This is an optimization exercise on Yosys and OpenROAD, whose aim is small area, not a production implementation. Only simulation tests tie the RTL to the original design; equivalence was not proved. The series may have gaps, and a smaller design here may also do less where the tests do not look.

--- flow/config.mk ---
export PLATFORM = sky130hd
export DESIGN_NAME = systolic
export DESIGN_NICKNAME = systolic
export VERILOG_FILES = /design/flow/design.v
export SDC_FILE = /design/flow/constraint.sdc
export NUM_CORES = 4
export LEC_CHECK = 0
export CAP_MARGIN = 20
export CORE_MARGIN = 2
export CORE_UTILIZATION = 40
export SLEW_MARGIN = 20
--- flow/design.v ---
`timescale 1 ps / 1 ps
module counter
#(
  parameter   WIDTH   = 32,
  parameter   HEIGHT  = 32
)
(
  input   wire clk,
  input   wire rst,
  input   wire enable_row_count,
  output  reg  [($clog2(WIDTH)?$clog2(WIDTH):1)-1:0]     pixel_cntr,
  output  reg  [($clog2(HEIGHT)?$clog2(HEIGHT):1)-1:0]    slice_cntr
);
always@(posedge clk)
begin
  if (rst)
  begin
    pixel_cntr <= 0;
    slice_cntr <= 0;
  end
  else if(enable_row_count)
  begin
    if((pixel_cntr + 1) % WIDTH == 0)
    begin
      slice_cntr <= (slice_cntr + 1) % HEIGHT;
      pixel_cntr <= (pixel_cntr + 1) % WIDTH;
    end
    else
    pixel_cntr <= (pixel_cntr + 1) % WIDTH;
  end
  else
  pixel_cntr <= (pixel_cntr + 1) % WIDTH;
end
endmodule
`timescale 1 ps / 1 ps
module control
  #(
    parameter   N   = 3,
    parameter   M   = 6
  )
  (
    input   wire                                        clk,
    input   wire                                        rst,
    input   wire                                        enable_row_count,
    output  wire    [$clog2(M)-1:0]                     pixel_cntr_A,
    output  wire    [($clog2(M/N)?$clog2(M/N):1)-1:0]   slice_cntr_A,
    output  wire    [($clog2(M/N)?$clog2(M/N):1)-1:0]   pixel_cntr_B,
    output  wire    [$clog2(M)-1:0]                     slice_cntr_B,
    output  wire    [$clog2((M*M)/N)-1:0]               rd_addr_A,
    output  wire    [$clog2((M*M)/N)-1:0]               rd_addr_B
  );
assign rd_addr_A = slice_cntr_A*M+pixel_cntr_A;
assign rd_addr_B = pixel_cntr_B*M+slice_cntr_B;
counter#
(
  .WIDTH  (M),
  .HEIGHT (M/N)
)
counter_B
(
  .clk                  (clk),
  .rst                  (rst),
  .enable_row_count     (1'b1),
  .pixel_cntr           (slice_cntr_B),
  .slice_cntr           (pixel_cntr_B)
);
counter#
(
  .WIDTH  (M),
  .HEIGHT (M/N)
)
counter_A
(
  .clk                  (clk),
  .rst                  (rst),
  .enable_row_count     (enable_row_count),
  .pixel_cntr           (pixel_cntr_A),
  .slice_cntr           (slice_cntr_A)
);
endmodule
`timescale 1 ps / 1 ps
module pe
#(
    parameter   D_W_ACC  = 64,  
    parameter   D_W      = 32   
)
(
    input   wire                  clk,
    input   wire                  rst,
    input   wire                  init,
    input   wire    [D_W-1:0]     in_a,
    input   wire    [D_W-1:0]     in_b,
    output  reg     [D_W_ACC-1:0] out_sum,
    output  reg     [D_W-1:0]     out_b,
    output  reg     [D_W-1:0]     out_a,
    output  reg                  valid_D
);
reg     [D_W_ACC-1:0] counter;
always @(posedge clk)
begin
    if (rst == 1)
    begin
      valid_D <= 0;
      out_sum <= 0;
      counter <= 0;
      out_a <= 0;
      out_b <= 0;
    end
    else if (init == 1)
    begin
      valid_D <= 1;
      out_sum <= counter;
      counter <= in_a*in_b;
      out_a <= in_a;
      out_b <= in_b;
    end
    else 
    begin
      valid_D <= 0;
      counter <= counter + in_a*in_b;
      out_a <= in_a;
      out_b <= in_b;
    end
end
endmodule
`timescale 1 ps / 1 ps
module systolic
#
(
    parameter   D_W  = 8,  
    parameter   D_W_ACC = 16,  
    parameter   N   = 8,
    parameter   M   = 16
)
(
    input   wire                                        clk,
    input   wire                                        rst,
    input   wire                                        enable_row_count_A,
    output  wire    [$clog2(M)-1:0]                     pixel_cntr_A,
    output  wire    [($clog2(M/N)?$clog2(M/N):1)-1:0]   slice_cntr_A,
    output  wire    [($clog2(M/N)?$clog2(M/N):1)-1:0]   pixel_cntr_B,
    output  wire    [$clog2(M)-1:0]                     slice_cntr_B,
    output  wire    [$clog2((M*M)/N)-1:0]               rd_addr_A,
    output  wire    [$clog2((M*M)/N)-1:0]               rd_addr_B,
    input   wire    [N*D_W-1:0]                         A,  
    input   wire    [N*D_W-1:0]                         B,  
    output  wire    [N*N*D_W_ACC-1:0]                   D,  
    output  wire    [N*N-1:0]                           valid_D  
);
wire    [D_W-1:0]    out_a   [N-1:0][N-1:0];
wire    [D_W-1:0]    out_b   [N-1:0][N-1:0];
wire    [D_W-1:0]    in_a   [N-1:0][N-1:0];
wire    [D_W-1:0]    in_b   [N-1:0][N-1:0];
reg    [N-1:0] init_pe  [N-1:0];
integer p;
integer q;
control #
(
    .N        (N),
    .M        (M)
  )
  control_inst
  (
    .clk                  (clk),
    .rst                  (rst),
    .enable_row_count     (enable_row_count_A),
    .pixel_cntr_B         (pixel_cntr_B),
    .slice_cntr_B         (slice_cntr_B),
    .pixel_cntr_A         (pixel_cntr_A),
    .slice_cntr_A         (slice_cntr_A),
    .rd_addr_A            (rd_addr_A),
    .rd_addr_B            (rd_addr_B)
  );
genvar i;
genvar j;
genvar k;
generate
  for(k = 0; k < N; k =k+1)
  begin 
    assign in_a[k][0] = A[k*D_W +: D_W];
    assign in_b[0][k] = B[k*D_W +: D_W];
  end
  for(i = 0; i < N; i = i + 1)
  begin
    for(j = 0; j < N; j = j + 1)
    begin
    pe#
    (
      .D_W_ACC   (D_W_ACC),
      .D_W (D_W)
    )
    pe_v
    (
      .clk                  (clk),
      .rst                  (rst),
      .init     (init_pe[i][j]),
      .in_a           (in_a[i][j]),
      .in_b           (in_b[i][j]),
      .out_sum           (D[(i*N+j)*D_W_ACC +: D_W_ACC]),
      .out_a           (out_a[i][j]),
      .out_b           (out_b[i][j]),
      .valid_D           (valid_D[i*N+j])
    );
    if (j+1 <N)
    begin
      assign in_a[i][j+1] = out_a[i][j];
    end
    if (i+1 <N)
    begin
      assign in_b[i+1][j] = out_b[i][j];
    end
    end
  end
endgenerate
reg [$clog2(M)-1:0] tempA;
reg [$clog2(M)-1:0] tempB;
always @(posedge clk)
begin  
  if(pixel_cntr_A == 0 && slice_cntr_B == 0 && tempA == M-1 && tempB == M-1)
  begin
    init_pe[0][0] <= 1;
  end
  else 
  init_pe[0][0] <= 0;
  for(p = 0; p < N; p = p + 1)
  begin
    for(q = 0; q < N; q = q + 1)
    begin
      begin
        if (q+1 < N)
        init_pe[p][q+1] <= init_pe[p][q];
        if (p+1 < N)
        init_pe[p+1][q] <= init_pe[p][q];
      end
    end
  end
  tempA <= pixel_cntr_A;
  tempB <= slice_cntr_B;
end
endmodule
--- flow/constraint.sdc ---
create_clock -name core_clock -period 7.0 [get_ports {clk}]
set_input_delay 1.4000 -clock core_clock [delete_from_list [all_inputs] [get_ports {clk}]]
set_output_delay 1.4000 -clock core_clock [all_outputs]
set_load 0.01 [all_outputs]
--- flow/run.sh ---
#!/bin/bash
# synth_recipe.tcl (not shown) runs the flow's synth.tcl, then flattens the netlist and writes it again
# the make line also repeats each setting of config.mk as NAME=value (left out here)
make -C /OpenROAD-flow-scripts/flow DESIGN_CONFIG=/design/flow/config.mk WORK_HOME=/design/flow/orfs CLKGATE_MAP_FILE= SYNTH_SCRIPT=/design/flow/synth_recipe.tcl finish
==> reports/qor.csv, run 1 <==
metric,value,unit
netlist_instances,29400,
cp_cell_sequence,"nand2_1, fa_1, fa_1, inv_1, fa_1, inv_1, fa_1, inv_1, ha_1, a2111oi_0, o31ai_1, a21oi_1, xnor2_1, ha_1, nand2_1, nor2_1, o31ai_1, a311oi_1, xnor2_1, or3_1, a21oi_1",
synth_top_family_by_area,adder cells,
period_minus_slack,6430,ps
cts_tree,yes,
drtIter0Drc,9968,
multi_input_area,0.191,mm²
dp_slack,-414,ps
core,0.664,mm²
rsz0062_at_grt,no,
ys_warn_count,5,
slew_violations,0,
final_net_count,36800,
outcome,timing/DRC/antenna clean,
synthesis.area,0.267,mm²
grt_max_degree,174,
grt_pass1_wl,1200000,µm
postCtsSetupRepairBufs,0,
ff2ff_path_depth,21,
io-pin-count,1239,
crit_top_cell,fa_1,
synth-simple-area-share,19.5,%
tns,0,ps
drcViolationCount,0,
yosysSeqAreaShare,22.5,%
dieArea,0.673,mm²
initial_utilization,40.2,%
cts_hold_buf,0,
synth_compound_gate_area_share,8.86,%
rrSetupSlack,570,ps
setup.worst_path.start_class,flip-flop,
fin_cells,40200,
grt_pass1_vias,206000,
core.rowCount,299,
relSlewSlack,25.8,%
ant_nets,0,
numCtsBuffers,377,
cap_viol_max_count,0,
num_vias,203000,
register_area,0.0599,mm²
grtUsageTotal,22.6,%
max_freq,155,MHz
cts-resized-gates,0,
insertion_delay,1060,ps
hold_class,reg -> reg,
skew,93.2,ps
crit_buf_inv,3,
synthAdderAreaFrac,33.4,%
firstDrtPassIters,6,
crit_slowest_cell,a2111oi_0,
clock-sinks,2992,
cpPeakStageDelay,910,ps
synthXorXnorAreaFrac,5.09,%
die_h,821,µm
place_inst,39400,
setup_viol,0,
wl,772000,µm
worst_ep_required_time,7980,ps
numPortBuffers,1238,
cpLargestDelayFamily,adder cells,
clock_path_buffers,4,
fp.dieW,821,µm
dp_hpwl,621000,µm
cts_root_buf,clkbuf_16,
synth-seq-cells,2992,
cp_max_fo,9,
worstSetupPathType,reg -> reg,
synth-edff-count,0,
syn_avg_cell_area,9.07,µm²
worst_pin_slew,1110,ps
fin_crit_sh,91.9,%
synth_top_flop_cell,dfxtp_1,
fin_ws,565,ps
fillCellCount,64000,
ys_async_sr_fraction,0,%
hold_depth,0,
vias_per_cell,5.06,
r2r-start,genblk2[2].genblk1[5].pe_v.out_b[2],
yosysUniqueCellTypes,81,
routabilityCongestion,0.900,
worstPathArrival,7410,ps
syn2layout_area_growth,14.7,%
antenna_found_initial,56,
grt-ovfl-total,0,
reg2reg_to,genblk2[3].genblk1[5].pe_v.counter[15],
htree_num_levels,5,
synth_mux_area_share,4.83,%
holdPathEnd,tempB[0],
clk_pin_slew,60,ps
drive_gt1_share,4.49,%
hold_start,control_inst.counter_B.pixel_cntr[0],
hold_viol,0,
end_kind,flip-flop,
-- run 1: cell families after synthesis --
| family | after synthesis |
|---|---|
| adders and majority gates | 5702 |
| buffers and inverters | 4105 |
| AOI/OAI and AO/OA | 3702 |
| DFF | 2992 |
| xor gates and xnor gates | 1549 |
| muxes | 1287 |
| and+or+nand+nor | 10100 |
-- run 1: how the worst max path moves through the flow --
stage / startpoint / to / cells past startpoint
global route: genblk2[3].genblk1[7].pe_v.out_b[2] / genblk2[4].genblk1[7].pe_v.counter[15] / 22
detailed placement: B[50] / genblk2[0].genblk1[6].pe_v.counter[15] / 24
finish: genblk2[2].genblk1[5].pe_v.out_b[2] / genblk2[3].genblk1[5].pe_v.counter[15] / 21
floorplan: A[54] / genblk2[6].genblk1[0].pe_v.counter[15] / 23
global placement: B[50] / genblk2[0].genblk1[6].pe_v.counter[15] / 25
CTS: genblk2[3].genblk1[7].pe_v.out_b[2] / genblk2[4].genblk1[7].pe_v.counter[15] / 23
-- run 1: registers in the layout (all words and copies together), names as in the netlist --
register and count:
tempB 4, control_inst.counter_A.pixel_cntr 4, init_pe 15, tempA 4, control_inst.counter_B.slice_cntr 1, genblk2.genblk1.pe_v.out_a 448, control_inst.counter_A.slice_cntr 1, genblk2.genblk1.pe_v.out_sum 1024
genblk2.genblk1.pe_v.out_b 448, genblk2.genblk1.pe_v.counter 1024, genblk2.genblk1.pe_v.valid_D 15, control_inst.counter_B.pixel_cntr 4
-- run 1: final cells by class --
| class | count | share of cell area, % |
|---|---|---|
| inverter | 3403 | 4.18 |
| antenna | 32 | 0.0262 |
| multi-input combinational | 22300 | 62.5 |
| tap | 8879 | 3.63 |
| timing repair buffer | 1837 | 5.62 |
| clock buffer | 491 | 3.45 |
| clock inverter | 207 | 0.981 |
| sequential | 2992 | 19.6 |
-- run 1: layout by cell type, fill, tap and decap left out, types with 32 or more instances in the layout --
master / count
a2111oi_0: 48
a211oi_1: 118
a21o_1: 462
a21oi_1: 1490
a22o_1: 77
a31oi_1: 107
a41oi_1: 49
and2_1: 3568
and3_1: 147
buf_4: 576
bufinv_16: 51
clkbuf_1: 47
clkbuf_16: 379
clkbuf_8: 65
clkdlybuf4s50_1: 1237
clkinv_2: 57
dfxtp_1: 2977
diode_2: 32
fa_1: 2368
ha_1: 3334
inv_1: 3398
mux2i_1: 1286
nand2_1: 1234
nand2b_1: 99
nand3_1: 219
nand4_1: 46
nor2_1: 2940
nor2b_1: 1029
nor3_1: 440
nor4_1: 52
o211ai_1: 64
o21a_1: 168
o21ai_0: 463
o21bai_1: 206
o31ai_1: 68
o41ai_1: 88
or2_2: 68
or3_1: 121
xnor2_1: 1028
xor2_1: 521
-- run 1: cell usage after synthesis, drive strengths merged (64+ instances only) --
cell / n / area (µm²)
nor3: 440 / 2200
a21o: 462 / 3470
a211oi: 118 / 886
fa: 2368 / 47400
ha: 3334 / 41700
a22o: 77 / 674
nand2: 1234 / 4630
o31ai: 68 / 510
a31oi: 107 / 669
xnor2: 1028 / 9000
a21oi: 1491 / 7470
and2: 3568 / 22300
o21bai: 206 / 1550
or3: 121 / 757
o21a: 168 / 1260
o21ai: 466 / 2330
dfxtp: 2992 / 59900
nor2b: 1031 / 6450
o41ai: 90 / 803
mux2i: 1286 / 12900
or2: 68 / 425
buf: 160 / 881
nand3: 219 / 1100
clkbuf: 542 / 2030
nor2: 2948 / 11100
o211ai: 64 / 480
and3: 147 / 920
inv: 3402 / 12800
nand2b: 99 / 619
xor2: 521 / 4560
-- run 1: per-stage QoR --
step / area, µm² / hold WS (ps) / util, %
finish: 306000 / 450 / 46.1
global placement: 292000 / 451 / 44.0
global route: 306000 / 471 / 46.1
detailed placement: 292000 / 459 / 44.0
floorplan: 267000 / 329 / -
CTS: 306000 / 436 / 46.1
-- run 1: metal layers --
metal  up-vias  part of all wire (%)  global-route usage, %
met5         -                 0.024                      0
met4        30                   4.4                   8.50
met3       997                   5.1                   3.67
met2      3731                    47                   38.0
met1     98900                    44                   29.2
li1      99300                     -                      -
Figure 1. Wire density map (run 1).
Scale: 0.5 px per µm. The die is cut into 21 by 21 equal tiles; dark purple is low, yellow is high, scaled to the fullest tile. Values are wire area over tile area, all layers added.
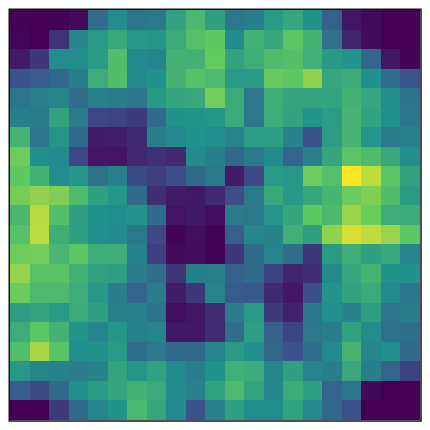
fullest tile: 0.41
nearly empty tiles: 4.5%
emptiest ninth of the die: center
mean over tiles: 0.18

Figure 2. Cell area per tile (run 1).
Scale: 0.5 px per µm. The die is cut into 21 by 21 equal tiles; dark purple is low, yellow is high, 0 to 100% covered.
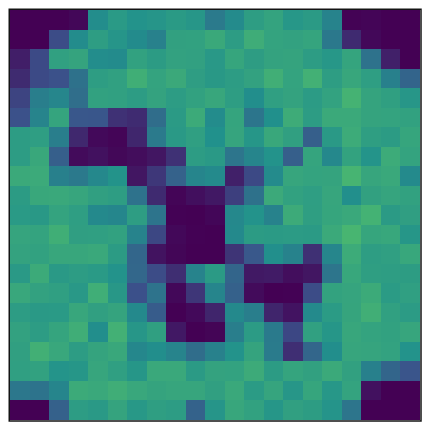
nearly empty tiles: 7.9%
mean over tiles: 44%
emptiest ninth of the die: center

Figure 3. Routing congestion (run 1).
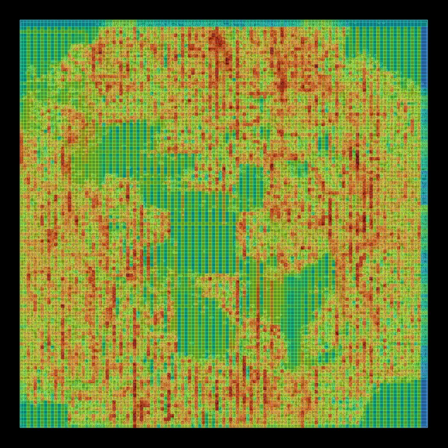
met2 Use GR: 38.0%
WL per Instance: 19.2 µm
Final Util: 46.1%
Top Usage Layer GRT: met2

Figure 4. The worst timing path (run 1).
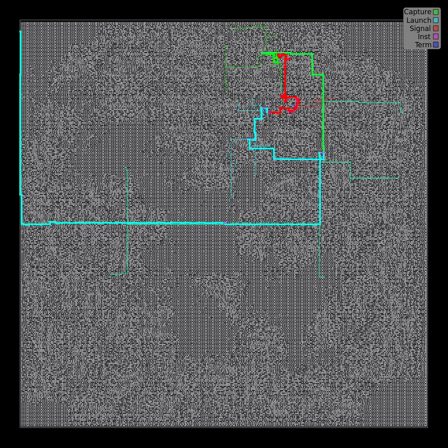

--- run 2 (diff from run 1) ---
==> flow/design.v (replaced) <==
`timescale 1 ps / 1 ps
module counter
(
  input   wire       clk,
  input   wire       rst,
  output  reg  [3:0] cnt
);
always @(posedge clk)
  if (rst) cnt <= 4'd0;
  else     cnt <= cnt + 4'd1;
endmodule
`timescale 1 ps / 1 ps
module control
(
  input   wire       clk,
  input   wire       rst,
  input   wire       enable_row_count,
  output  wire [3:0] pixel_cntr_A,
  output  reg        slice_cntr_A,
  output  reg        pixel_cntr_B,
  output  wire [3:0] slice_cntr_B,
  output  wire [4:0] rd_addr_A,
  output  wire [4:0] rd_addr_B,
  output  wire       wrap         
);
wire [3:0] cnt;
counter cnt_inst (.clk(clk), .rst(rst), .cnt(cnt));
assign wrap = &cnt;
always @(posedge clk)
  if (rst) begin
    slice_cntr_A <= 1'b0;
    pixel_cntr_B <= 1'b0;
  end else begin
    if (wrap & enable_row_count) slice_cntr_A <= ~slice_cntr_A;
    if (wrap)                    pixel_cntr_B <= ~pixel_cntr_B;
  end
assign pixel_cntr_A = cnt;
assign slice_cntr_B = cnt;
assign rd_addr_A    = {slice_cntr_A, cnt};
assign rd_addr_B    = {pixel_cntr_B, cnt};
endmodule
`timescale 1 ps / 1 ps
module pe
(
    input   wire          clk,
    input   wire          clr,
    input   wire  [7:0]   in_a,
    input   wire  [7:0]   in_b,
    output  reg   [7:0]   out_a,
    output  reg   [7:0]   out_b,
    output  reg   [15:0]  acc
);
always @(posedge clk) begin
    out_a <= in_a;
    out_b <= in_b;
    acc   <= (clr ? 16'd0 : acc) + out_a * out_b;
end
endmodule
`timescale 1 ps / 1 ps
module systolic
#
(
    parameter   D_W  = 8,  
    parameter   D_W_ACC = 16,  
    parameter   N   = 8,
    parameter   M   = 16
)
(
    input   wire                                        clk,
    input   wire                                        rst,
    input   wire                                        enable_row_count_A,
    output  wire    [$clog2(M)-1:0]                     pixel_cntr_A,
    output  wire    [($clog2(M/N)?$clog2(M/N):1)-1:0]   slice_cntr_A,
    output  wire    [($clog2(M/N)?$clog2(M/N):1)-1:0]   pixel_cntr_B,
    output  wire    [$clog2(M)-1:0]                     slice_cntr_B,
    output  wire    [$clog2((M*M)/N)-1:0]               rd_addr_A,
    output  wire    [$clog2((M*M)/N)-1:0]               rd_addr_B,
    input   wire    [N*D_W-1:0]                         A,  
    input   wire    [N*D_W-1:0]                         B,  
    output  wire    [N*N*D_W_ACC-1:0]                   D,  
    output  wire    [N*N-1:0]                           valid_D  
);
wire wrap;
control control_inst
  (
    .clk                  (clk),
    .rst                  (rst),
    .enable_row_count     (enable_row_count_A),
    .pixel_cntr_A         (pixel_cntr_A),
    .slice_cntr_A         (slice_cntr_A),
    .pixel_cntr_B         (pixel_cntr_B),
    .slice_cntr_B         (slice_cntr_B),
    .rd_addr_A            (rd_addr_A),
    .rd_addr_B            (rd_addr_B),
    .wrap                 (wrap)
  );
reg        was15;
reg [15:0] chain;    
always @(posedge clk) begin
  was15    <= wrap;
  chain[0] <= (pixel_cntr_A == 4'd0) && was15;
  chain[15:1] <= rst ? 15'd0 : chain[14:0];
end
reg [8:0] rd;
always @(posedge clk)
  rd <= {rd[7:0], rst};
wire [7:0] rstart;
genvar i, j;
generate
  for (i = 0; i < N; i = i + 1) begin : g_rs
    assign rstart[i] = rd[i+1] & ~rd[i];
  end
endgenerate
wire [D_W-1:0] fa [N-1:0][N:0];
wire [D_W-1:0] fb [N:0][N-1:0];
generate
  for (i = 0; i < N; i = i + 1) begin : g_in
    assign fa[i][0] = A[i*D_W +: D_W];
    assign fb[0][i] = B[i*D_W +: D_W];
  end
  for (i = 0; i < N; i = i + 1) begin : g_row
    for (j = 0; j < N; j = j + 1) begin : g_col
      localparam K = (i > j) ? i : j;
      assign valid_D[i*N+j] = chain[i+j+1];
      pe pe_v
      (
        .clk    (clk),
        .clr    (chain[i+j+1] | rstart[K]),
        .in_a   (fa[i][j]),
        .in_b   (fb[i][j]),
        .out_a  (fa[i][j+1]),
        .out_b  (fb[i+1][j]),
        .acc    (D[(i*N+j)*D_W_ACC +: D_W_ACC])
      );
    end
  end
endgenerate
endmodule
Figure 5. The worst timing path (run 2).
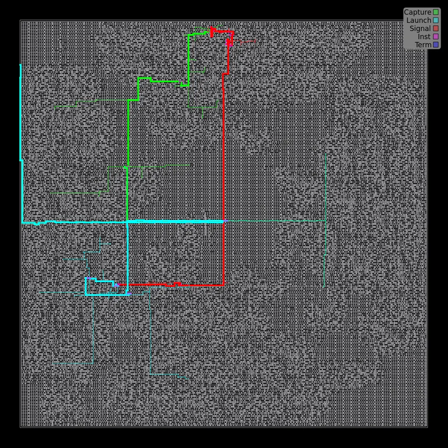
Final Util: 46.1%
final non-filler cell total: 29.8k
Setup TNS: 0 ps

Figure 6. Register map, names as in the netlist (run 2).
Scale: 1 px per µm. Other sequential cells in the stronger gray, the rest of the logic in the fainter gray.
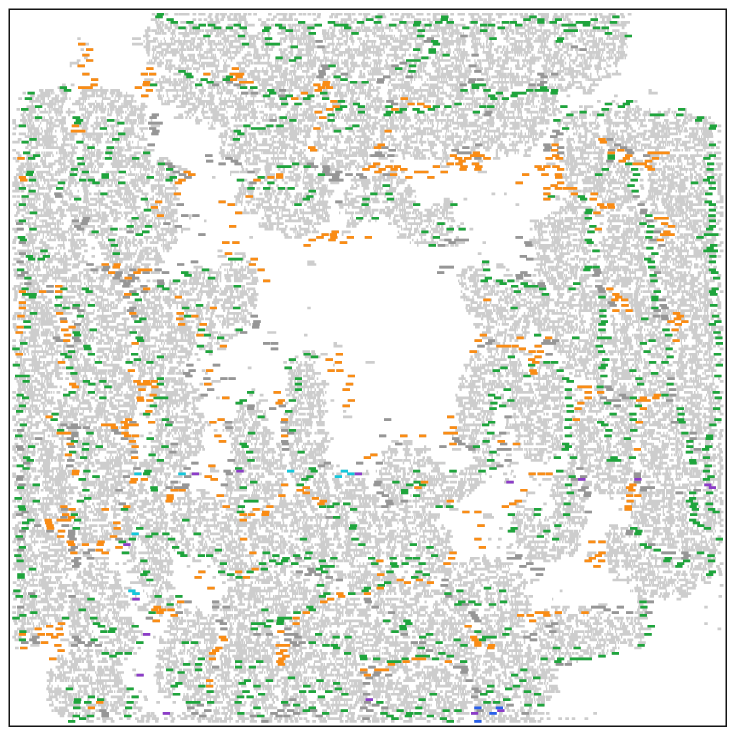
| color | name in the netlist | flops |
|---|---|---|
| orange | g_row.g_col.pe_v.out_a | 512 |
| green | g_row.g_col.pe_v.acc | 1024 |
| cyan | rd | 9 |
| purple | chain | 16 |
| blue | control_inst.cnt_inst.cnt | 4 |

Figure 7. Wire density map (run 2).
Scale: 0.5 px per µm. The die is cut into 36 by 36 equal tiles; dark purple is low, yellow is high, scaled to the fullest tile. Values are wire area over tile area, all layers added.
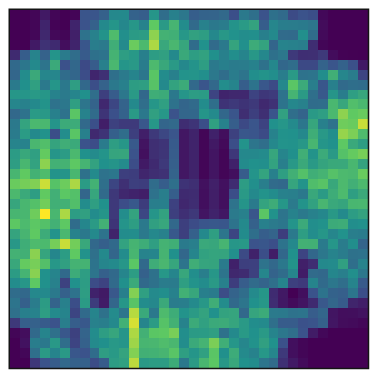
nearly empty tiles: 5.9%
tiles over half the peak: 36%
mean over tiles: 0.19

==> run 2 against run 1 <==
  * Die area shrank 24%
  * Setup slack gained 640 ps
  * Cell area shrank 24%
  * Critical path depth shrank 4
  * Sequential cell count shrank 912
  * Register-to-register slack gained 640 ps
  * Clock-buffer cell count shrank 128
  * Wire length shrank 23%
  * Final cell count shrank 26%
  * Critical endpoint is now g_row[4].g_col[3].pe_v.acc[13]
  * Largest cell class unchanged
==> reports/qor.csv, run 2 <==
metric,value,unit
wl,598000,µm
antenna_found_initial,48,
netlist_instances,21400,
clk_pin_slew,60,ps
grt_pass1_vias,153000,
place_inst,29200,
worst_pin_slew,1130,ps
grt-ovfl-total,0,
cp.depth,17,
setup_viol,0,
synthesis.area,0.203,mm²
htree_num_levels,5,
insertion_delay,990,ps
yosys-top-cells-area,"fa_1, dfxtp_1, ha_1",
vias_per_cell,4.77,
numCtsBuffers,284,
dieArea,0.512,mm²
max_freq,173,MHz
numPortBuffers,1238,
final_common_cell,inv_1,
cts_hold_buf,0,
skew,82.0,ps
dp_hpwl,498000,µm
drtIter0Drc,6324,
drcViolationCount,0,
crit_slowest_cell,nor2_2,
crit_top_cell,fa_1,
worstSetupPathType,reg -> reg,
hold_class,reg -> reg,
synth_top_flop_cell,dfxtp_1,
fillCellCount,48400,
clock-sinks,2080,
avgRoutedWirePerCell,20.1,µm
ant_nets,0,
slew_violations,0,
synth_top_cell_area_share,31.6,%
relSlewSlack,24.6,%
synth-seq-cells,2080,
cpPeakStageDelay,850,ps
hold_viol,0,
clock_path_buffers,4,
routabilityCongestion,0.909,
core.rowCount,261,
yosysUniqueCellTypes,72,
end_kind,flip-flop,
fp.dieW,716,µm
core,0.505,mm²
cp_cell_sequence,"nor2b_2, nor2_2, nand2_1, fa_1, inv_1, fa_1, fa_1, inv_1, fa_1, inv_1, ha_1, o21ai_0, nor2_1, a211oi_1, o21bai_1, a21oi_1, xnor2_1",
period_minus_slack,5790,ps
cts_root_buf,clkbuf_16,
yosysMostFrequentCell,inv_1,
worstPathArrival,6660,ps
die_h,716,µm
drive_gt1_share,2.84,%
cap_viol_max_count,0,
synth-edff-count,0,
reg2reg_to,g_row[4].g_col[3].pe_v.acc[13],
fin_crit_sh,82.7,%
crit_buf_inv,3,
synth_commonest_cells,"inv_1, fa_1, and2_1",
setup.worst_path.start_class,flip-flop,
largest_reg_flops,1024,
final_cell_mix,"inv_1, fa_1, and2_1",
ys_warn_count,4,
syn2layout_area_growth,15.0,%
num_vias,142000,
syn_avg_cell_area,9.46,µm²
grt_max_degree,33,
worst_ep_required_time,7870,ps
yosysSeqAreaShare,20.6,%
ff2ff_path_depth,17,
final_net_count,28400,
ys_async_sr_fraction,0,%
rrSetupSlack,1210,ps
top_register,g_row.g_col.pe_v.acc,
io-pin-count,1239,
grtUsageTotal,23.7,%
outcome,timing/DRC/antenna clean,
cts_tree,yes,
cpLargestDelayFamily,adder cells,
initial_utilization,40.1,%
rsz0062_at_grt,no,
cts-resized-gates,0,
grt_pass1_wl,925000,µm
firstDrtPassIters,6,
r2r-start,rd[4],
cp_max_fo,9,
yosysTopAreaCell,fa_1,
startpoint,rd[4],
crit_end,g_row[4].g_col[3].pe_v.acc[13],
postCtsSetupRepairBufs,0,
top_regs,"g_row.g_col.pe_v.acc x1024, g_row.g_col.pe_v.out_a x512, g_row.g_col.pe_v.out_b x512",
run 2: cell types whose count changed after synthesis, moves of 912 or more:
cell | before | now
dfxtp_1 | 2992 | 2080
nor2b_1 | 1031 | 52
nor2_1 | 2948 | 290
ha_1 | 3334 | 2242
inv_1 | 3400 | 5284
a21oi_1 | 1490 | 511
nand2_1 | 1234 | 2475
mux2i_1 | 1286 | 3
run 2: per-layer routing:
metal | wire (µm) | vias to the layer above | track usage, %
li1 | - | 66700 | -
met1 | 236000 | 71600 | 27.9
met2 | 291000 | 2743 | 41.0
met3 | 35500 | 942 | 4.96
met4 | 35100 | 36 | 11.6
met5 | 220 | - | 0
run 2: area by class of cell:
| cell class | instances | area (µm²) | area share, % |
|---|---|---|---|
| antenna | 40 | 100 | 0.0430 |
| clock buffer | 363 | 7820 | 3.35 |
| clock inverter | 154 | 2200 | 0.946 |
| inverter | 5284 | 19800 | 8.51 |
| multi-input combinational | 13800 | 140000 | 60.2 |
| sequential | 2080 | 41600 | 17.9 |
| tap | 6706 | 8390 | 3.60 |
| timing repair buffer | 1290 | 12800 | 5.49 |
run 2: worst min-delay path by stage:
stage          cells after the start                            start                              end  slack [ps]
3_3_place_gp                       0                            rd[0]                            rd[1]         340
3_5_place_dp                       0                            rd[0]                            rd[1]         340
4_1_cts                            0                            rd[0]                            rd[1]         350
2_1_floorplan                      0  g_row[0].g_col[1].pe_v.out_b[0]  g_row[1].g_col[1].pe_v.out_b[0]         330
5_1_grt                            0                            rd[0]                            rd[1]         370
6_report                           0                            rd[0]                            rd[1]         350
run 2: per-stage QoR:
step	cell area (µm²)	setup slack [ps]	hold slack, ps
5_1_grt	233000	952	372
2_1_floorplan	203000	2210	329
4_1_cts	233000	1250	354
3_3_place_gp	223000	1310	341
3_5_place_dp	223000	1270	342
6_report	233000	1210	351
run 2: logic make-up (layout without fill, tap and decap cells):
family,Yosys count,count (layout),share of synthesized area [%]
other cells,0,40,0
xor+xnor,856,856,3.70
compound gates,1554,1554,4.90
buf+inv,5479,7091,10.3
mux,4,4,0.0204
simple gates,5992,5992,15.0
flops,2080,2080,20.6
fa+ha+maj,5442,5442,45.5
Figure 8. Routing congestion (run 2).
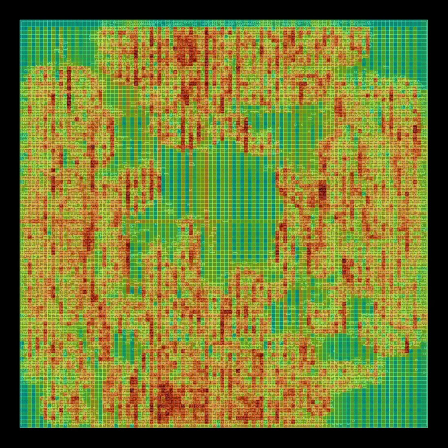

## Run 3: files that changed since run 2, shown whole
==> flow/design.v <==
`timescale 1 ps / 1 ps
module counter
(
  input   wire       clk,
  input   wire       rst,
  output  reg  [3:0] cnt
);
always @(posedge clk)
  if (rst) cnt <= 4'd0;
  else     cnt <= cnt + 4'd1;
endmodule
`timescale 1 ps / 1 ps
module control
(
  input   wire       clk,
  input   wire       rst,
  input   wire       enable_row_count,
  output  wire [3:0] pixel_cntr_A,
  output  reg        slice_cntr_A,
  output  reg        pixel_cntr_B,
  output  wire [3:0] slice_cntr_B,
  output  wire [4:0] rd_addr_A,
  output  wire [4:0] rd_addr_B,
  output  wire       wrap         
);
wire [3:0] cnt;
counter cnt_inst (.clk(clk), .rst(rst), .cnt(cnt));
assign wrap = &cnt;
always @(posedge clk)
  if (rst) begin
    slice_cntr_A <= 1'b0;
    pixel_cntr_B <= 1'b0;
  end else begin
    if (wrap & enable_row_count) slice_cntr_A <= ~slice_cntr_A;
    if (wrap)                    pixel_cntr_B <= ~pixel_cntr_B;
  end
assign pixel_cntr_A = cnt;
assign slice_cntr_B = cnt;
assign rd_addr_A    = {slice_cntr_A, cnt};
assign rd_addr_B    = {pixel_cntr_B, cnt};
endmodule
`timescale 1 ps / 1 ps
module pe
(
    input   wire          clk,
    input   wire          clr,
    input   wire  [7:0]   in_a_n,
    input   wire  [7:0]   in_b_n,
    output  reg   [7:0]   a_n,
    output  reg   [7:0]   b_n,
    output  reg   [15:0]  acc
);
wire [15:0] accg = acc & {16{~clr}};
wire pp0_0 = ~(a_n[0] | b_n[0]);
wire pp0_1 = ~(a_n[0] | b_n[1]);
wire pp0_2 = ~(a_n[0] | b_n[2]);
wire pp0_3 = ~(a_n[0] | b_n[3]);
wire pp0_4 = ~(a_n[0] | b_n[4]);
wire pp0_5 = ~(a_n[0] | b_n[5]);
wire pp0_6 = ~(a_n[0] | b_n[6]);
wire pp0_7 = ~(a_n[0] | b_n[7]);
wire pp1_0 = ~(a_n[1] | b_n[0]);
wire pp1_1 = ~(a_n[1] | b_n[1]);
wire pp1_2 = ~(a_n[1] | b_n[2]);
wire pp1_3 = ~(a_n[1] | b_n[3]);
wire pp1_4 = ~(a_n[1] | b_n[4]);
wire pp1_5 = ~(a_n[1] | b_n[5]);
wire pp1_6 = ~(a_n[1] | b_n[6]);
wire pp1_7 = ~(a_n[1] | b_n[7]);
wire pp2_0 = ~(a_n[2] | b_n[0]);
wire pp2_1 = ~(a_n[2] | b_n[1]);
wire pp2_2 = ~(a_n[2] | b_n[2]);
wire pp2_3 = ~(a_n[2] | b_n[3]);
wire pp2_4 = ~(a_n[2] | b_n[4]);
wire pp2_5 = ~(a_n[2] | b_n[5]);
wire pp2_6 = ~(a_n[2] | b_n[6]);
wire pp2_7 = ~(a_n[2] | b_n[7]);
wire pp3_0 = ~(a_n[3] | b_n[0]);
wire pp3_1 = ~(a_n[3] | b_n[1]);
wire pp3_2 = ~(a_n[3] | b_n[2]);
wire pp3_3 = ~(a_n[3] | b_n[3]);
wire pp3_4 = ~(a_n[3] | b_n[4]);
wire pp3_5 = ~(a_n[3] | b_n[5]);
wire pp3_6 = ~(a_n[3] | b_n[6]);
wire pp3_7 = ~(a_n[3] | b_n[7]);
wire pp4_0 = ~(a_n[4] | b_n[0]);
wire pp4_1 = ~(a_n[4] | b_n[1]);
wire pp4_2 = ~(a_n[4] | b_n[2]);
wire pp4_3 = ~(a_n[4] | b_n[3]);
wire pp4_4 = ~(a_n[4] | b_n[4]);
wire pp4_5 = ~(a_n[4] | b_n[5]);
wire pp4_6 = ~(a_n[4] | b_n[6]);
wire pp4_7 = ~(a_n[4] | b_n[7]);
wire pp5_0 = ~(a_n[5] | b_n[0]);
wire pp5_1 = ~(a_n[5] | b_n[1]);
wire pp5_2 = ~(a_n[5] | b_n[2]);
wire pp5_3 = ~(a_n[5] | b_n[3]);
wire pp5_4 = ~(a_n[5] | b_n[4]);
wire pp5_5 = ~(a_n[5] | b_n[5]);
wire pp5_6 = ~(a_n[5] | b_n[6]);
wire pp5_7 = ~(a_n[5] | b_n[7]);
wire pp6_0 = ~(a_n[6] | b_n[0]);
wire pp6_1 = ~(a_n[6] | b_n[1]);
wire pp6_2 = ~(a_n[6] | b_n[2]);
wire pp6_3 = ~(a_n[6] | b_n[3]);
wire pp6_4 = ~(a_n[6] | b_n[4]);
wire pp6_5 = ~(a_n[6] | b_n[5]);
wire pp6_6 = ~(a_n[6] | b_n[6]);
wire pp6_7 = ~(a_n[6] | b_n[7]);
wire pp7_0 = ~(a_n[7] | b_n[0]);
wire pp7_1 = ~(a_n[7] | b_n[1]);
wire pp7_2 = ~(a_n[7] | b_n[2]);
wire pp7_3 = ~(a_n[7] | b_n[3]);
wire pp7_4 = ~(a_n[7] | b_n[4]);
wire pp7_5 = ~(a_n[7] | b_n[5]);
wire pp7_6 = ~(a_n[7] | b_n[6]);
wire pp7_7 = ~(a_n[7] | b_n[7]);
wire s0, c0;
ha us0 (.a(pp0_0), .b(accg[0]), .s(s0), .co(c0));
wire s1, c1;
fa us1 (.a(pp0_1), .b(pp1_0), .c(accg[1]), .s(s1), .co(c1));
wire s2, c2;
ha us2 (.a(c0), .b(s1), .s(s2), .co(c2));
wire s3, c3;
fa us3 (.a(pp0_2), .b(pp1_1), .c(pp2_0), .s(s3), .co(c3));
wire s4, c4;
fa us4 (.a(s3), .b(accg[2]), .c(c1), .s(s4), .co(c4));
wire s5, c5;
ha us5 (.a(c2), .b(s4), .s(s5), .co(c5));
wire s6, c6;
fa us6 (.a(pp0_3), .b(pp1_2), .c(pp2_1), .s(s6), .co(c6));
wire s7, c7;
fa us7 (.a(pp3_0), .b(c3), .c(s6), .s(s7), .co(c7));
wire s8, c8;
fa us8 (.a(accg[3]), .b(s7), .c(c4), .s(s8), .co(c8));
wire s9, c9;
ha us9 (.a(c5), .b(s8), .s(s9), .co(c9));
wire s10, c10;
fa us10 (.a(pp0_4), .b(pp1_3), .c(pp2_2), .s(s10), .co(c10));
wire s11, c11;
fa us11 (.a(pp3_1), .b(pp4_0), .c(c6), .s(s11), .co(c11));
wire s12, c12;
fa us12 (.a(s10), .b(accg[4]), .c(s11), .s(s12), .co(c12));
wire s13, c13;
fa us13 (.a(c7), .b(s12), .c(c8), .s(s13), .co(c13));
wire s14, c14;
ha us14 (.a(c9), .b(s13), .s(s14), .co(c14));
wire s15, c15;
fa us15 (.a(pp0_5), .b(pp1_4), .c(pp2_3), .s(s15), .co(c15));
wire s16, c16;
fa us16 (.a(pp3_2), .b(pp4_1), .c(pp5_0), .s(s16), .co(c16));
wire s17, c17;
fa us17 (.a(c10), .b(s15), .c(s16), .s(s17), .co(c17));
wire s18, c18;
fa us18 (.a(accg[5]), .b(c11), .c(s17), .s(s18), .co(c18));
wire s19, c19;
fa us19 (.a(c12), .b(s18), .c(c13), .s(s19), .co(c19));
wire s20, c20;
ha us20 (.a(c14), .b(s19), .s(s20), .co(c20));
wire s21, c21;
fa us21 (.a(pp0_6), .b(pp1_5), .c(pp2_4), .s(s21), .co(c21));
wire s22, c22;
fa us22 (.a(pp3_3), .b(pp4_2), .c(pp5_1), .s(s22), .co(c22));
wire s23, c23;
fa us23 (.a(pp6_0), .b(c15), .c(c16), .s(s23), .co(c23));
wire s24, c24;
fa us24 (.a(s21), .b(s22), .c(accg[6]), .s(s24), .co(c24));
wire s25, c25;
fa us25 (.a(s23), .b(c17), .c(s24), .s(s25), .co(c25));
wire s26, c26;
fa us26 (.a(c18), .b(s25), .c(c19), .s(s26), .co(c26));
wire s27, c27;
ha us27 (.a(c20), .b(s26), .s(s27), .co(c27));
wire s28, c28;
fa us28 (.a(pp0_7), .b(pp1_6), .c(pp2_5), .s(s28), .co(c28));
wire s29, c29;
fa us29 (.a(pp3_4), .b(pp4_3), .c(pp5_2), .s(s29), .co(c29));
wire s30, c30;
fa us30 (.a(pp6_1), .b(pp7_0), .c(c21), .s(s30), .co(c30));
wire s31, c31;
fa us31 (.a(c22), .b(s28), .c(s29), .s(s31), .co(c31));
wire s32, c32;
fa us32 (.a(accg[7]), .b(c23), .c(s30), .s(s32), .co(c32));
wire s33, c33;
fa us33 (.a(s31), .b(c24), .c(s32), .s(s33), .co(c33));
wire s34, c34;
fa us34 (.a(c25), .b(s33), .c(c26), .s(s34), .co(c34));
wire s35, c35;
ha us35 (.a(c27), .b(s34), .s(s35), .co(c35));
wire s36, c36;
fa us36 (.a(pp1_7), .b(pp2_6), .c(pp3_5), .s(s36), .co(c36));
wire s37, c37;
fa us37 (.a(pp4_4), .b(pp5_3), .c(pp6_2), .s(s37), .co(c37));
wire s38, c38;
fa us38 (.a(pp7_1), .b(c28), .c(c29), .s(s38), .co(c38));
wire s39, c39;
fa us39 (.a(s36), .b(s37), .c(accg[8]), .s(s39), .co(c39));
wire s40, c40;
fa us40 (.a(c30), .b(s38), .c(c31), .s(s40), .co(c40));
wire s41, c41;
fa us41 (.a(s39), .b(c32), .c(s40), .s(s41), .co(c41));
wire s42, c42;
fa us42 (.a(c33), .b(s41), .c(c34), .s(s42), .co(c42));
wire s43, c43;
ha us43 (.a(c35), .b(s42), .s(s43), .co(c43));
wire s44, c44;
fa us44 (.a(pp2_7), .b(pp3_6), .c(pp4_5), .s(s44), .co(c44));
wire s45, c45;
fa us45 (.a(pp5_4), .b(pp6_3), .c(pp7_2), .s(s45), .co(c45));
wire s46, c46;
fa us46 (.a(c36), .b(c37), .c(s44), .s(s46), .co(c46));
wire s47, c47;
fa us47 (.a(s45), .b(accg[9]), .c(c38), .s(s47), .co(c47));
wire s48, c48;
fa us48 (.a(s46), .b(c39), .c(s47), .s(s48), .co(c48));
wire s49, c49;
fa us49 (.a(c40), .b(s48), .c(c41), .s(s49), .co(c49));
wire s50, c50;
fa us50 (.a(s49), .b(c42), .c(c43), .s(s50), .co(c50));
wire s51, c51;
fa us51 (.a(pp3_7), .b(pp4_6), .c(pp5_5), .s(s51), .co(c51));
wire s52, c52;
fa us52 (.a(pp6_4), .b(pp7_3), .c(c44), .s(s52), .co(c52));
wire s53, c53;
fa us53 (.a(c45), .b(s51), .c(accg[10]), .s(s53), .co(c53));
wire s54, c54;
fa us54 (.a(s52), .b(c46), .c(s53), .s(s54), .co(c54));
wire s55, c55;
fa us55 (.a(c47), .b(s54), .c(c48), .s(s55), .co(c55));
wire s56, c56;
ha us56 (.a(c49), .b(s55), .s(s56), .co(c56));
wire s57, c57;
fa us57 (.a(pp4_7), .b(pp5_6), .c(pp6_5), .s(s57), .co(c57));
wire s58, c58;
fa us58 (.a(pp7_4), .b(c51), .c(s57), .s(s58), .co(c58));
wire s59, c59;
fa us59 (.a(accg[11]), .b(c52), .c(s58), .s(s59), .co(c59));
wire s60, c60;
fa us60 (.a(c53), .b(s59), .c(c54), .s(s60), .co(c60));
wire s61, c61;
fa us61 (.a(s60), .b(c55), .c(c56), .s(s61), .co(c61));
wire s62, c62;
fa us62 (.a(pp5_7), .b(pp6_6), .c(pp7_5), .s(s62), .co(c62));
wire s63, c63;
fa us63 (.a(c57), .b(s62), .c(accg[12]), .s(s63), .co(c63));
wire s64, c64;
fa us64 (.a(c58), .b(s63), .c(c59), .s(s64), .co(c64));
wire s65, c65;
fa us65 (.a(s64), .b(c60), .c(c61), .s(s65), .co(c65));
wire s66, c66;
fa us66 (.a(pp6_7), .b(pp7_6), .c(c62), .s(s66), .co(c66));
wire s67, c67;
fa us67 (.a(accg[13]), .b(s66), .c(c63), .s(s67), .co(c67));
wire s68, c68;
fa us68 (.a(s67), .b(c64), .c(c65), .s(s68), .co(c68));
wire s69, c69;
fa us69 (.a(pp7_7), .b(accg[14]), .c(c66), .s(s69), .co(c69));
wire s70, c70;
fa us70 (.a(s69), .b(c67), .c(c68), .s(s70), .co(c70));
wire x71 = accg[15] ^ c69 ^ c70;
wire q10 = s56 ^ c50;
wire g11 = s56 & c50;
wire q11 = s61 ^ g11;
wire pr11 = s56 & s61;
wire g12 = pr11 & c50;
wire q12 = s65 ^ g12;
wire pr12 = pr11 & s65;
wire g13 = pr12 & c50;
wire q13 = s68 ^ g13;
wire pr13 = pr12 & s68;
wire g14 = pr13 & c50;
wire q14 = s70 ^ g14;
wire pr14 = pr13 & s70;
wire g15 = pr14 & c50;
wire q15 = x71 ^ g15;
wire pr15 = pr14 & x71;
wire [15:0] nxt = {q15, q14, q13, q12, q11, q10, s50, s43, s35, s27, s20, s14, s9, s5, s2, s0};
always @(posedge clk) begin
    a_n <= in_a_n;
    b_n <= in_b_n;
    acc <= nxt;
end
endmodule
module fa (input wire a, input wire b, input wire c, output wire s, output wire co);
assign s  = a ^ b ^ c;
assign co = (a & b) | (a & c) | (b & c);
endmodule
module ha (input wire a, input wire b, output wire s, output wire co);
assign s  = a ^ b;
assign co = a & b;
endmodule
`timescale 1 ps / 1 ps
module systolic
#
(
    parameter   D_W  = 8,  
    parameter   D_W_ACC = 16,  
    parameter   N   = 8,
    parameter   M   = 16
)
(
    input   wire                                        clk,
    input   wire                                        rst,
    input   wire                                        enable_row_count_A,
    output  wire    [$clog2(M)-1:0]                     pixel_cntr_A,
    output  wire    [($clog2(M/N)?$clog2(M/N):1)-1:0]   slice_cntr_A,
    output  wire    [($clog2(M/N)?$clog2(M/N):1)-1:0]   pixel_cntr_B,
    output  wire    [$clog2(M)-1:0]                     slice_cntr_B,
    output  wire    [$clog2((M*M)/N)-1:0]               rd_addr_A,
    output  wire    [$clog2((M*M)/N)-1:0]               rd_addr_B,
    input   wire    [N*D_W-1:0]                         A,  
    input   wire    [N*D_W-1:0]                         B,  
    output  wire    [N*N*D_W_ACC-1:0]                   D,  
    output  wire    [N*N-1:0]                           valid_D  
);
wire wrap;
control control_inst
  (
    .clk                  (clk),
    .rst                  (rst),
    .enable_row_count     (enable_row_count_A),
    .pixel_cntr_A         (pixel_cntr_A),
    .slice_cntr_A         (slice_cntr_A),
    .pixel_cntr_B         (pixel_cntr_B),
    .slice_cntr_B         (slice_cntr_B),
    .rd_addr_A            (rd_addr_A),
    .rd_addr_B            (rd_addr_B),
    .wrap                 (wrap)
  );
reg        was15;
reg [15:0] chain;    
reg [14:0] clr;
always @(posedge clk) begin
  was15       <= wrap;
  chain[0]    <= (pixel_cntr_A == 4'd0) && was15;
  chain[15:1] <= rst ? 15'd0 : chain[14:0];
  clr         <= rst ? 15'h7fff : chain[14:0];
end
wire [D_W-1:0] fa [N-1:0][N:0];
wire [D_W-1:0] fb [N:0][N-1:0];
genvar i, j;
generate
  for (i = 0; i < N; i = i + 1) begin : g_in
    assign fa[i][0] = rst ? {D_W{1'b1}} : ~A[i*D_W +: D_W];
    assign fb[0][i] = rst ? {D_W{1'b1}} : ~B[i*D_W +: D_W];
  end
  for (i = 0; i < N; i = i + 1) begin : g_row
    for (j = 0; j < N; j = j + 1) begin : g_col
      assign valid_D[i*N+j] = chain[i+j+1];
      pe pe_v
      (
        .clk    (clk),
        .clr    (clr[i+j]),
        .in_a_n (fa[i][j]),
        .in_b_n (fb[i][j]),
        .a_n    (fa[i][j+1]),
        .b_n    (fb[i+1][j]),
        .acc    (D[(i*N+j)*D_W_ACC +: D_W_ACC])
      );
    end
  end
endgenerate
endmodule
==> flow/config.mk <==
export PLATFORM = sky130hd
export DESIGN_NAME = systolic
export DESIGN_NICKNAME = systolic
export VERILOG_FILES = /design/flow/design.v
export SDC_FILE = /design/flow/constraint.sdc
export NUM_CORES = 4
export LEC_CHECK = 0
export CAP_MARGIN = 20
export CORE_MARGIN = 2
export CORE_UTILIZATION = 40
export SLEW_MARGIN = 20
export SYNTH_HIERARCHICAL = 1
export SYNTH_MINIMUM_KEEP_SIZE = 0
Figure 9. Routing congestion (run 3).
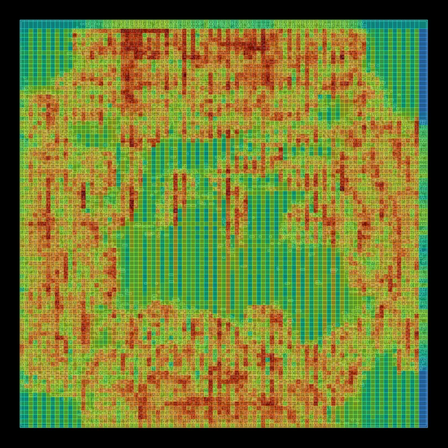
WL per Instance: 23.6 µm
Final Util: 46.0%

Figure 10. Wire density map (run 3).
Scale: 0.5 px per µm. The die is cut into 32 by 32 equal tiles; dark purple is low, yellow is high, scaled to the fullest tile. Values are wire area over tile area, all layers added.
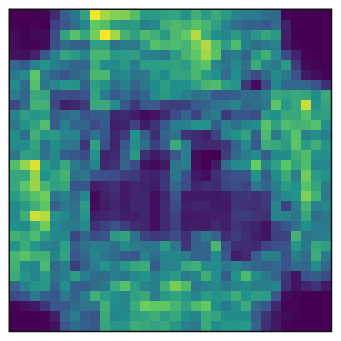
densest ninth of the die: north
emptiest ninth of the die: center
tiles over half the peak: 31%
nearly empty tiles: 6.2%
fullest tile: 0.51
overall routing resource usage: 23.4%
Routed WL: 471000 µm

==> run 3 against run 2 <==
  * Synthesized area decreased by 20%
  * Worst hold slack better by 93 ps
  * Die area down 20%
  * Clock-buffer cell count fell by 8
  * Setup slack improved by 240 ps
  * Critical path type unchanged
==> reports/qor.csv, run 3 <==
metric,value,unit
outcome,timing/DRC/antenna clean,
fillCellCount,36900,
worstSetupPathType,reg -> reg,
yosysUniqueCellTypes,25,
ant_nets,0,
cpPeakStageDelay,730,ps
postCtsSetupRepairBufs,0,
dp_hpwl,388000,µm
grt_max_degree,88,
clk_pin_slew,50,ps
numPortBuffers,1238,
setup_viol,0,
antenna_found_initial,10,
final_cell_mix,"nor2_1, fa_1, dfxtp_1",
clock-sinks,2086,
numCtsBuffers,265,
dieArea,0.412,mm²
skew,57.3,ps
synth_top_cell_area_share,48.1,%
hold_start,was15,
netlist_instances,13900,
synth-edff-count,0,
die_h,641,µm
rrSetupSlack,1450,ps
num_vias,100000,
tns,0,ps
dp_slack,1370,ps
yosys-top-cells-area,"fa_1, dfxtp_1, nor2_1",
firstDrtPassIters,7,
grt-ovfl-total,0,
worstPathArrival,6370,ps
hold_viol,0,
cap_viol_max_count,0,
hold_depth,1,
synth-seq-cells,2086,
fin_crit_sh,79.3,%
drive_gt1_share,4.41,%
relSlewSlack,39.5,%
grt_pass1_vias,114000,
yosysSeqAreaShare,25.7,%
initial_utilization,40.1,%
fp.dieW,641,µm
yosysTopAreaCell,fa_1,
clock_path_buffers,4,
slew_violations,0,
htree_num_levels,5,
cts_root_buf,clkbuf_16,
cts_tree,yes,
grt_pass1_wl,723000,µm
drcViolationCount,0,
largest_reg_flops,1024,
vias_per_cell,5.03,
yosysMostFrequentCell,nor2_1,
ff2ff_path_depth,14,
Figure 11. The worst timing path (run 3).
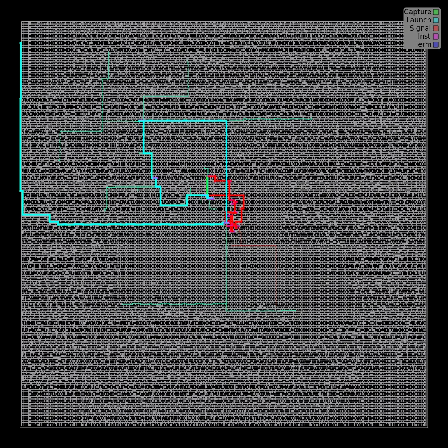
Min Clock Period, post-route: 5550 ps
final non-filler cell total: 19.9k
setup ws final: 1450 ps

run 3: cell types whose count changed after synthesis, moves of 98 or more:
cell / change
ha_1: -1537
o21bai_1: -98
nor2b_1: +797
inv_1: -5284
a21oi_1: -511
clkbuf_1: +909
and2_1: -2852
and2b_1: +192
nand2_1: -2411
a21o_1: -252
fa_1: +704
nor2_1: +3811
xnor2_1: -313
o21ai_0: -303
run 3: how the worst max path moves through the flow:
stage                                             start                              to  cells after the start
after floorplan                                  clr[7]  g_row[0].g_col[7].pe_v.acc[11]                     13
after global placement    g_row[3].g_col[5].pe_v.a_n[0]  g_row[3].g_col[5].pe_v.acc[11]                     13
after detailed placement  g_row[3].g_col[5].pe_v.a_n[0]  g_row[3].g_col[5].pe_v.acc[15]                     14
after CTS                 g_row[3].g_col[5].pe_v.a_n[0]  g_row[3].g_col[5].pe_v.acc[14]                     14
after global routing      g_row[3].g_col[5].pe_v.a_n[0]  g_row[3].g_col[5].pe_v.acc[14]                     14
final                     g_row[3].g_col[5].pe_v.a_n[0]  g_row[3].g_col[5].pe_v.acc[14]                     14
run 3: modules after synthesis (local to each module, per instance):
| module | cell area (µm²) | flops+latches | cells inside | times used |
|---|---|---|---|---|
| pe | 1150 | 32 | 141 | 64 |
| systolic | 2210 | 32 | 273 | 1 |
| counter | 145 | 4 | 13 | 1 |
| fa | 20.0 | 0 | 1 | 3904 |
| control | 205 | 2 | 24 | 1 |
| ha | 12.5 | 0 | 1 | 640 |
run 3: area by class of cell:
cell class	instances	area (µm²)	area share, %
clock buffer	355	7520	4.03
timing repair buffer	1298	12900	6.90
tap	5428	6790	3.64
clock inverter	122	1490	0.799
sequential	2086	41800	22.4
antenna	7	17.5	0.00940
multi-input combinational	10600	116000	62.2
run 3: worst max-delay path: cells and delay by family (launching register included):
| family | cells | cell delay [ps] |
|---|---|---|
| DFF | 1 | 730 |
| and+or+nand+nor | 3 | 460 |
| xor gates and xnor gates | 1 | 120 |
| adders and majority gates | 10 | 4170 |
run 3: metal layers:
layer / track usage [%] / share of wire, %
met5: 0 / 0.034
met2: 38.7 / 49
met3: 5.38 / 6.9
met1: 28.5 / 38
met4: 12.5 / 6.4
run 3: kinds of logic (layout without fill, tap and decap cells):
| family | count (synthesis) | count (layout) | share of synthesized area (%) |
|---|---|---|---|
| simple gates | 5546 | 5546 | 15.4 |
| fa+ha+maj | 4609 | 4609 | 53.5 |
| flops | 2086 | 2086 | 25.7 |
| buf+inv | 1184 | 1775 | 2.98 |
| xor+xnor | 450 | 450 | 2.42 |
| compound gates | 2 | 2 | 0.0108 |
| mux | 1 | 1 | 0.00923 |
| other cells | 0 | 7 | 0 |
run 3: per-stage QoR:
stage               area [µm²]  cells
detailed placement      177000  19400
finish                  186000  19900
floorplan               163000  13900
global route            186000  19900
CTS                     186000  19900
global placement        177000  19400
Figure 12. Cell area per tile (run 3).
Scale: 0.5 px per µm. The die is cut into 32 by 32 equal tiles; dark purple is low, yellow is high, 0 to 100% covered.
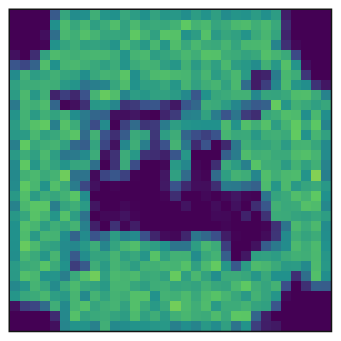

--- run 4 (diff from run 3) ---
--- a/flow/design.v
+++ b/flow/design.v
@@ -229,5 +229,5 @@
 fa us55 (.a(c47), .b(s54), .c(c48), .s(s55), .co(c55));
 wire s56, c56;
-ha us56 (.a(c49), .b(s55), .s(s56), .co(c56));
+fa us56 (.a(c49), .b(s55), .c(c50), .s(s56), .co(c56));
 wire s57, c57;
 fa us57 (.a(pp4_7), .b(pp5_6), .c(pp6_5), .s(s57), .co(c57));
@@ -247,5 +247,5 @@
 fa us64 (.a(c58), .b(s63), .c(c59), .s(s64), .co(c64));
 wire s65, c65;
-fa us65 (.a(s64), .b(c60), .c(c61), .s(s65), .co(c65));
+ha us65 (.a(s64), .b(c60), .s(s65), .co(c65));
 wire s66, c66;
 fa us66 (.a(pp6_7), .b(pp7_6), .c(c62), .s(s66), .co(c66));
@@ -259,21 +259,15 @@
 fa us70 (.a(s69), .b(c67), .c(c68), .s(s70), .co(c70));
 wire x71 = accg[15] ^ c69 ^ c70;
-wire q10 = s56 ^ c50;
-wire g11 = s56 & c50;
-wire q11 = s61 ^ g11;
-wire pr11 = s56 & s61;
-wire g12 = pr11 & c50;
-wire q12 = s65 ^ g12;
-wire pr12 = pr11 & s65;
-wire g13 = pr12 & c50;
+wire q12 = s65 ^ c61;
+wire g13 = s65 & c61;
 wire q13 = s68 ^ g13;
-wire pr13 = pr12 & s68;
-wire g14 = pr13 & c50;
+wire pr13 = s65 & s68;
+wire g14 = pr13 & c61;
 wire q14 = s70 ^ g14;
 wire pr14 = pr13 & s70;
-wire g15 = pr14 & c50;
+wire g15 = pr14 & c61;
 wire q15 = x71 ^ g15;
 wire pr15 = pr14 & x71;
-wire [15:0] nxt = {q15, q14, q13, q12, q11, q10, s50, s43, s35, s27, s20, s14, s9, s5, s2, s0};
+wire [15:0] nxt = {q15, q14, q13, q12, s61, s56, s50, s43, s35, s27, s20, s14, s9, s5, s2, s0};
 always @(posedge clk) begin
     a_n <= in_a_n;
Figure 13. Cell area per tile (run 4).
Scale: 0.5 px per µm. The die is cut into 32 by 32 equal tiles; dark purple is low, yellow is high, 0 to 100% covered.
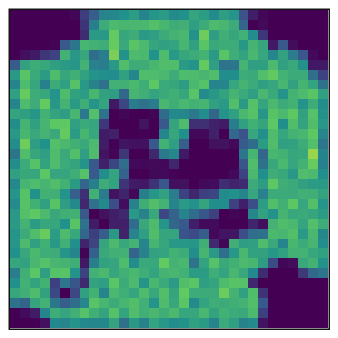
tiles over 75% full: 1.7%
fullest tile: 84%
emptiest ninth of the die: center
mean over tiles: 44%

Figure 14. Routing congestion (run 4).
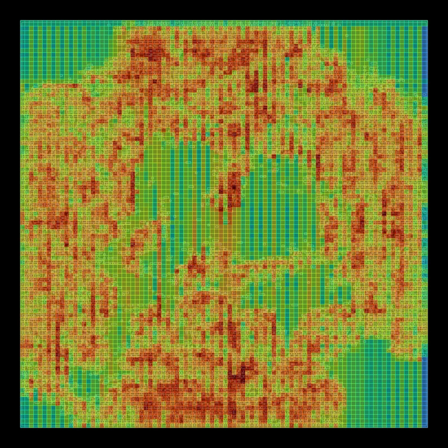
WL per Instance: 24.9 µm
met2 Use GR: 42.1%
overall routing resource usage: 24.8%

Figure 15. Register map, names as in the netlist (run 4).
Scale: 1 px per µm. Other sequential cells in the stronger gray, the rest of the logic in the fainter gray.
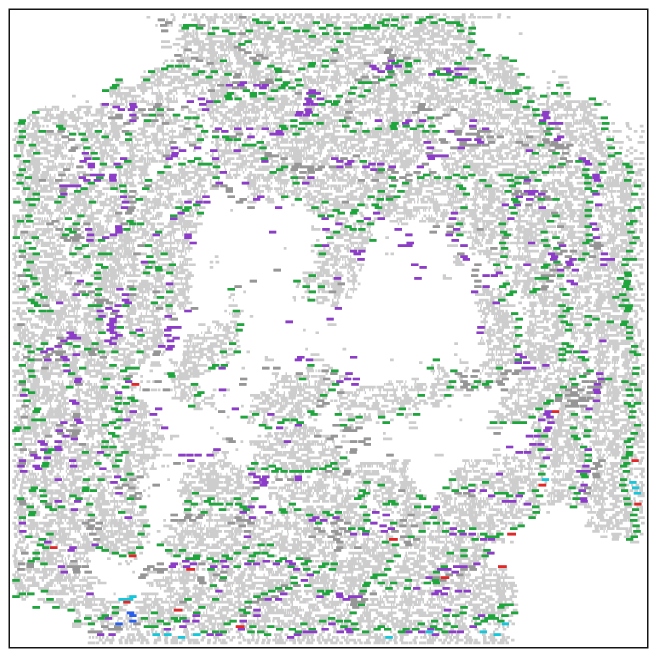
| color | name in the netlist | flops |
|---|---|---|
| red | clr | 15 |
| cyan | chain | 16 |
| green | g_row.g_col.pe_v.acc | 1024 |
| blue | control_inst.cnt_inst.cnt | 4 |
| purple | g_row.g_col.pe_v.b_n | 512 |
not colored: 515

==> run 4 against run 3 <==
  * Sequential cell count unchanged
  * Global-route usage grew 1.3 points
  * Fmax fell by 13%
  * Largest cell class unchanged
  * Setup slack got worse by 800 ps
  * Highest routed layer unchanged
==> reports/qor.csv, run 4 <==
metric,value,unit
outcome,timing/DRC/antenna clean,
rsz0062_at_grt,no,
firstDrtPassIters,6,
clock_path_buffers,4,
crit_buf_inv,0,
clk_pin_slew,60,ps
largest_reg_flops,1024,
cpLargestDelayFamily,adder cells,
routabilityCongestion,0.920,
cts_tree,yes,
yosys-top-cells-area,"fa_1, dfxtp_1, nor2_1",
core,0.399,mm²
synth_top_flop_cell,dfxtp_1,
synth_commonest_cells,"nor2_1, fa_1, dfxtp_1",
yosysTopAreaCell,fa_1,
dp_hpwl,412000,µm
clock-sinks,2086,
final_cell_mix,"nor2_1, fa_1, dfxtp_1",
hold_class,reg -> reg,
grt_pass1_vias,113000,
cts-resized-gates,0,
synth-seq-cells,2086,
yosysMostFrequentCell,nor2_1,
dieArea,0.406,mm²
insertion_delay,930,ps
worstPathArrival,7140,ps
worst_pin_slew,968,ps
num_vias,99600,
worst_ep_required_time,7790,ps
final_common_cell,nor2_1,
top_register,g_row.g_col.pe_v.acc,
antenna_found_initial,25,
max_freq,158,MHz
fillCellCount,35900,
tns,0,ps
grt_max_degree,67,
crit_top_cell,fa_1,
ys_warn_count,10,
core.rowCount,232,
drtIter0Drc,5751,
skew,44.9,ps
yosysSeqAreaShare,26.1,%
postCtsSetupRepairBufs,0,
syn_avg_cell_area,11.8,µm²
register_area,0.0418,mm²
worstSetupPathType,reg -> reg,
top_regs,"g_row.g_col.pe_v.acc x1024, g_row.g_col.pe_v.a_n x512, g_row.g_col.pe_v.b_n x512",
rrSetupSlack,650,ps
cap_viol_max_count,0,
fp.dieW,637,µm
final_net_count,19000,
setup.worst_path.start_class,flip-flop,
crit_slowest_cell,dfxtp_1,
synth-edff-count,0,
io-pin-count,1239,
drive_gt1_share,5.22,%
place_inst,19200,
wl,491000,µm
end_kind,flip-flop,
setup_viol,0,
numCtsBuffers,265,
cpPeakStageDelay,840,ps
hold_viol,0,
htree_num_levels,5,
yosysUniqueCellTypes,23,
cts_root_buf,clkbuf_16,
cp_max_fo,9,
grt-ovfl-total,0,
synthesis.area,0.160,mm²
run 4: changes by cell type in the layout (fill, tap and decap cells not counted), moves of 3 or more:
| cell | previous run | this run |
|---|---|---|
| and4_4 | 64 | 0 |
| buf_4 | 59 | 297 |
| bufinv_16 | 24 | 36 |
| clkbuf_1 | 45 | 37 |
| clkbuf_16 | 274 | 271 |
| clkinvlp_4 | 25 | 18 |
| diode_2 | 7 | 20 |
| inv_6 | 13 | 16 |
| nand2_1 | 64 | 0 |
| nand3_2 | 64 | 0 |
| nand4_1 | 0 | 64 |
| xnor2_1 | 322 | 258 |
| xor2_1 | 128 | 64 |
run 4: logic make-up (layout without fill, tap and decap cells):
logic type               count (synthesis)  in the layout  synth area share, %
buffers and inverters                 1184           2011                 3.03
flip-flops                            2086           2086                 26.1
other                                    0             20                    0
XOR/XNOR                               322            322                 1.76
AO/OA/AOI/OAI                            2              2               0.0109
adder cells (fa/ha/maj)               4609           4609                 54.3
AND/OR/NAND/NOR                       5418           5418                 14.8
multiplexers                             1              1              0.00937
run 4: cell type report:
cell class,instances,share of cell area [%]
repair buffers,1537,7.88
flip-flops and latches,2086,22.5
clock inverters,128,0.984
clock buffers,346,4.00
well taps,5265,3.54
diodes,20,0.0269
multi-input cells,10400,61.1
run 4: per-module statistics from Yosys (local to each module, per instance):
module | flops+latches | cells | copies in the design | area, µm²
counter | 4 | 13 | 1 | 145
pe | 32 | 137 | 64 | 1120
ha | 0 | 1 | 640 | 12.5
fa | 0 | 1 | 3904 | 20.0
systolic | 32 | 273 | 1 | 2210
control | 2 | 24 | 1 | 205
run 4: routing by layer:
layer	global-route usage [%]	up-vias	share of wire, %
met4	15.8	20	7.9
met3	5.53	854	6.9
met1	28.2	52800	35
li1	-	42300	-
met2	42.1	3589	50
met5	0	-	0.024
run 4: final timing paths:
path,start,endpoint,depth (start not counted)
max,g_row[2].g_col[5].pe_v.a_n[1],g_row[2].g_col[5].pe_v.acc[13],15
min,g_row[2].g_col[6].pe_v.a_n[2],g_row[2].g_col[7].pe_v.a_n[2],0
max reg2reg,g_row[2].g_col[5].pe_v.a_n[1],g_row[2].g_col[5].pe_v.acc[13],15
min reg2reg,g_row[2].g_col[6].pe_v.a_n[2],g_row[2].g_col[7].pe_v.a_n[2],0
run 4: stage by stage:
step                cell area, µm²  setup WS, ps  hold WS (ps)  util [%]
floorplan                   160000           813           329         -
global placement            177000           538           391      44.3
detailed placement          177000           497           391      44.3
CTS                         186000           520           401      46.6
global route                186000           339           418      46.6
finish                      186000           651           401      46.6
Figure 16. The worst timing path (run 4).
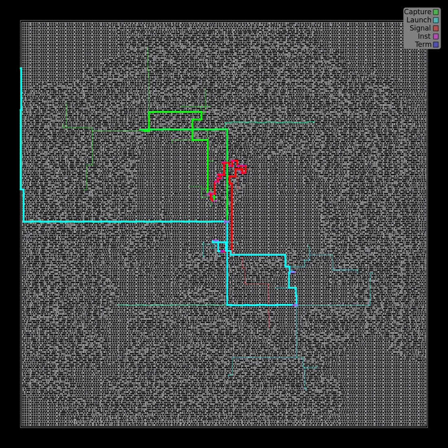

--- run 5 (diff from run 4) ---
==> flow/flow/run.sh (new file) <==
#!/bin/bash
# Standard layout, with two changes: the port buffers are made from the
# smallest buffer cell, and the buffers synthesis leaves on the nets between
# processing elements are removed at floorplan (placement here is not
# timing-driven, which is where the standard flow would remove them).
set -e
export BUFFER_PORTS_ARGS="-buffer_cell sky130_fd_sc_hd__buf_1"
export REMOVE_ABC_BUFFERS=1
bash standard.sh > standard.log 2>&1
==> flow/standard.sh (new file) <==
#!/bin/bash
# synth_recipe.tcl (not shown) runs the flow's synth.tcl, then flattens the netlist and writes it again
# the make line also repeats each setting of config.mk as NAME=value (left out here)
make -C /OpenROAD-flow-scripts/flow DESIGN_CONFIG=/design/flow/config.mk WORK_HOME=/design/flow/orfs CLKGATE_MAP_FILE= SYNTH_SCRIPT=/design/flow/synth_recipe.tcl "${@:-finish}"
--- a/flow/config.mk
+++ b/flow/config.mk
@@ -9,4 +9,5 @@
 export CORE_MARGIN = 2
 export CORE_UTILIZATION = 40
+export GPL_TIMING_DRIVEN = 0
 export SLEW_MARGIN = 20
 export SYNTH_HIERARCHICAL = 1
removed: flow/run.sh
Figure 17. The worst timing path (run 5).
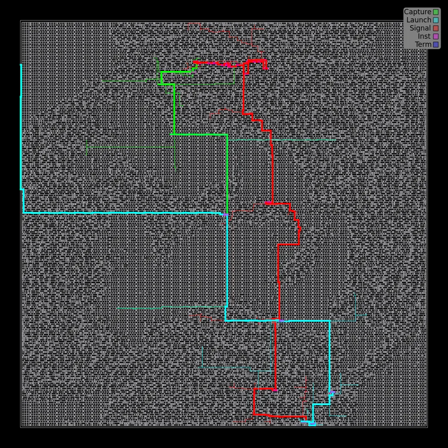
Final Util: 44.3%
setup ws final: 364 ps
final non-filler cell total: 19.5k
Min Clock Period, post-route: 6640 ps

Figure 18. Cell area per tile (run 5).
Scale: 0.5 px per µm. The die is cut into 32 by 32 equal tiles; dark purple is low, yellow is high, 0 to 100% covered.
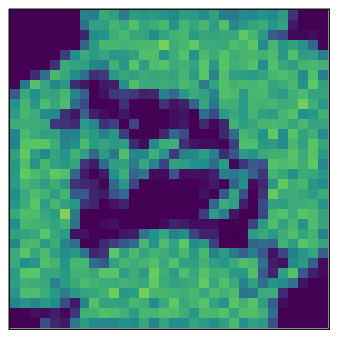
nearly empty tiles: 16%
fullest tile: 81%
emptiest ninth of the die: center
tiles over 75% full: 1.0%

Figure 19. Routing congestion (run 5).
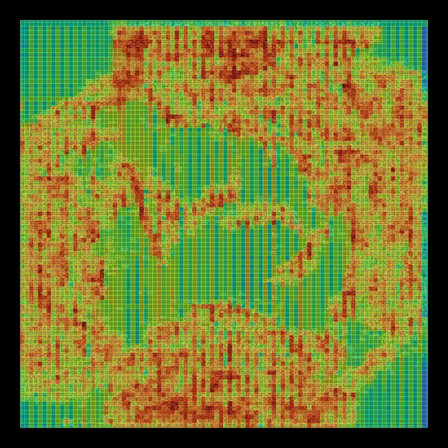
met2 Use GR: 40.0%
overall routing resource usage: 23.3%
WL per Instance: 23.9 µm
M1 GR Usage: 26.3%
met3 Use GR: 5.50%

==> run 5 against run 4 <==
  * Core utilization fell by 2.3 points
  * Cell area fell by 5.0%
  * Global-route usage fell by 1.4 points
  * Largest cell class unchanged
  * Highest routed layer unchanged
==> reports/qor.csv, run 5 <==
metric,value,unit
relSlewSlack,34.6,%
setup.worst_path.start_class,flip-flop,
firstDrtPassIters,5,
dp_hpwl,381000,µm
cts-resized-gates,0,
cp_max_fo,48,
cts_tree,yes,
grt-ovfl-total,0,
grt_pass1_vias,111000,
antenna_found_initial,23,
die_h,637,µm
syn_avg_cell_area,11.8,µm²
drtIter0Drc,5385,
hold_viol,0,
yosysSeqAreaShare,26.1,%
hold_start,chain[0],
clk_pin_slew,60,ps
ant_nets,0,
insertion_delay,920,ps
vias_per_cell,5.05,
clock_path_buffers,4,
yosysUniqueCellTypes,23,
synth_top_cell_area_share,48.8,%
top_register,g_row.g_col.pe_v.acc,
grt_pass1_wl,709000,µm
grt_max_degree,59,
final_cell_mix,"nor2_1, fa_1, dfxtp_1",
io-pin-count,1239,
skew,53.6,ps
drcViolationCount,0,
synth_top_flop_cell,dfxtp_1,
worst_pin_slew,980,ps
numPortBuffers,1238,
ys_async_sr_fraction,0,%
synth_commonest_cells,"nor2_1, fa_1, dfxtp_1",
worst_ep_required_time,7760,ps
cts_root_buf,clkbuf_16,
hold_class,reg -> reg,
end_kind,flip-flop,
fin_crit_sh,94.8,%
r2r-start,clr[7],
core.rowCount,232,
numCtsBuffers,270,
postCtsSetupRepairBufs,0,
synth-seq-cells,2086,
final_net_count,18700,
rsz0062_at_grt,no,
clock-sinks,2086,
wl,465000,µm
ys_warn_count,10,
setup_viol,0,
yosysMostFrequentCell,nor2_1,
htree_num_levels,5,
holdWs,421,ps
final_common_cell,nor2_1,
holdPathEnd,clr[0],
cts_hold_buf,0,
yosys-top-cells-area,"fa_1, dfxtp_1, nor2_1",
worstPathArrival,7390,ps
netlist_instances,13600,
dp_slack,153,ps
syn2layout_area_growth,10.3,%
max_freq,151,MHz
largest_reg_flops,1024,
fp.dieW,637,µm
ff2ff_path_depth,17,
yosysTopAreaCell,fa_1,
synthesis.area,0.160,mm²
hold_depth,1,
synth-edff-count,0,
outcome,timing/DRC/antenna clean,
worstSetupPathType,reg -> reg,
drive_gt1_share,3.47,%
top_usage_layer,met2,
dieArea,0.406,mm²
rrSetupSlack,360,ps
top_regs,"g_row.g_col.pe_v.acc x1024, g_row.g_col.pe_v.a_n x512, g_row.g_col.pe_v.b_n x512",
core,0.399,mm²
initial_utilization,40.1,%
cap_viol_max_count,0,
num_vias,98200,
slew_violations,0,
reg2reg_to,g_row[4].g_col[3].pe_v.acc[13],
routabilityCongestion,0.896,
[run 5: modules after synthesis (local to each module, per instance)]
module,cells,times used
systolic,273,1
pe,137,64
control,24,1
counter,13,1
fa,1,3904
ha,1,640
[run 5: cell families after synthesis]
family | count (synthesis) | synth area share, %
xor+xnor | 322 | 1.76
simple gates | 5418 | 14.8
fa+ha+maj | 4609 | 54.3
mux | 1 | 0.00937
buf+inv | 1184 | 3.03
flops | 2086 | 26.1
compound gates | 2 | 0.0109
[run 5: metal layers]
metal  wire [µm]  up-vias
met5         195        -
met4       35200       30
met3       32700      870
met2      231000     3320
met1      166000    52300
li1            -    41700
[run 5: critical path, cell delays in order, from the launching register on]
cell and delay, ps:
dfxtp_4 600, buf_12 260, buf_16 240, and2b_1 240, fa_1 390, fa_1 390, fa_1 390, fa_1 410
fa_1 410, fa_1 400, fa_1 390, fa_1 440, ha_1 210, fa_1 380, fa_1 390, fa_1 440
ha_1 230, xor2_1 150
[run 5: worst max path at each step]
stage / startpoint / to / slack (ps) / cells past startpoint
global route: clr[7] / g_row[3].g_col[4].pe_v.acc[13] / 130 / 17
CTS: clr[7] / g_row[4].g_col[3].pe_v.acc[13] / 110 / 17
global placement: clr[7] / g_row[3].g_col[4].pe_v.acc[13] / -3130 / 15
detailed placement: clr[7] / g_row[3].g_col[4].pe_v.acc[13] / 150 / 17
finish: clr[7] / g_row[4].g_col[3].pe_v.acc[13] / 360 / 17
floorplan: clr[7] / g_row[0].g_col[7].pe_v.acc[13] / -430 / 15
[run 5: through the flow]
step / instance area, µm² / util [%] / setup TNS (ps) / instances
finish: 177000 / 44.3 / 0 / 19500
global route: 177000 / 44.3 / 0 / 19400
CTS: 177000 / 44.3 / 0 / 19400
detailed placement: 167000 / 41.9 / 0 / 19000
global placement: 167000 / 41.7 / -727400 / 18900
floorplan: 155000 / - / -14710 / 12400
[run 5: area by class of cell]
type | instances | area [µm²]
antenna | 6 | 15.0
clock buffer | 346 | 7540
clock inverter | 139 | 2000
fill | 36800 | 222000
multi-input combinational | 10400 | 114000
sequential | 2086 | 41800
tap | 5265 | 6590
timing repair buffer | 1257 | 5110
Figure 20. Register map, names as in the netlist (run 5).
Scale: 1 px per µm. Other sequential cells in the stronger gray, the rest of the logic in the fainter gray.
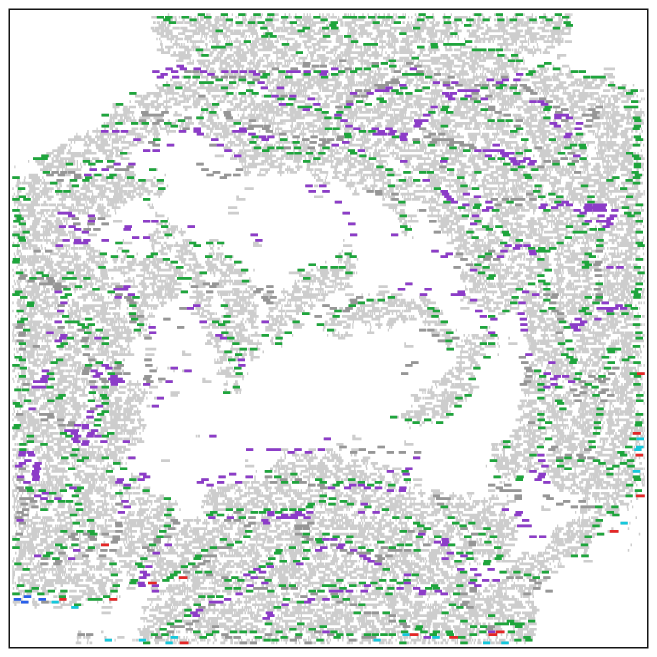

--- run 6 (diff from run 5) ---
--- a/flow/config.mk
+++ b/flow/config.mk
@@ -9,4 +9,6 @@
 export CORE_MARGIN = 2
 export CORE_UTILIZATION = 40
+export CTS_CLUSTER_DIAMETER = 130
+export CTS_CLUSTER_SIZE = 28
 export GPL_TIMING_DRIVEN = 0
 export SLEW_MARGIN = 20
Figure 21. Register map, names as in the netlist (run 6).
Scale: 1 px per µm. Other sequential cells in the stronger gray, the rest of the logic in the fainter gray.
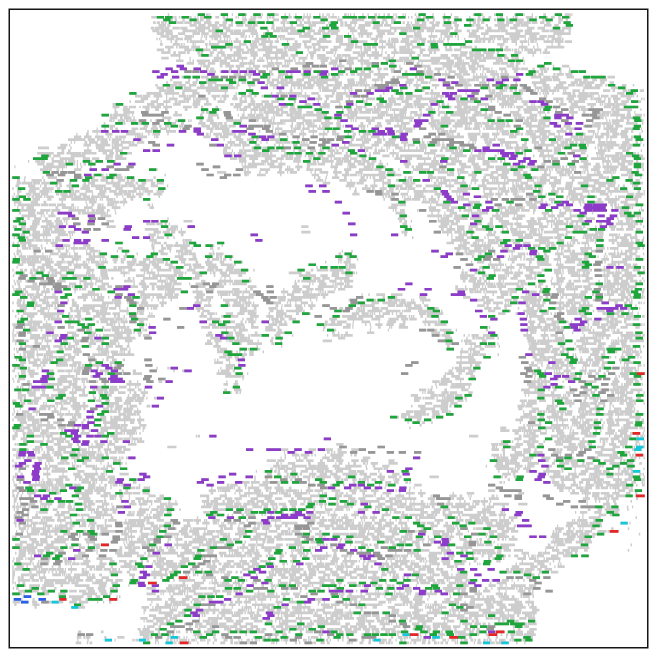
| color | name in the netlist | flops |
|---|---|---|
| green | g_row.g_col.pe_v.acc | 1024 |
| cyan | chain | 16 |
| red | clr | 15 |
| purple | g_row.g_col.pe_v.b_n | 512 |
| blue | control_inst.cnt_inst.cnt | 4 |
not colored: 515

Figure 22. Cell area per tile (run 6).
Scale: 0.5 px per µm. The die is cut into 32 by 32 equal tiles; dark purple is low, yellow is high, 0 to 100% covered.
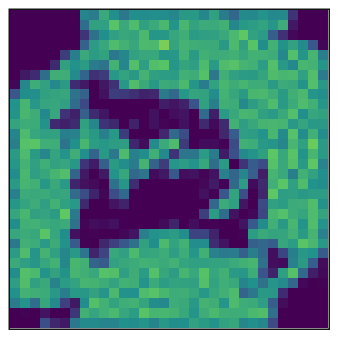
mean over tiles: 40%
tiles over 75% full: 0.20%
emptiest ninth of the die: center
fullest tile: 79%
nearly empty tiles: 17%
core area: 0.399 mm²
Initial Util: 40.1%

Figure 23. Wire density map (run 6).
Scale: 0.5 px per µm. The die is cut into 32 by 32 equal tiles; dark purple is low, yellow is high, scaled to the fullest tile. Values are wire area over tile area, all layers added.
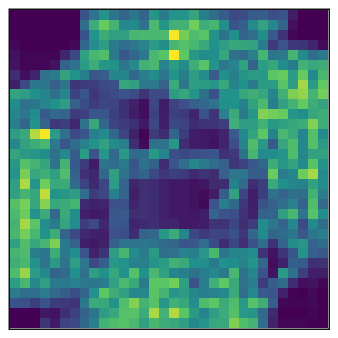
mean over tiles: 0.19
tiles over half the peak: 34%
fullest tile: 0.50

==> run 6 against run 5 <==
  * Still clean
  * Setup slack better by 50 ps
  * Global-route usage down 0.35 points
  * Synthesized cell count unchanged
  * Critical endpoint is now g_row[1].g_col[5].pe_v.acc[13]
  * Clock-buffer cell count down 235
  * Via count down 1.7%
  * First-iteration DRC count down 4.2%
==> reports/qor.csv, run 6 <==
metric,value,unit
outcome,timing/DRC/antenna clean,
drcViolationCount,0,
htree_num_levels,3,
r2r-start,clr[6],
ff2ff_path_depth,17,
clk_pin_slew,110,ps
dp_hpwl,381000,µm
io-pin-count,1239,
cts_root_buf,clkbuf_16,
drive_gt1_share,1.33,%
top_usage_layer,met2,
worst_pin_slew,938,ps
period_minus_slack,6590,ps
antenna_found_initial,23,
crit_top_cell,fa_1,
setup_viol,0,
end_kind,flip-flop,
yosysUniqueCellTypes,23,
netlist_instances,13600,
reg2reg_to,g_row[1].g_col[5].pe_v.acc[13],
yosysMostFrequentCell,nor2_1,
yosysTopAreaCell,fa_1,
num_vias,96500,
clock-sinks,2086,
firstDrtPassIters,6,
dieArea,0.406,mm²
max_freq,152,MHz
worstSetupPathType,reg -> reg,
grt_max_degree,59,
core.rowCount,232,
rsz0062_at_grt,no,
insertion_delay,910,ps
hold_depth,1,
fp.dieW,637,µm
slew_violations,0,
synth_top_flop_cell,dfxtp_1,
drtIter0Drc,5160,
syn_avg_cell_area,11.8,µm²
use_met3,4.63,%
routabilityCongestion,0.896,
cp_max_fo,56,
die_h,637,µm
clock_path_buffers,4,
grt_pass1_vias,109000,
top_register,g_row.g_col.pe_v.acc,
synth-seq-cells,2086,
synth_commonest_cells,"nor2_1, fa_1, dfxtp_1",
setup.worst_path.start_class,flip-flop,
synth_top_cell_area_share,48.8,%
numPortBuffers,1238,
avgRoutedWirePerCell,24.0,µm
skew,70.4,ps
crit_buf_inv,2,
gr-usage-met1,26.3,%
yosysSeqAreaShare,26.1,%
largest_reg_flops,1024,
grt_pass1_wl,699000,µm
ys_warn_count,10,
ant_nets,0,
grt-ovfl-total,0,
cts_tree,yes,
fillCellCount,37400,
holdWs,408,ps
top_regs,"g_row.g_col.pe_v.acc x1024, g_row.g_col.pe_v.a_n x512, g_row.g_col.pe_v.b_n x512",
multi_input_area,0.114,mm²
ys_async_sr_fraction,0,%
rrSetupSlack,410,ps
vias_per_cell,5.05,
numCtsBuffers,101,
worstPathArrival,7380,ps
cap_viol_max_count,0,
hold_viol,0,
grtUsageTotal,23.0,%
register_area,0.0418,mm²
worst_ep_required_time,7790,ps
cpPeakStageDelay,560,ps
hold_class,reg -> reg,
syn2layout_area_growth,6.32,%
cp_cell_sequence,"buf_16, buf_16, and2b_1, fa_1, fa_1, fa_1, fa_1, fa_1, fa_1, fa_1, fa_1, ha_1, fa_1, fa_1, fa_1, ha_1, xor2_1",
final_net_count,18500,
gr-usage-met2,39.7,%
yosys-top-cells-area,"fa_1, dfxtp_1, nor2_1",
final_common_cell,nor2_1,
cpLargestDelayFamily,adder cells,
final_cell_mix,"nor2_1, fa_1, dfxtp_1",
crit_slowest_cell,dfxtp_4,
synth-edff-count,0,
fin_crit_sh,94.1,%
holdPathEnd,chain[0],
synthesis.area,0.160,mm²
wl,458000,µm
final_util,42.7,%
relSlewSlack,37.4,%
hold_start,was15,
run 6: timing repair:
item / 4_1_cts / 5_1_grt
hold buffers: 0 / 0
setup buffers: 0 / 1
setup endpoints to repair: 0 / 3
resized for setup: 0 / 0
run 6: stage by stage:
stage / std cells / TNS (ps) / cell area, µm² / setup slack (ps)
6_report: 19100 / 0 / 170000 / 414
5_1_grt: 19100 / 0 / 170000 / 157
4_1_cts: 19100 / 0 / 170000 / 171
3_5_place_dp: 19000 / 0 / 167000 / 153
3_3_place_gp: 18900 / -727400 / 167000 / -3130
2_1_floorplan: 12400 / -14710 / 155000 / -430
run 6: cell families after synthesis:
| group | after synthesis | synth area share [%] |
|---|---|---|
| adders and majority gates | 4609 | 54.3 |
| and+or+nand+nor | 5418 | 14.8 |
| buffers and inverters | 1184 | 3.03 |
| muxes | 1 | 0.00937 |
| AOI/OAI and AO/OA | 2 | 0.0109 |
| DFF | 2086 | 26.1 |
| xor gates and xnor gates | 322 | 1.76 |
run 6: metal layers:
metal	vias to the layer above	wire length, µm
li1	41200	-
met1	51700	166000
met2	2899	228000
met3	747	28800
met4	34	34800
met5	-	224
run 6: area by class of cell:
cell class                 instances  area share (%)
sequential                      2086            24.5
multi-input combinational      10400            66.7
tap                             5265            3.87
clock inverter                    38           0.348
timing repair buffer            1257            3.00
antenna                            7          0.0103
clock buffer                     111            1.54
run 6: worst max path at each step:
stage / start / endpoint / cells after the start
floorplan: clr[7] / g_row[0].g_col[7].pe_v.acc[13] / 15
global placement: clr[7] / g_row[3].g_col[4].pe_v.acc[13] / 15
detailed placement: clr[7] / g_row[3].g_col[4].pe_v.acc[13] / 17
CTS: clr[7] / g_row[3].g_col[4].pe_v.acc[13] / 17
global route: clr[7] / g_row[3].g_col[4].pe_v.acc[13] / 17
finish: clr[6] / g_row[1].g_col[5].pe_v.acc[13] / 17
run 6: modules after synthesis, one instance, submodules excluded:
module,cells,flip-flops and latches
control,24,2
counter,13,4
fa,1,0
ha,1,0
pe,137,32
systolic,273,32
Figure 24. Routing congestion (run 6).
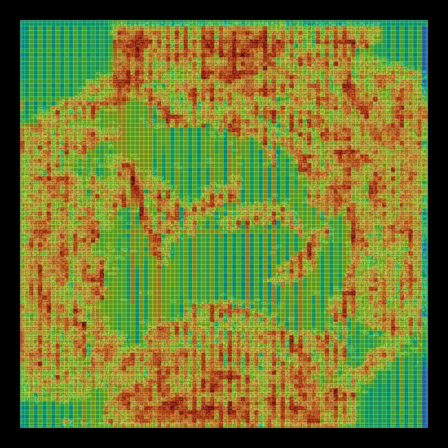

--- run 7 (diff from run 6) ---
--- a/flow/config.mk
+++ b/flow/config.mk
@@ -9,6 +9,6 @@
 export CORE_MARGIN = 2
 export CORE_UTILIZATION = 40
-export CTS_CLUSTER_DIAMETER = 130
-export CTS_CLUSTER_SIZE = 28
+export CTS_CLUSTER_DIAMETER = 120
+export CTS_CLUSTER_SIZE = 25
 export GPL_TIMING_DRIVEN = 0
 export SLEW_MARGIN = 20
Figure 25. Routing congestion (run 7).
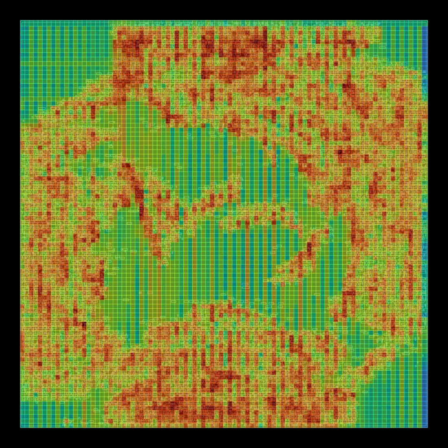
M1 GR Usage: 26.3%
Final Util: 42.8%
WL per Instance: 24.0 µm
overall routing resource usage: 23.1%
met2 Use GR: 39.6%

Figure 26. The worst timing path (run 7).
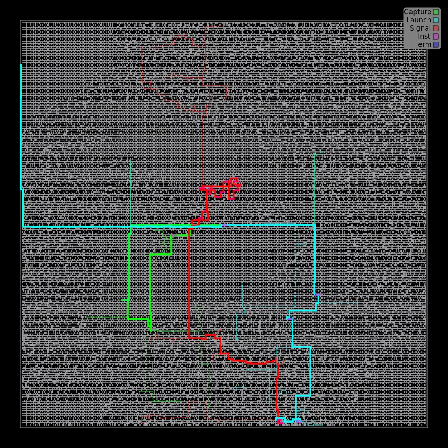
setup ws final: 352 ps
final non-filler cell total: 19.1k
Min Clock Period, post-route: 6650 ps

==> run 7 against run 6 <==
  * Worst hold slack improved by 4.8 ps
  * Critical path depth unchanged
  * Setup slack worse by 62 ps
  * Core utilization up 0.095 points
  * Die area is the same
  * First-iteration DRC count is 2.2% higher
  * Highest routed layer unchanged
  * Via count grew 0.23%
  * Fmax shrank 0.94%
==> reports/qor.csv, run 7 <==
metric,value,unit
synth_commonest_cells,"nor2_1, fa_1, dfxtp_1",
wl,459000,µm
end_kind,flip-flop,
netlist_instances,13600,
grt_max_degree,59,
worstPathArrival,7430,ps
numPortBuffers,1238,
cts-resized-gates,0,
yosysMostFrequentCell,nor2_1,
drive_gt1_share,1.48,%
yosys-top-cells-area,"fa_1, dfxtp_1, nor2_1",
fin_area,0.171,mm²
final_cell_mix,"nor2_1, fa_1, dfxtp_1",
relSlewSlack,35.5,%
grt-ovfl-total,0,
synth-seq-cells,2086,
synthesis.area,0.160,mm²
cts_root_buf,clkbuf_16,
slew_violations,0,
core.rowCount,232,
final_common_cell,nor2_1,
yosysTopAreaCell,fa_1,
cp_max_fo,56,
initial_utilization,40.1,%
yosysUniqueCellTypes,23,
tns,0,ps
worstSetupPathType,reg -> reg,
drcViolationCount,0,
worst_ep_required_time,7780,ps
synth_top_flop_cell,dfxtp_1,
grt_pass1_wl,700000,µm
rsz0062_at_grt,no,
rrSetupSlack,350,ps
syn2layout_area_growth,6.55,%
ant_nets,0,
setup_viol,0,
clk_pin_slew,110,ps
antenna_found_initial,24,
ys_async_sr_fraction,0,%
worst_pin_slew,966,ps
fin_crit_sh,95.0,%
num_vias,96700,
core,0.399,mm²
firstDrtPassIters,5,
grt_pass1_vias,109000,
clock-sinks,2086,
die_h,637,µm
yosysSeqAreaShare,26.1,%
syn_avg_cell_area,11.8,µm²
synth_top_cell_area_share,48.8,%
cap_viol_max_count,0,
top_regs,"g_row.g_col.pe_v.acc x1024, g_row.g_col.pe_v.a_n x512, g_row.g_col.pe_v.b_n x512",
io-pin-count,1239,
place_inst,19000,
max_freq,150,MHz
vias_per_cell,5.05,
final_net_count,18600,
htree_num_levels,3,
fp.dieW,637,µm
drtIter0Drc,5271,
setup.worst_path.start_class,flip-flop,
hold_class,reg -> reg,
cts_tree,yes,
dieArea,0.406,mm²
clock_path_buffers,4,
routabilityCongestion,0.896,
outcome,timing/DRC/antenna clean,
dp_hpwl,381000,µm
synth-edff-count,0,
placed_cell_area,0.167,mm²
numCtsBuffers,115,
largest_reg_flops,1024,
fillCellCount,37300,
skew,73.1,ps
hold_viol,0,
insertion_delay,920,ps
top_register,g_row.g_col.pe_v.acc,
ys_warn_count,10,
Figure 27. Register map, names as in the netlist (run 7).
Scale: 1 px per µm. Other sequential cells in the stronger gray, the rest of the logic in the fainter gray.
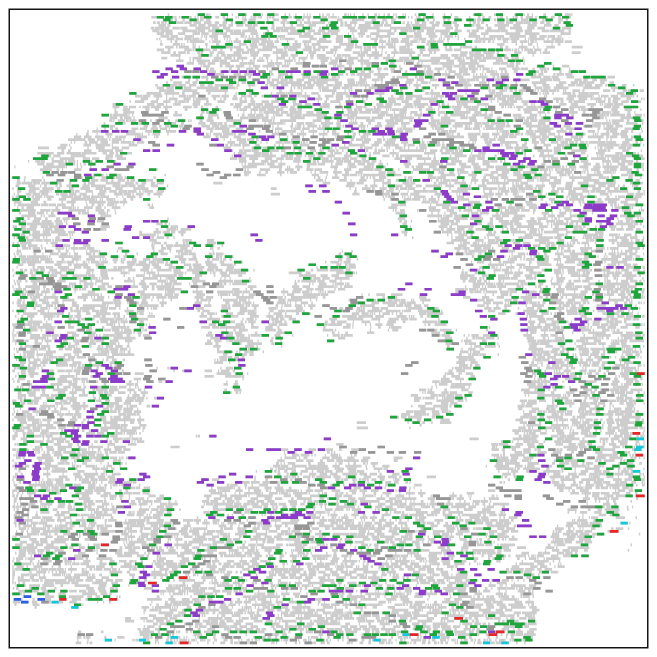
| color | name in the netlist | flops |
|---|---|---|
| red | clr | 15 |
| green | g_row.g_col.pe_v.acc | 1024 |
| blue | control_inst.cnt_inst.cnt | 4 |
| purple | g_row.g_col.pe_v.b_n | 512 |
| cyan | chain | 16 |
not colored: 515
Seq area share: 24.5%

run 7: cell count changes in the layout (fill, tap and decap cells not counted), sizes merged:
| cell | previous run | this run |
|---|---|---|
| clkinv | 7 | 22 |
| clkbuf | 111 | 125 |
| bufinv | 5 | 1 |
| clkinvlp | 3 | 4 |
| diode | 7 | 6 |
| inv | 23 | 20 |
run 7: modules after synthesis (local to each module, per instance):
module	copies in the design	flip-flops and latches
pe	64	32
systolic	1	32
ha	640	0
fa	3904	0
control	1	2
counter	1	4
run 7: per-stage QoR:
stage / hold slack (ps) / setup WS (ps)
3_5_place_dp: 410 / 153
5_1_grt: 432 / 138
4_1_cts: 411 / 130
3_3_place_gp: 412 / -3130
2_1_floorplan: 406 / -430
6_report: 412 / 352
run 7: path summary, 6_finish.rpt:
check | start | endpoint | cells past startpoint
worst min-delay path | was15 | chain[0] | 1
worst max register to register | clr[6] | g_row[1].g_col[5].pe_v.acc[13] | 17
worst max-delay path | clr[6] | g_row[1].g_col[5].pe_v.acc[13] | 17
worst min register to register | was15 | chain[0] | 1
run 7: cell families (layout without fill, tap and decap cells):
| group | Yosys count | after routing | synth area share [%] |
|---|---|---|---|
| AND/OR/NAND/NOR | 5418 | 5418 | 14.8 |
| adder cells (fa/ha/maj) | 4609 | 4609 | 54.3 |
| flip-flops | 2086 | 2086 | 26.1 |
| buffers and inverters | 1184 | 1429 | 3.03 |
| XOR/XNOR | 322 | 322 | 1.76 |
| AO/OA/AOI/OAI | 2 | 2 | 0.0109 |
| multiplexers | 1 | 1 | 0.00937 |
| other | 0 | 6 | 0 |
run 7: critical path, stage by stage (launching register included):
cell and delay [ps]:
dfxtp_4 550, buf_16 240, buf_16 290, and2b_1 230
fa_1 390, fa_1 400, fa_1 400, fa_1 420
fa_1 410, fa_1 390, fa_1 410, fa_1 440
ha_1 210, fa_1 410, fa_1 400, fa_1 430
ha_1 230, xor2_1 150
run 7: per-layer routing:
metal  routed length [µm]  track usage, %  part of all wire, %
met1               166000            26.3                   36
met2               229000            39.6                   50
met3                29200            4.76                  6.4
met4                35300            14.3                  7.7
met5                  180               0                0.039
run 7: cell type report:
cell class	count	area, µm²	area share (%)
Antenna cell	6	15.0	0.00879
Clock buffer	125	2950	1.73
Clock inverter	47	654	0.383
Multi-Input combinational cell	10400	114000	66.5
Sequential cell	2086	41800	24.5
Tap cell	5265	6590	3.86
Timing Repair Buffer	1257	5110	2.99
run 7: repair_timing:
item,4_1_cts,5_1_grt
hold buffers,0,0
setup buffers,0,1
setup endpoints to repair,0,4
Figure 28. Wire density map (run 7).
Scale: 0.5 px per µm. The die is cut into 32 by 32 equal tiles; dark purple is low, yellow is high, scaled to the fullest tile. Values are wire area over tile area, all layers added.
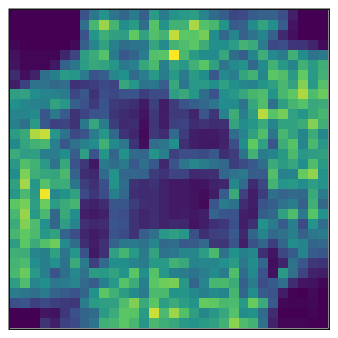

--- run 8 (diff from run 7) ---
==> flow/flow/run.sh (replaced) <==
#!/bin/bash
# Standard layout (standard.sh) with these changes:
#  - the port buffers are made from the smallest buffer cell;
#  - the buffers synthesis leaves on the nets between processing elements
#    are removed at floorplan (placement here is not timing-driven, which is
#    where the standard flow would remove them);
#  - clock tree: larger sink clusters and no dummy loads.
set -e
export BUFFER_PORTS_ARGS="-buffer_cell sky130_fd_sc_hd__buf_1"
export REMOVE_ABC_BUFFERS=1
export CTS_ARGS="-sink_clustering_enable -repair_clock_nets -sink_clustering_size 25 -sink_clustering_max_diameter 120 -dont_use_dummy_load"
bash standard.sh > standard.log 2>&1
--- a/flow/config.mk
+++ b/flow/config.mk
@@ -8,5 +8,5 @@
 export CAP_MARGIN = 20
 export CORE_MARGIN = 2
-export CORE_UTILIZATION = 40
+export CORE_UTILIZATION = 55
 export CTS_CLUSTER_DIAMETER = 120
 export CTS_CLUSTER_SIZE = 25
Figure 29. Wire density map (run 8).
The die is cut into 27 by 27 equal tiles; dark purple is low, yellow is high, scaled to the fullest tile. Values are wire area over tile area, all layers added.
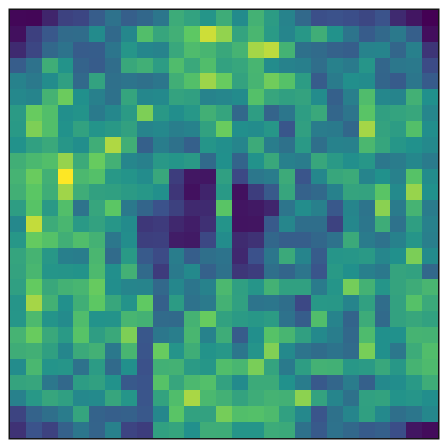
emptiest ninth of the die: center
nearly empty tiles: 0.40%
mean over tiles: 0.26
Routed WL: 444000 µm
vias: 97.7k

Figure 30. Cells by drive strength (run 8).
Scale: 1.5 px per µm.
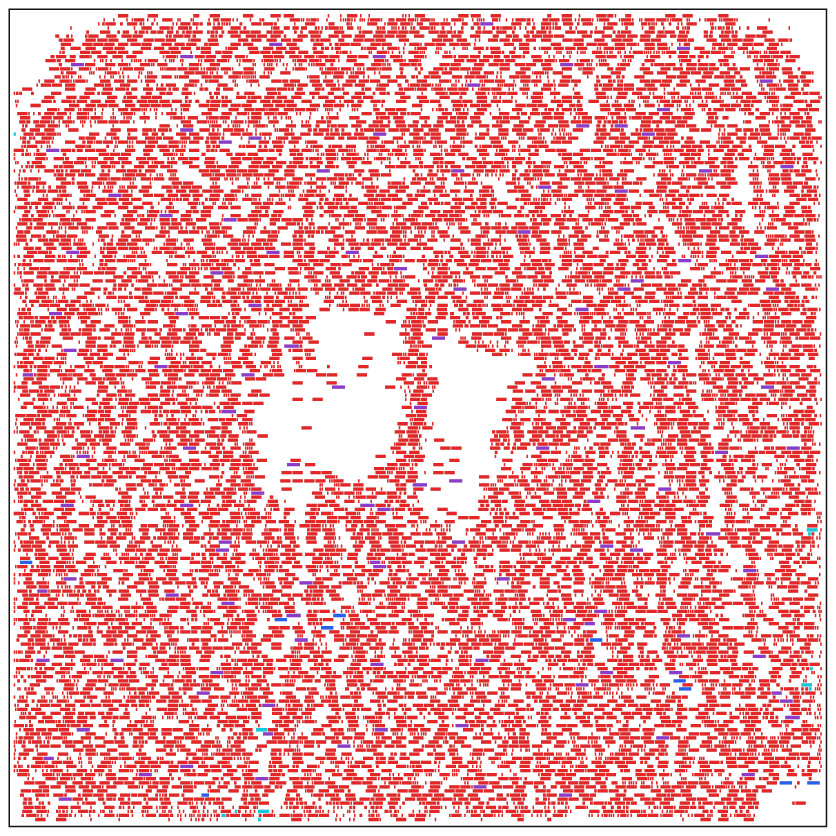
| color | size | cells | share | most used |
|---|---|---|---|---|
| blue | x3 and x4 | 10 | 0.072% | dfxtp_4 |
| purple | x6 and larger | 121 | 0.88% | clkbuf_16 |
| red | x1 and smaller | 13655 | 99% | nor2_1 |
| cyan | x2 | 11 | 0.080% | or2_2 |

==> run 8 against run 7 <==
  * Via count is 1.0% higher
  * Core utilization is 15 points higher
  * Fmax is 1.2% lower
  * Sequential share of layout area is 0.40 points higher
  * Clock skew is 2.1 ps lower
  * Cell area is 1.6% lower
  * First-iteration DRC count is 19% higher
  * Critical path type unchanged
  * Largest cell class unchanged
==> reports/qor.csv, run 8 <==
metric,value,unit
vias_per_cell,5.52,
skew,71.0,ps
yosysMostFrequentCell,nor2_1,
core,0.290,mm²
ant_nets,0,
ff2ff_path_depth,17,
core.rowCount,198,
setup.worst_path.start_class,flip-flop,
ys_async_sr_fraction,0,%
outcome,timing/DRC/antenna clean,
synth_commonest_cells,"nor2_1, fa_1, dfxtp_1",
insertion_delay,920,ps
grt_pass1_wl,685000,µm
yosys-top-cells-area,"fa_1, dfxtp_1, nor2_1",
grt_max_degree,65,
yosysTopAreaCell,fa_1,
netlist_instances,13600,
register_area,0.0418,mm²
numCtsBuffers,105,
crit_top_cell,fa_1,
grt-ovfl-total,0,
postCtsSetupRepairBufs,0,
fin_crit_sh,96.2,%
grt_pass1_vias,111000,
slew_violations,0,
hold_depth,1,
syn2layout_area_growth,4.85,%
yosysUniqueCellTypes,23,
avgRoutedWirePerCell,25.1,µm
drtIter0Drc,6259,
synth_top_cell_area_share,48.8,%
synth-edff-count,0,
dieArea,0.296,mm²
cpPeakStageDelay,630,ps
fin_area,0.168,mm²
top_regs,"g_row.g_col.pe_v.acc x1024, g_row.g_col.pe_v.a_n x512, g_row.g_col.pe_v.b_n x512",
final_cell_mix,"nor2_1, fa_1, dfxtp_1",
clock-sinks,2086,
numPortBuffers,1238,
final_net_count,18500,
final_common_cell,nor2_1,
die_h,544,µm
drcViolationCount,0,
cts_hold_buf,0,
placed_cell_area,0.165,mm²
io-pin-count,1239,
dp_slack,302,ps
drive_gt1_share,1.03,%
ys_warn_count,10,
worst_ep_required_time,7790,ps
initial_utilization,55.2,%
cts-resized-gates,0,
synthesis.area,0.160,mm²
synth_top_flop_cell,dfxtp_1,
final_util,57.9,%
top_register,g_row.g_col.pe_v.acc,
clk_pin_slew,100,ps
fin_ws,269,ps
routabilityCongestion,0.927,
setup_viol,0,
htree_num_levels,3,
firstDrtPassIters,5,
dp_hpwl,366000,µm
hold_class,reg -> reg,
antenna_found_initial,26,
rrSetupSlack,270,ps
crit_slowest_cell,dfxtp_4,
cp_max_fo,60,
largest_reg_flops,1024,
clock_path_buffers,4,
relSlewSlack,23.2,%
cap_viol_max_count,0,
multi_input_area,0.114,mm²
syn_avg_cell_area,11.8,µm²
fp.dieW,544,µm
fillCellCount,24200,
cts_root_buf,clkbuf_16,
grtUsageTotal,31.0,%
cts_tree,yes,
worstPathArrival,7520,ps
period_minus_slack,6730,ps
rsz0062_at_grt,no,
cp_cell_sequence,"buf_12, buf_16, and2b_1, fa_1, fa_1, fa_1, fa_1, fa_1, fa_1, fa_1, fa_1, ha_1, fa_1, fa_1, fa_1, ha_1, xor2_1",
worst_pin_slew,1150,ps
yosysSeqAreaShare,26.1,%
synth-seq-cells,2086,
end_kind,flip-flop,
worstSetupPathType,reg -> reg,
hold_viol,0,
max_freq,149,MHz
Figure 31. Register map, names as in the netlist (run 8).
Scale: 1 px per µm. Other sequential cells in the stronger gray, the rest of the logic in the fainter gray.
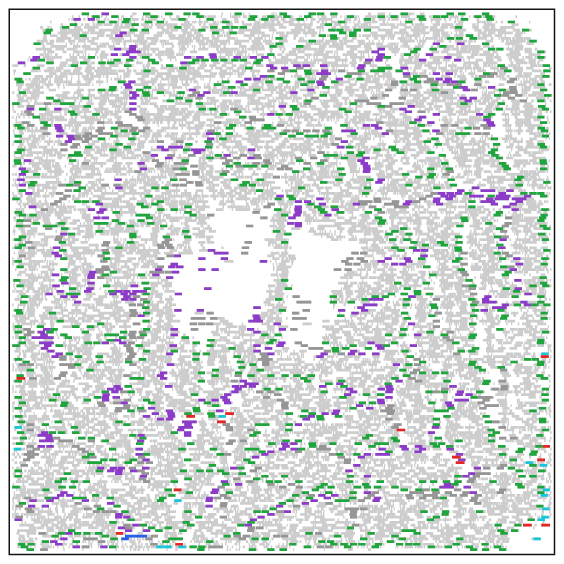
| color | name in the netlist | flops |
|---|---|---|
| purple | g_row.g_col.pe_v.b_n | 512 |
| cyan | chain | 16 |
| blue | control_inst.cnt_inst.cnt | 4 |
| green | g_row.g_col.pe_v.acc | 1024 |
| red | clr | 15 |
not colored: 515

==> run 8: cell count changes in the layout (fill, tap and decap cells not counted), sizes merged <==
cell      delta
diode       +12
buf          -3
clkinv      -22
clkbuf      -20
bufinv       -1
inv         -20
clkinvlp     -4
==> run 8: worst paths after layout <==
check	start	endpoint
worst max register to register	clr[7]	g_row[1].g_col[6].pe_v.acc[13]
worst min register to register	was15	chain[0]
worst max-delay path	clr[7]	g_row[1].g_col[6].pe_v.acc[13]
worst min-delay path	was15	chain[0]
==> run 8: logic make-up (layout without fill, tap and decap cells) <==
group | after synthesis | count (layout) | share of synthesized area [%]
adders and majority gates | 4609 | 4609 | 54.3
and+or+nand+nor | 5418 | 5418 | 14.8
muxes | 1 | 1 | 0.00937
DFF | 2086 | 2086 | 26.1
other | 0 | 18 | 0
AOI/OAI and AO/OA | 2 | 2 | 0.0109
buffers and inverters | 1184 | 1359 | 3.03
xor gates and xnor gates | 322 | 322 | 1.76
==> run 8: layout make-up <==
| class | instances | share of cell area (%) |
|---|---|---|
| well taps | 3900 | 2.90 |
| clock buffers | 105 | 1.56 |
| multi-input cells | 10400 | 67.6 |
| repair buffers | 1254 | 3.00 |
| flip-flops and latches | 2086 | 24.9 |
| diodes | 18 | 0.0268 |
==> run 8: stage by stage <==
stage | hold WS [ps] | setup TNS (ps) | cells
6_report | 443 | 0 | 17700
3_5_place_dp | 418 | 0 | 17600
3_3_place_gp | 412 | -600570 | 17600
2_1_floorplan | 406 | -14710 | 12400
4_1_cts | 443 | 0 | 17700
5_1_grt | 476 | 0 | 17700
==> run 8: per-module statistics from Yosys (local to each module, per instance) <==
module    times used  cells  flops+latches
control            1     24              2
counter            1     13              4
fa              3904      1              0
ha               640      1              0
pe                64    137             32
systolic           1    273             32
==> run 8: worst max-delay path, delay by kind of cell, from the launching register on <==
kind                       cells  cell delay (ps)
DFF                            1              630
and+or+nand+nor                1              240
buffers and inverters          2              540
adders and majority gates     13             4960
xor gates and xnor gates       1              160
==> run 8: metal layers <==
metal  vias to the layer above  track usage (%)  wire [µm]
met4                        10             18.9      33400
li1                      41100                -          -
met1                     52000             37.3     163000
met3                       852             8.80      38100
met5                         -                0         63
met2                      3730             49.6     209000
Figure 32. Cell area per tile (run 8).
The die is cut into 27 by 27 equal tiles; dark purple is low, yellow is high, 0 to 100% covered.
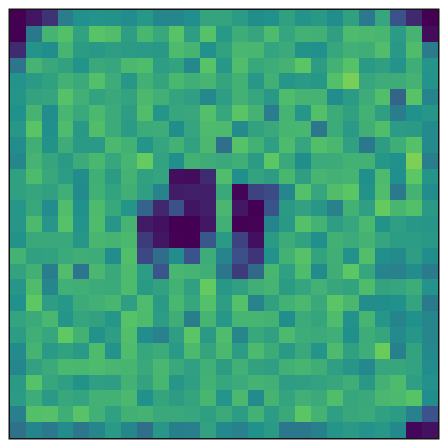

--- run 9 (diff from run 8) ---
--- a/flow/config.mk
+++ b/flow/config.mk
@@ -8,5 +8,5 @@
 export CAP_MARGIN = 20
 export CORE_MARGIN = 2
-export CORE_UTILIZATION = 55
+export CORE_UTILIZATION = 40
 export CTS_CLUSTER_DIAMETER = 120
 export CTS_CLUSTER_SIZE = 25
Figure 33. Cell area per tile (run 9).
Scale: 0.5 px per µm. The die is cut into 32 by 32 equal tiles; dark purple is low, yellow is high, 0 to 100% covered.
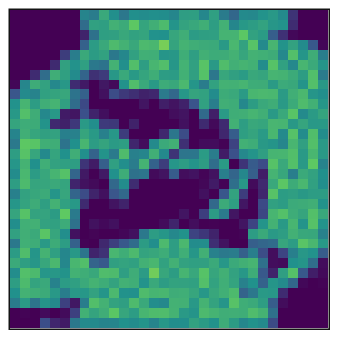
mean over tiles: 40%
emptiest ninth of the die: center
nearly empty tiles: 17%
fullest tile: 79%
tiles over 75% full: 0.20%
Final Util: 42.6%

Figure 34. The worst timing path (run 9).
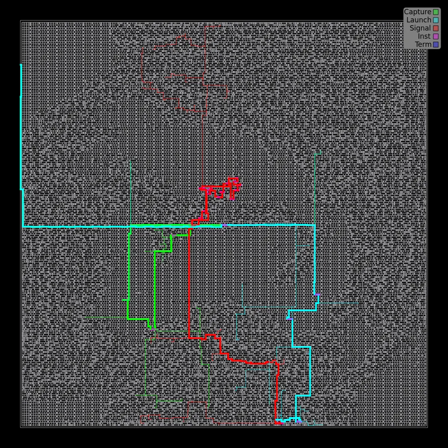
final non-filler cell total: 19.1k
Min Clock Period, post-route: 6670 ps
setup ws final: 334 ps

Figure 35. Routing congestion (run 9).
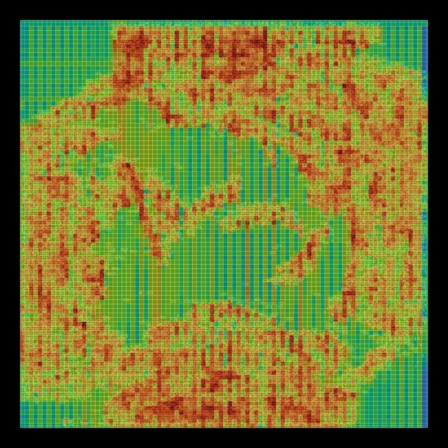
overall routing resource usage: 23.0%
M1 GR Usage: 26.2%
met3 Use GR: 4.79%
met2 Use GR: 39.6%

==> run 9 against run 8 <==
  * Via count down 1.2%
  * Setup slack better by 65 ps
  * Clock skew up 46 ps
  * Cell area up 1.2%
  * Sequential share of layout area down 0.29 points
  * Still clean
  * Worst hold slack worse by 55 ps
  * Synthesized area unchanged
  * Wire length up 3.3%
==> reports/qor.csv, run 9 <==
metric,value,unit
grt_pass1_wl,700000,µm
worst_pin_slew,990,ps
num_vias,96600,
slew_violations,0,
rsz0062_at_grt,no,
crit_slowest_cell,dfxtp_4,
core,0.399,mm²
cts_root_buf,clkbuf_16,
setup_viol,0,
cts_hold_buf,0,
drcViolationCount,0,
reg2reg_to,g_row[1].g_col[5].pe_v.acc[13],
hold_viol,0,
setup.worst_path.start_class,flip-flop,
final_cell_mix,"nor2_1, fa_1, dfxtp_1",
yosysMostFrequentCell,nor2_1,
ff2ff_path_depth,17,
final_net_count,18600,
ant_nets,0,
skew,117,ps
rrSetupSlack,330,ps
avgRoutedWirePerCell,24.0,µm
synthesis.area,0.160,mm²
grt-ovfl-total,0,
hold_class,reg -> reg,
synth_top_flop_cell,dfxtp_1,
hold_start,was15,
yosysUniqueCellTypes,23,
cp_max_fo,56,
firstDrtPassIters,5,
insertion_delay,910,ps
synth-edff-count,0,
netlist_instances,13600,
fp.dieW,637,µm
end_kind,flip-flop,
initial_utilization,40.1,%
synth_commonest_cells,"nor2_1, fa_1, dfxtp_1",
vias_per_cell,5.06,
worstSetupPathType,reg -> reg,
htree_num_levels,3,
synth_top_cell_area_share,48.8,%
clock_path_buffers,4,
syn_avg_cell_area,11.8,µm²
relSlewSlack,33.9,%
numCtsBuffers,115,
yosysTopAreaCell,fa_1,
largest_reg_flops,1024,
crit_buf_inv,2,
r2r-start,clr[6],
antenna_found_initial,23,
top_register,g_row.g_col.pe_v.acc,
io-pin-count,1239,
dieArea,0.406,mm²
ys_warn_count,10,
synth-seq-cells,2086,
max_freq,150,MHz
die_h,637,µm
cpPeakStageDelay,540,ps
cts_tree,yes,
core.rowCount,232,
holdWs,388,ps
dp_hpwl,381000,µm
ys_async_sr_fraction,0,%
grt_pass1_vias,109000,
wl,459000,µm
fin_crit_sh,95.2,%
worstPathArrival,7410,ps
final_common_cell,nor2_1,
clock-sinks,2086,
cpLargestDelayFamily,adder cells,
hold_depth,1,
numPortBuffers,1238,
place_inst,19000,
cp_cell_sequence,"buf_16, buf_16, and2b_1, fa_1, fa_1, fa_1, fa_1, fa_1, fa_1, fa_1, fa_1, ha_1, fa_1, fa_1, fa_1, ha_1, xor2_1",
routabilityCongestion,0.896,
grt_max_degree,59,
cap_viol_max_count,0,
top_regs,"g_row.g_col.pe_v.acc x1024, g_row.g_col.pe_v.a_n x512, g_row.g_col.pe_v.b_n x512",
worst_ep_required_time,7740,ps
drtIter0Drc,5085,
yosysSeqAreaShare,26.1,%
syn2layout_area_growth,6.11,%
holdPathEnd,chain[0],
tns,0,ps
drive_gt1_share,1.12,%
outcome,timing/DRC/antenna clean,
clk_pin_slew,110,ps
run 9: cell counts after synthesis:
No cell type changed its count.
run 9: cell families after synthesis:
logic type                 after synthesis  share of synthesized area (%)
and+or+nand+nor                       5418                           14.8
adders and majority gates             4609                           54.3
DFF                                   2086                           26.1
buffers and inverters                 1184                           3.03
xor gates and xnor gates               322                           1.76
AOI/OAI and AO/OA                        2                         0.0109
muxes                                    1                        0.00937
run 9: worst register-to-register path: stages (launching register included):
cell and delay (ps):
dfxtp_4 540, buf_16 240, buf_16 400, and2b_1 240, fa_1 390, fa_1 400, fa_1 400, fa_1 420
fa_1 400, fa_1 400, fa_1 410, fa_1 440, ha_1 210, fa_1 400, fa_1 400, fa_1 430
ha_1 230, xor2_1 150
run 9: area by class of cell:
type | count | area [µm²]
Fill cell | 37400 | 229000
Multi-Input combinational cell | 10400 | 114000
Sequential cell | 2086 | 41800
Tap cell | 5265 | 6590
Timing Repair Buffer | 1257 | 5110
Clock buffer | 115 | 2880
Antenna cell | 8 | 20.0
run 9: through the flow:
step	utilization [%]	instance area, µm²	setup WS [ps]
6_report	42.6	170000	334
2_1_floorplan	-	155000	-430
3_3_place_gp	41.7	167000	-3130
3_5_place_dp	41.9	167000	153
4_1_cts	42.6	170000	139
5_1_grt	42.6	170000	104
run 9: layer usage:
metal / global-route usage [%] / part of all wire (%) / vias up
li1: - / - / 41200
met1: 26.2 / 36 / 51700
met2: 39.6 / 50 / 2995
met3: 4.79 / 6.5 / 771
met4: 14.4 / 7.8 / 26
met5: 0 / 0.036 / -
run 9: per-module statistics from Yosys, one instance, submodules excluded:
module | flip-flops and latches | cell area (µm²)
control | 2 | 205
pe | 32 | 1120
fa | 0 | 20.0
systolic | 32 | 2210
ha | 0 | 12.5
counter | 4 | 145
run 9: timing repair:
item / CTS / global route
setup endpoints to repair: 0 / 3
setup buffers: 0 / 1
gates resized for setup: 0 / 0
run 9: how the worst max path moves through the flow:
stage / from / to / cells past startpoint
3_5_place_dp: clr[7] / g_row[3].g_col[4].pe_v.acc[13] / 17
5_1_grt: g_row[1].g_col[3].pe_v.b_n[3] / g_row[1].g_col[3].pe_v.acc[13] / 15
6_report: clr[6] / g_row[1].g_col[5].pe_v.acc[13] / 17
4_1_cts: clr[7] / g_row[3].g_col[4].pe_v.acc[13] / 17
3_3_place_gp: clr[7] / g_row[3].g_col[4].pe_v.acc[13] / 15
2_1_floorplan: clr[7] / g_row[0].g_col[7].pe_v.acc[13] / 15

==> screenshots <==
Register map, names as in the netlist.
Scale: 1 px per µm. Other sequential cells in the stronger gray, the rest of the logic in the fainter gray.
panel A
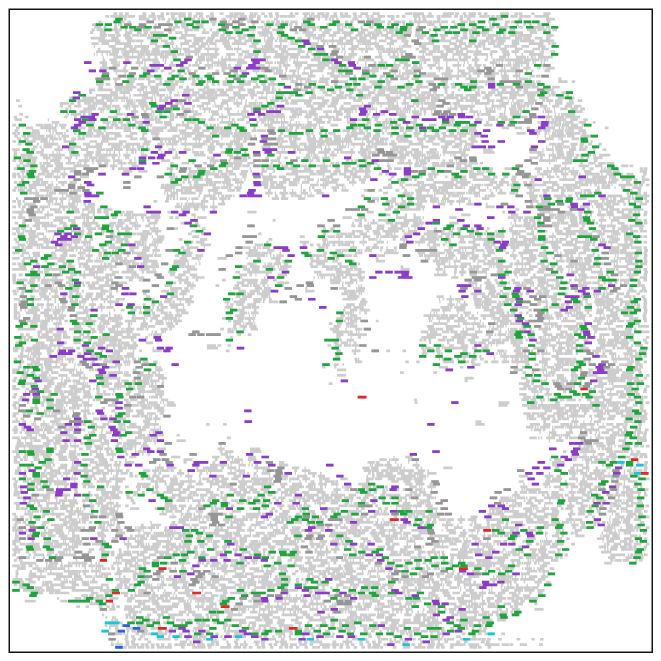
panel B
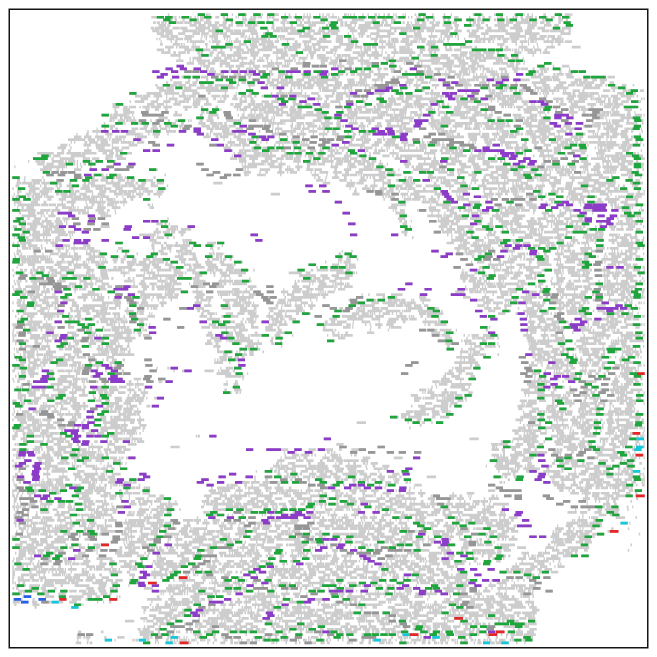
panel C
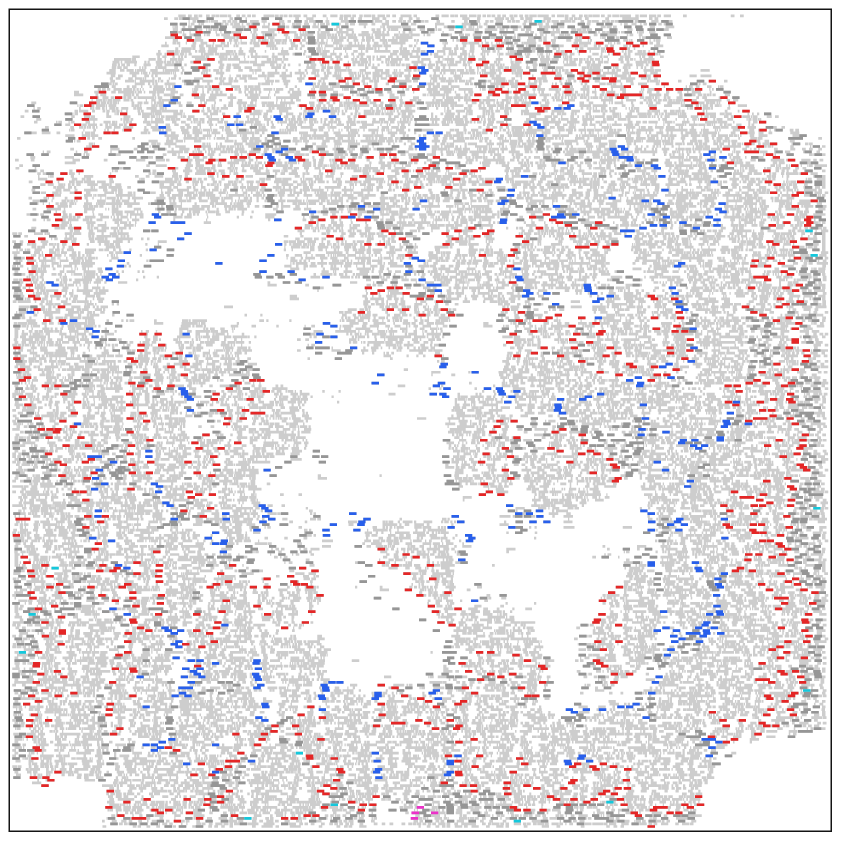
- largest die: panel C
- most cells: panel C
- run 9 = panel B
- run 3 = panel A
- run 1 = panel C

[port drivers added, routing unchanged]
In the flow no input, the clock included, has a driving cell. The finished layouts below were timed again as built, in two steps. Step 1: set_driving_cell puts a clkbuf_16 on clk and a buf_2 on each other input, an assumption about the parent block. Step 2 moves the port delays by t, midway between the first and last clock arrival at a register: inputs arrive t later, outputs are due t later. That takes back most of the time a late clock gives input paths. Slacks: ideal / step 1 / step 2; pairs: ideal / step 1.
run | shift t [ns] | setup slack, ns | worst register clock-pin slew, ns
run 1 | 1.152 | 0.565 / 0.565 / -0.464 | 0.07 / 0.07
run 2 | 1.072 | 1.210 / 1.210 / 1.210 | 0.06 / 0.06
run 3 | 1.013 | 1.450 / 1.450 / 1.450 | 0.07 / 0.07
run 4 | 1.012 | 0.651 / 0.651 / 0.651 | 0.07 / 0.07
run 5 | 0.995 | 0.364 / 0.364 / 0.364 | 0.07 / 0.07
run 6 | 0.988 | 0.414 / 0.414 / 0.414 | 0.12 / 0.12
run 7 | 0.998 | 0.352 / 0.352 / 0.352 | 0.12 / 0.12
run 8 | 0.993 | 0.269 / 0.269 / 0.269 | 0.11 / 0.11
run 9 | 0.972 | 0.334 / 0.334 / 0.334 | 0.11 / 0.11
With both steps, setup timing fails in run 1, where it was met with ideal ports. The setup slack of run 1, which loses most, moves by 0.000 ns with the drivers and by -1.029 ns with both steps.
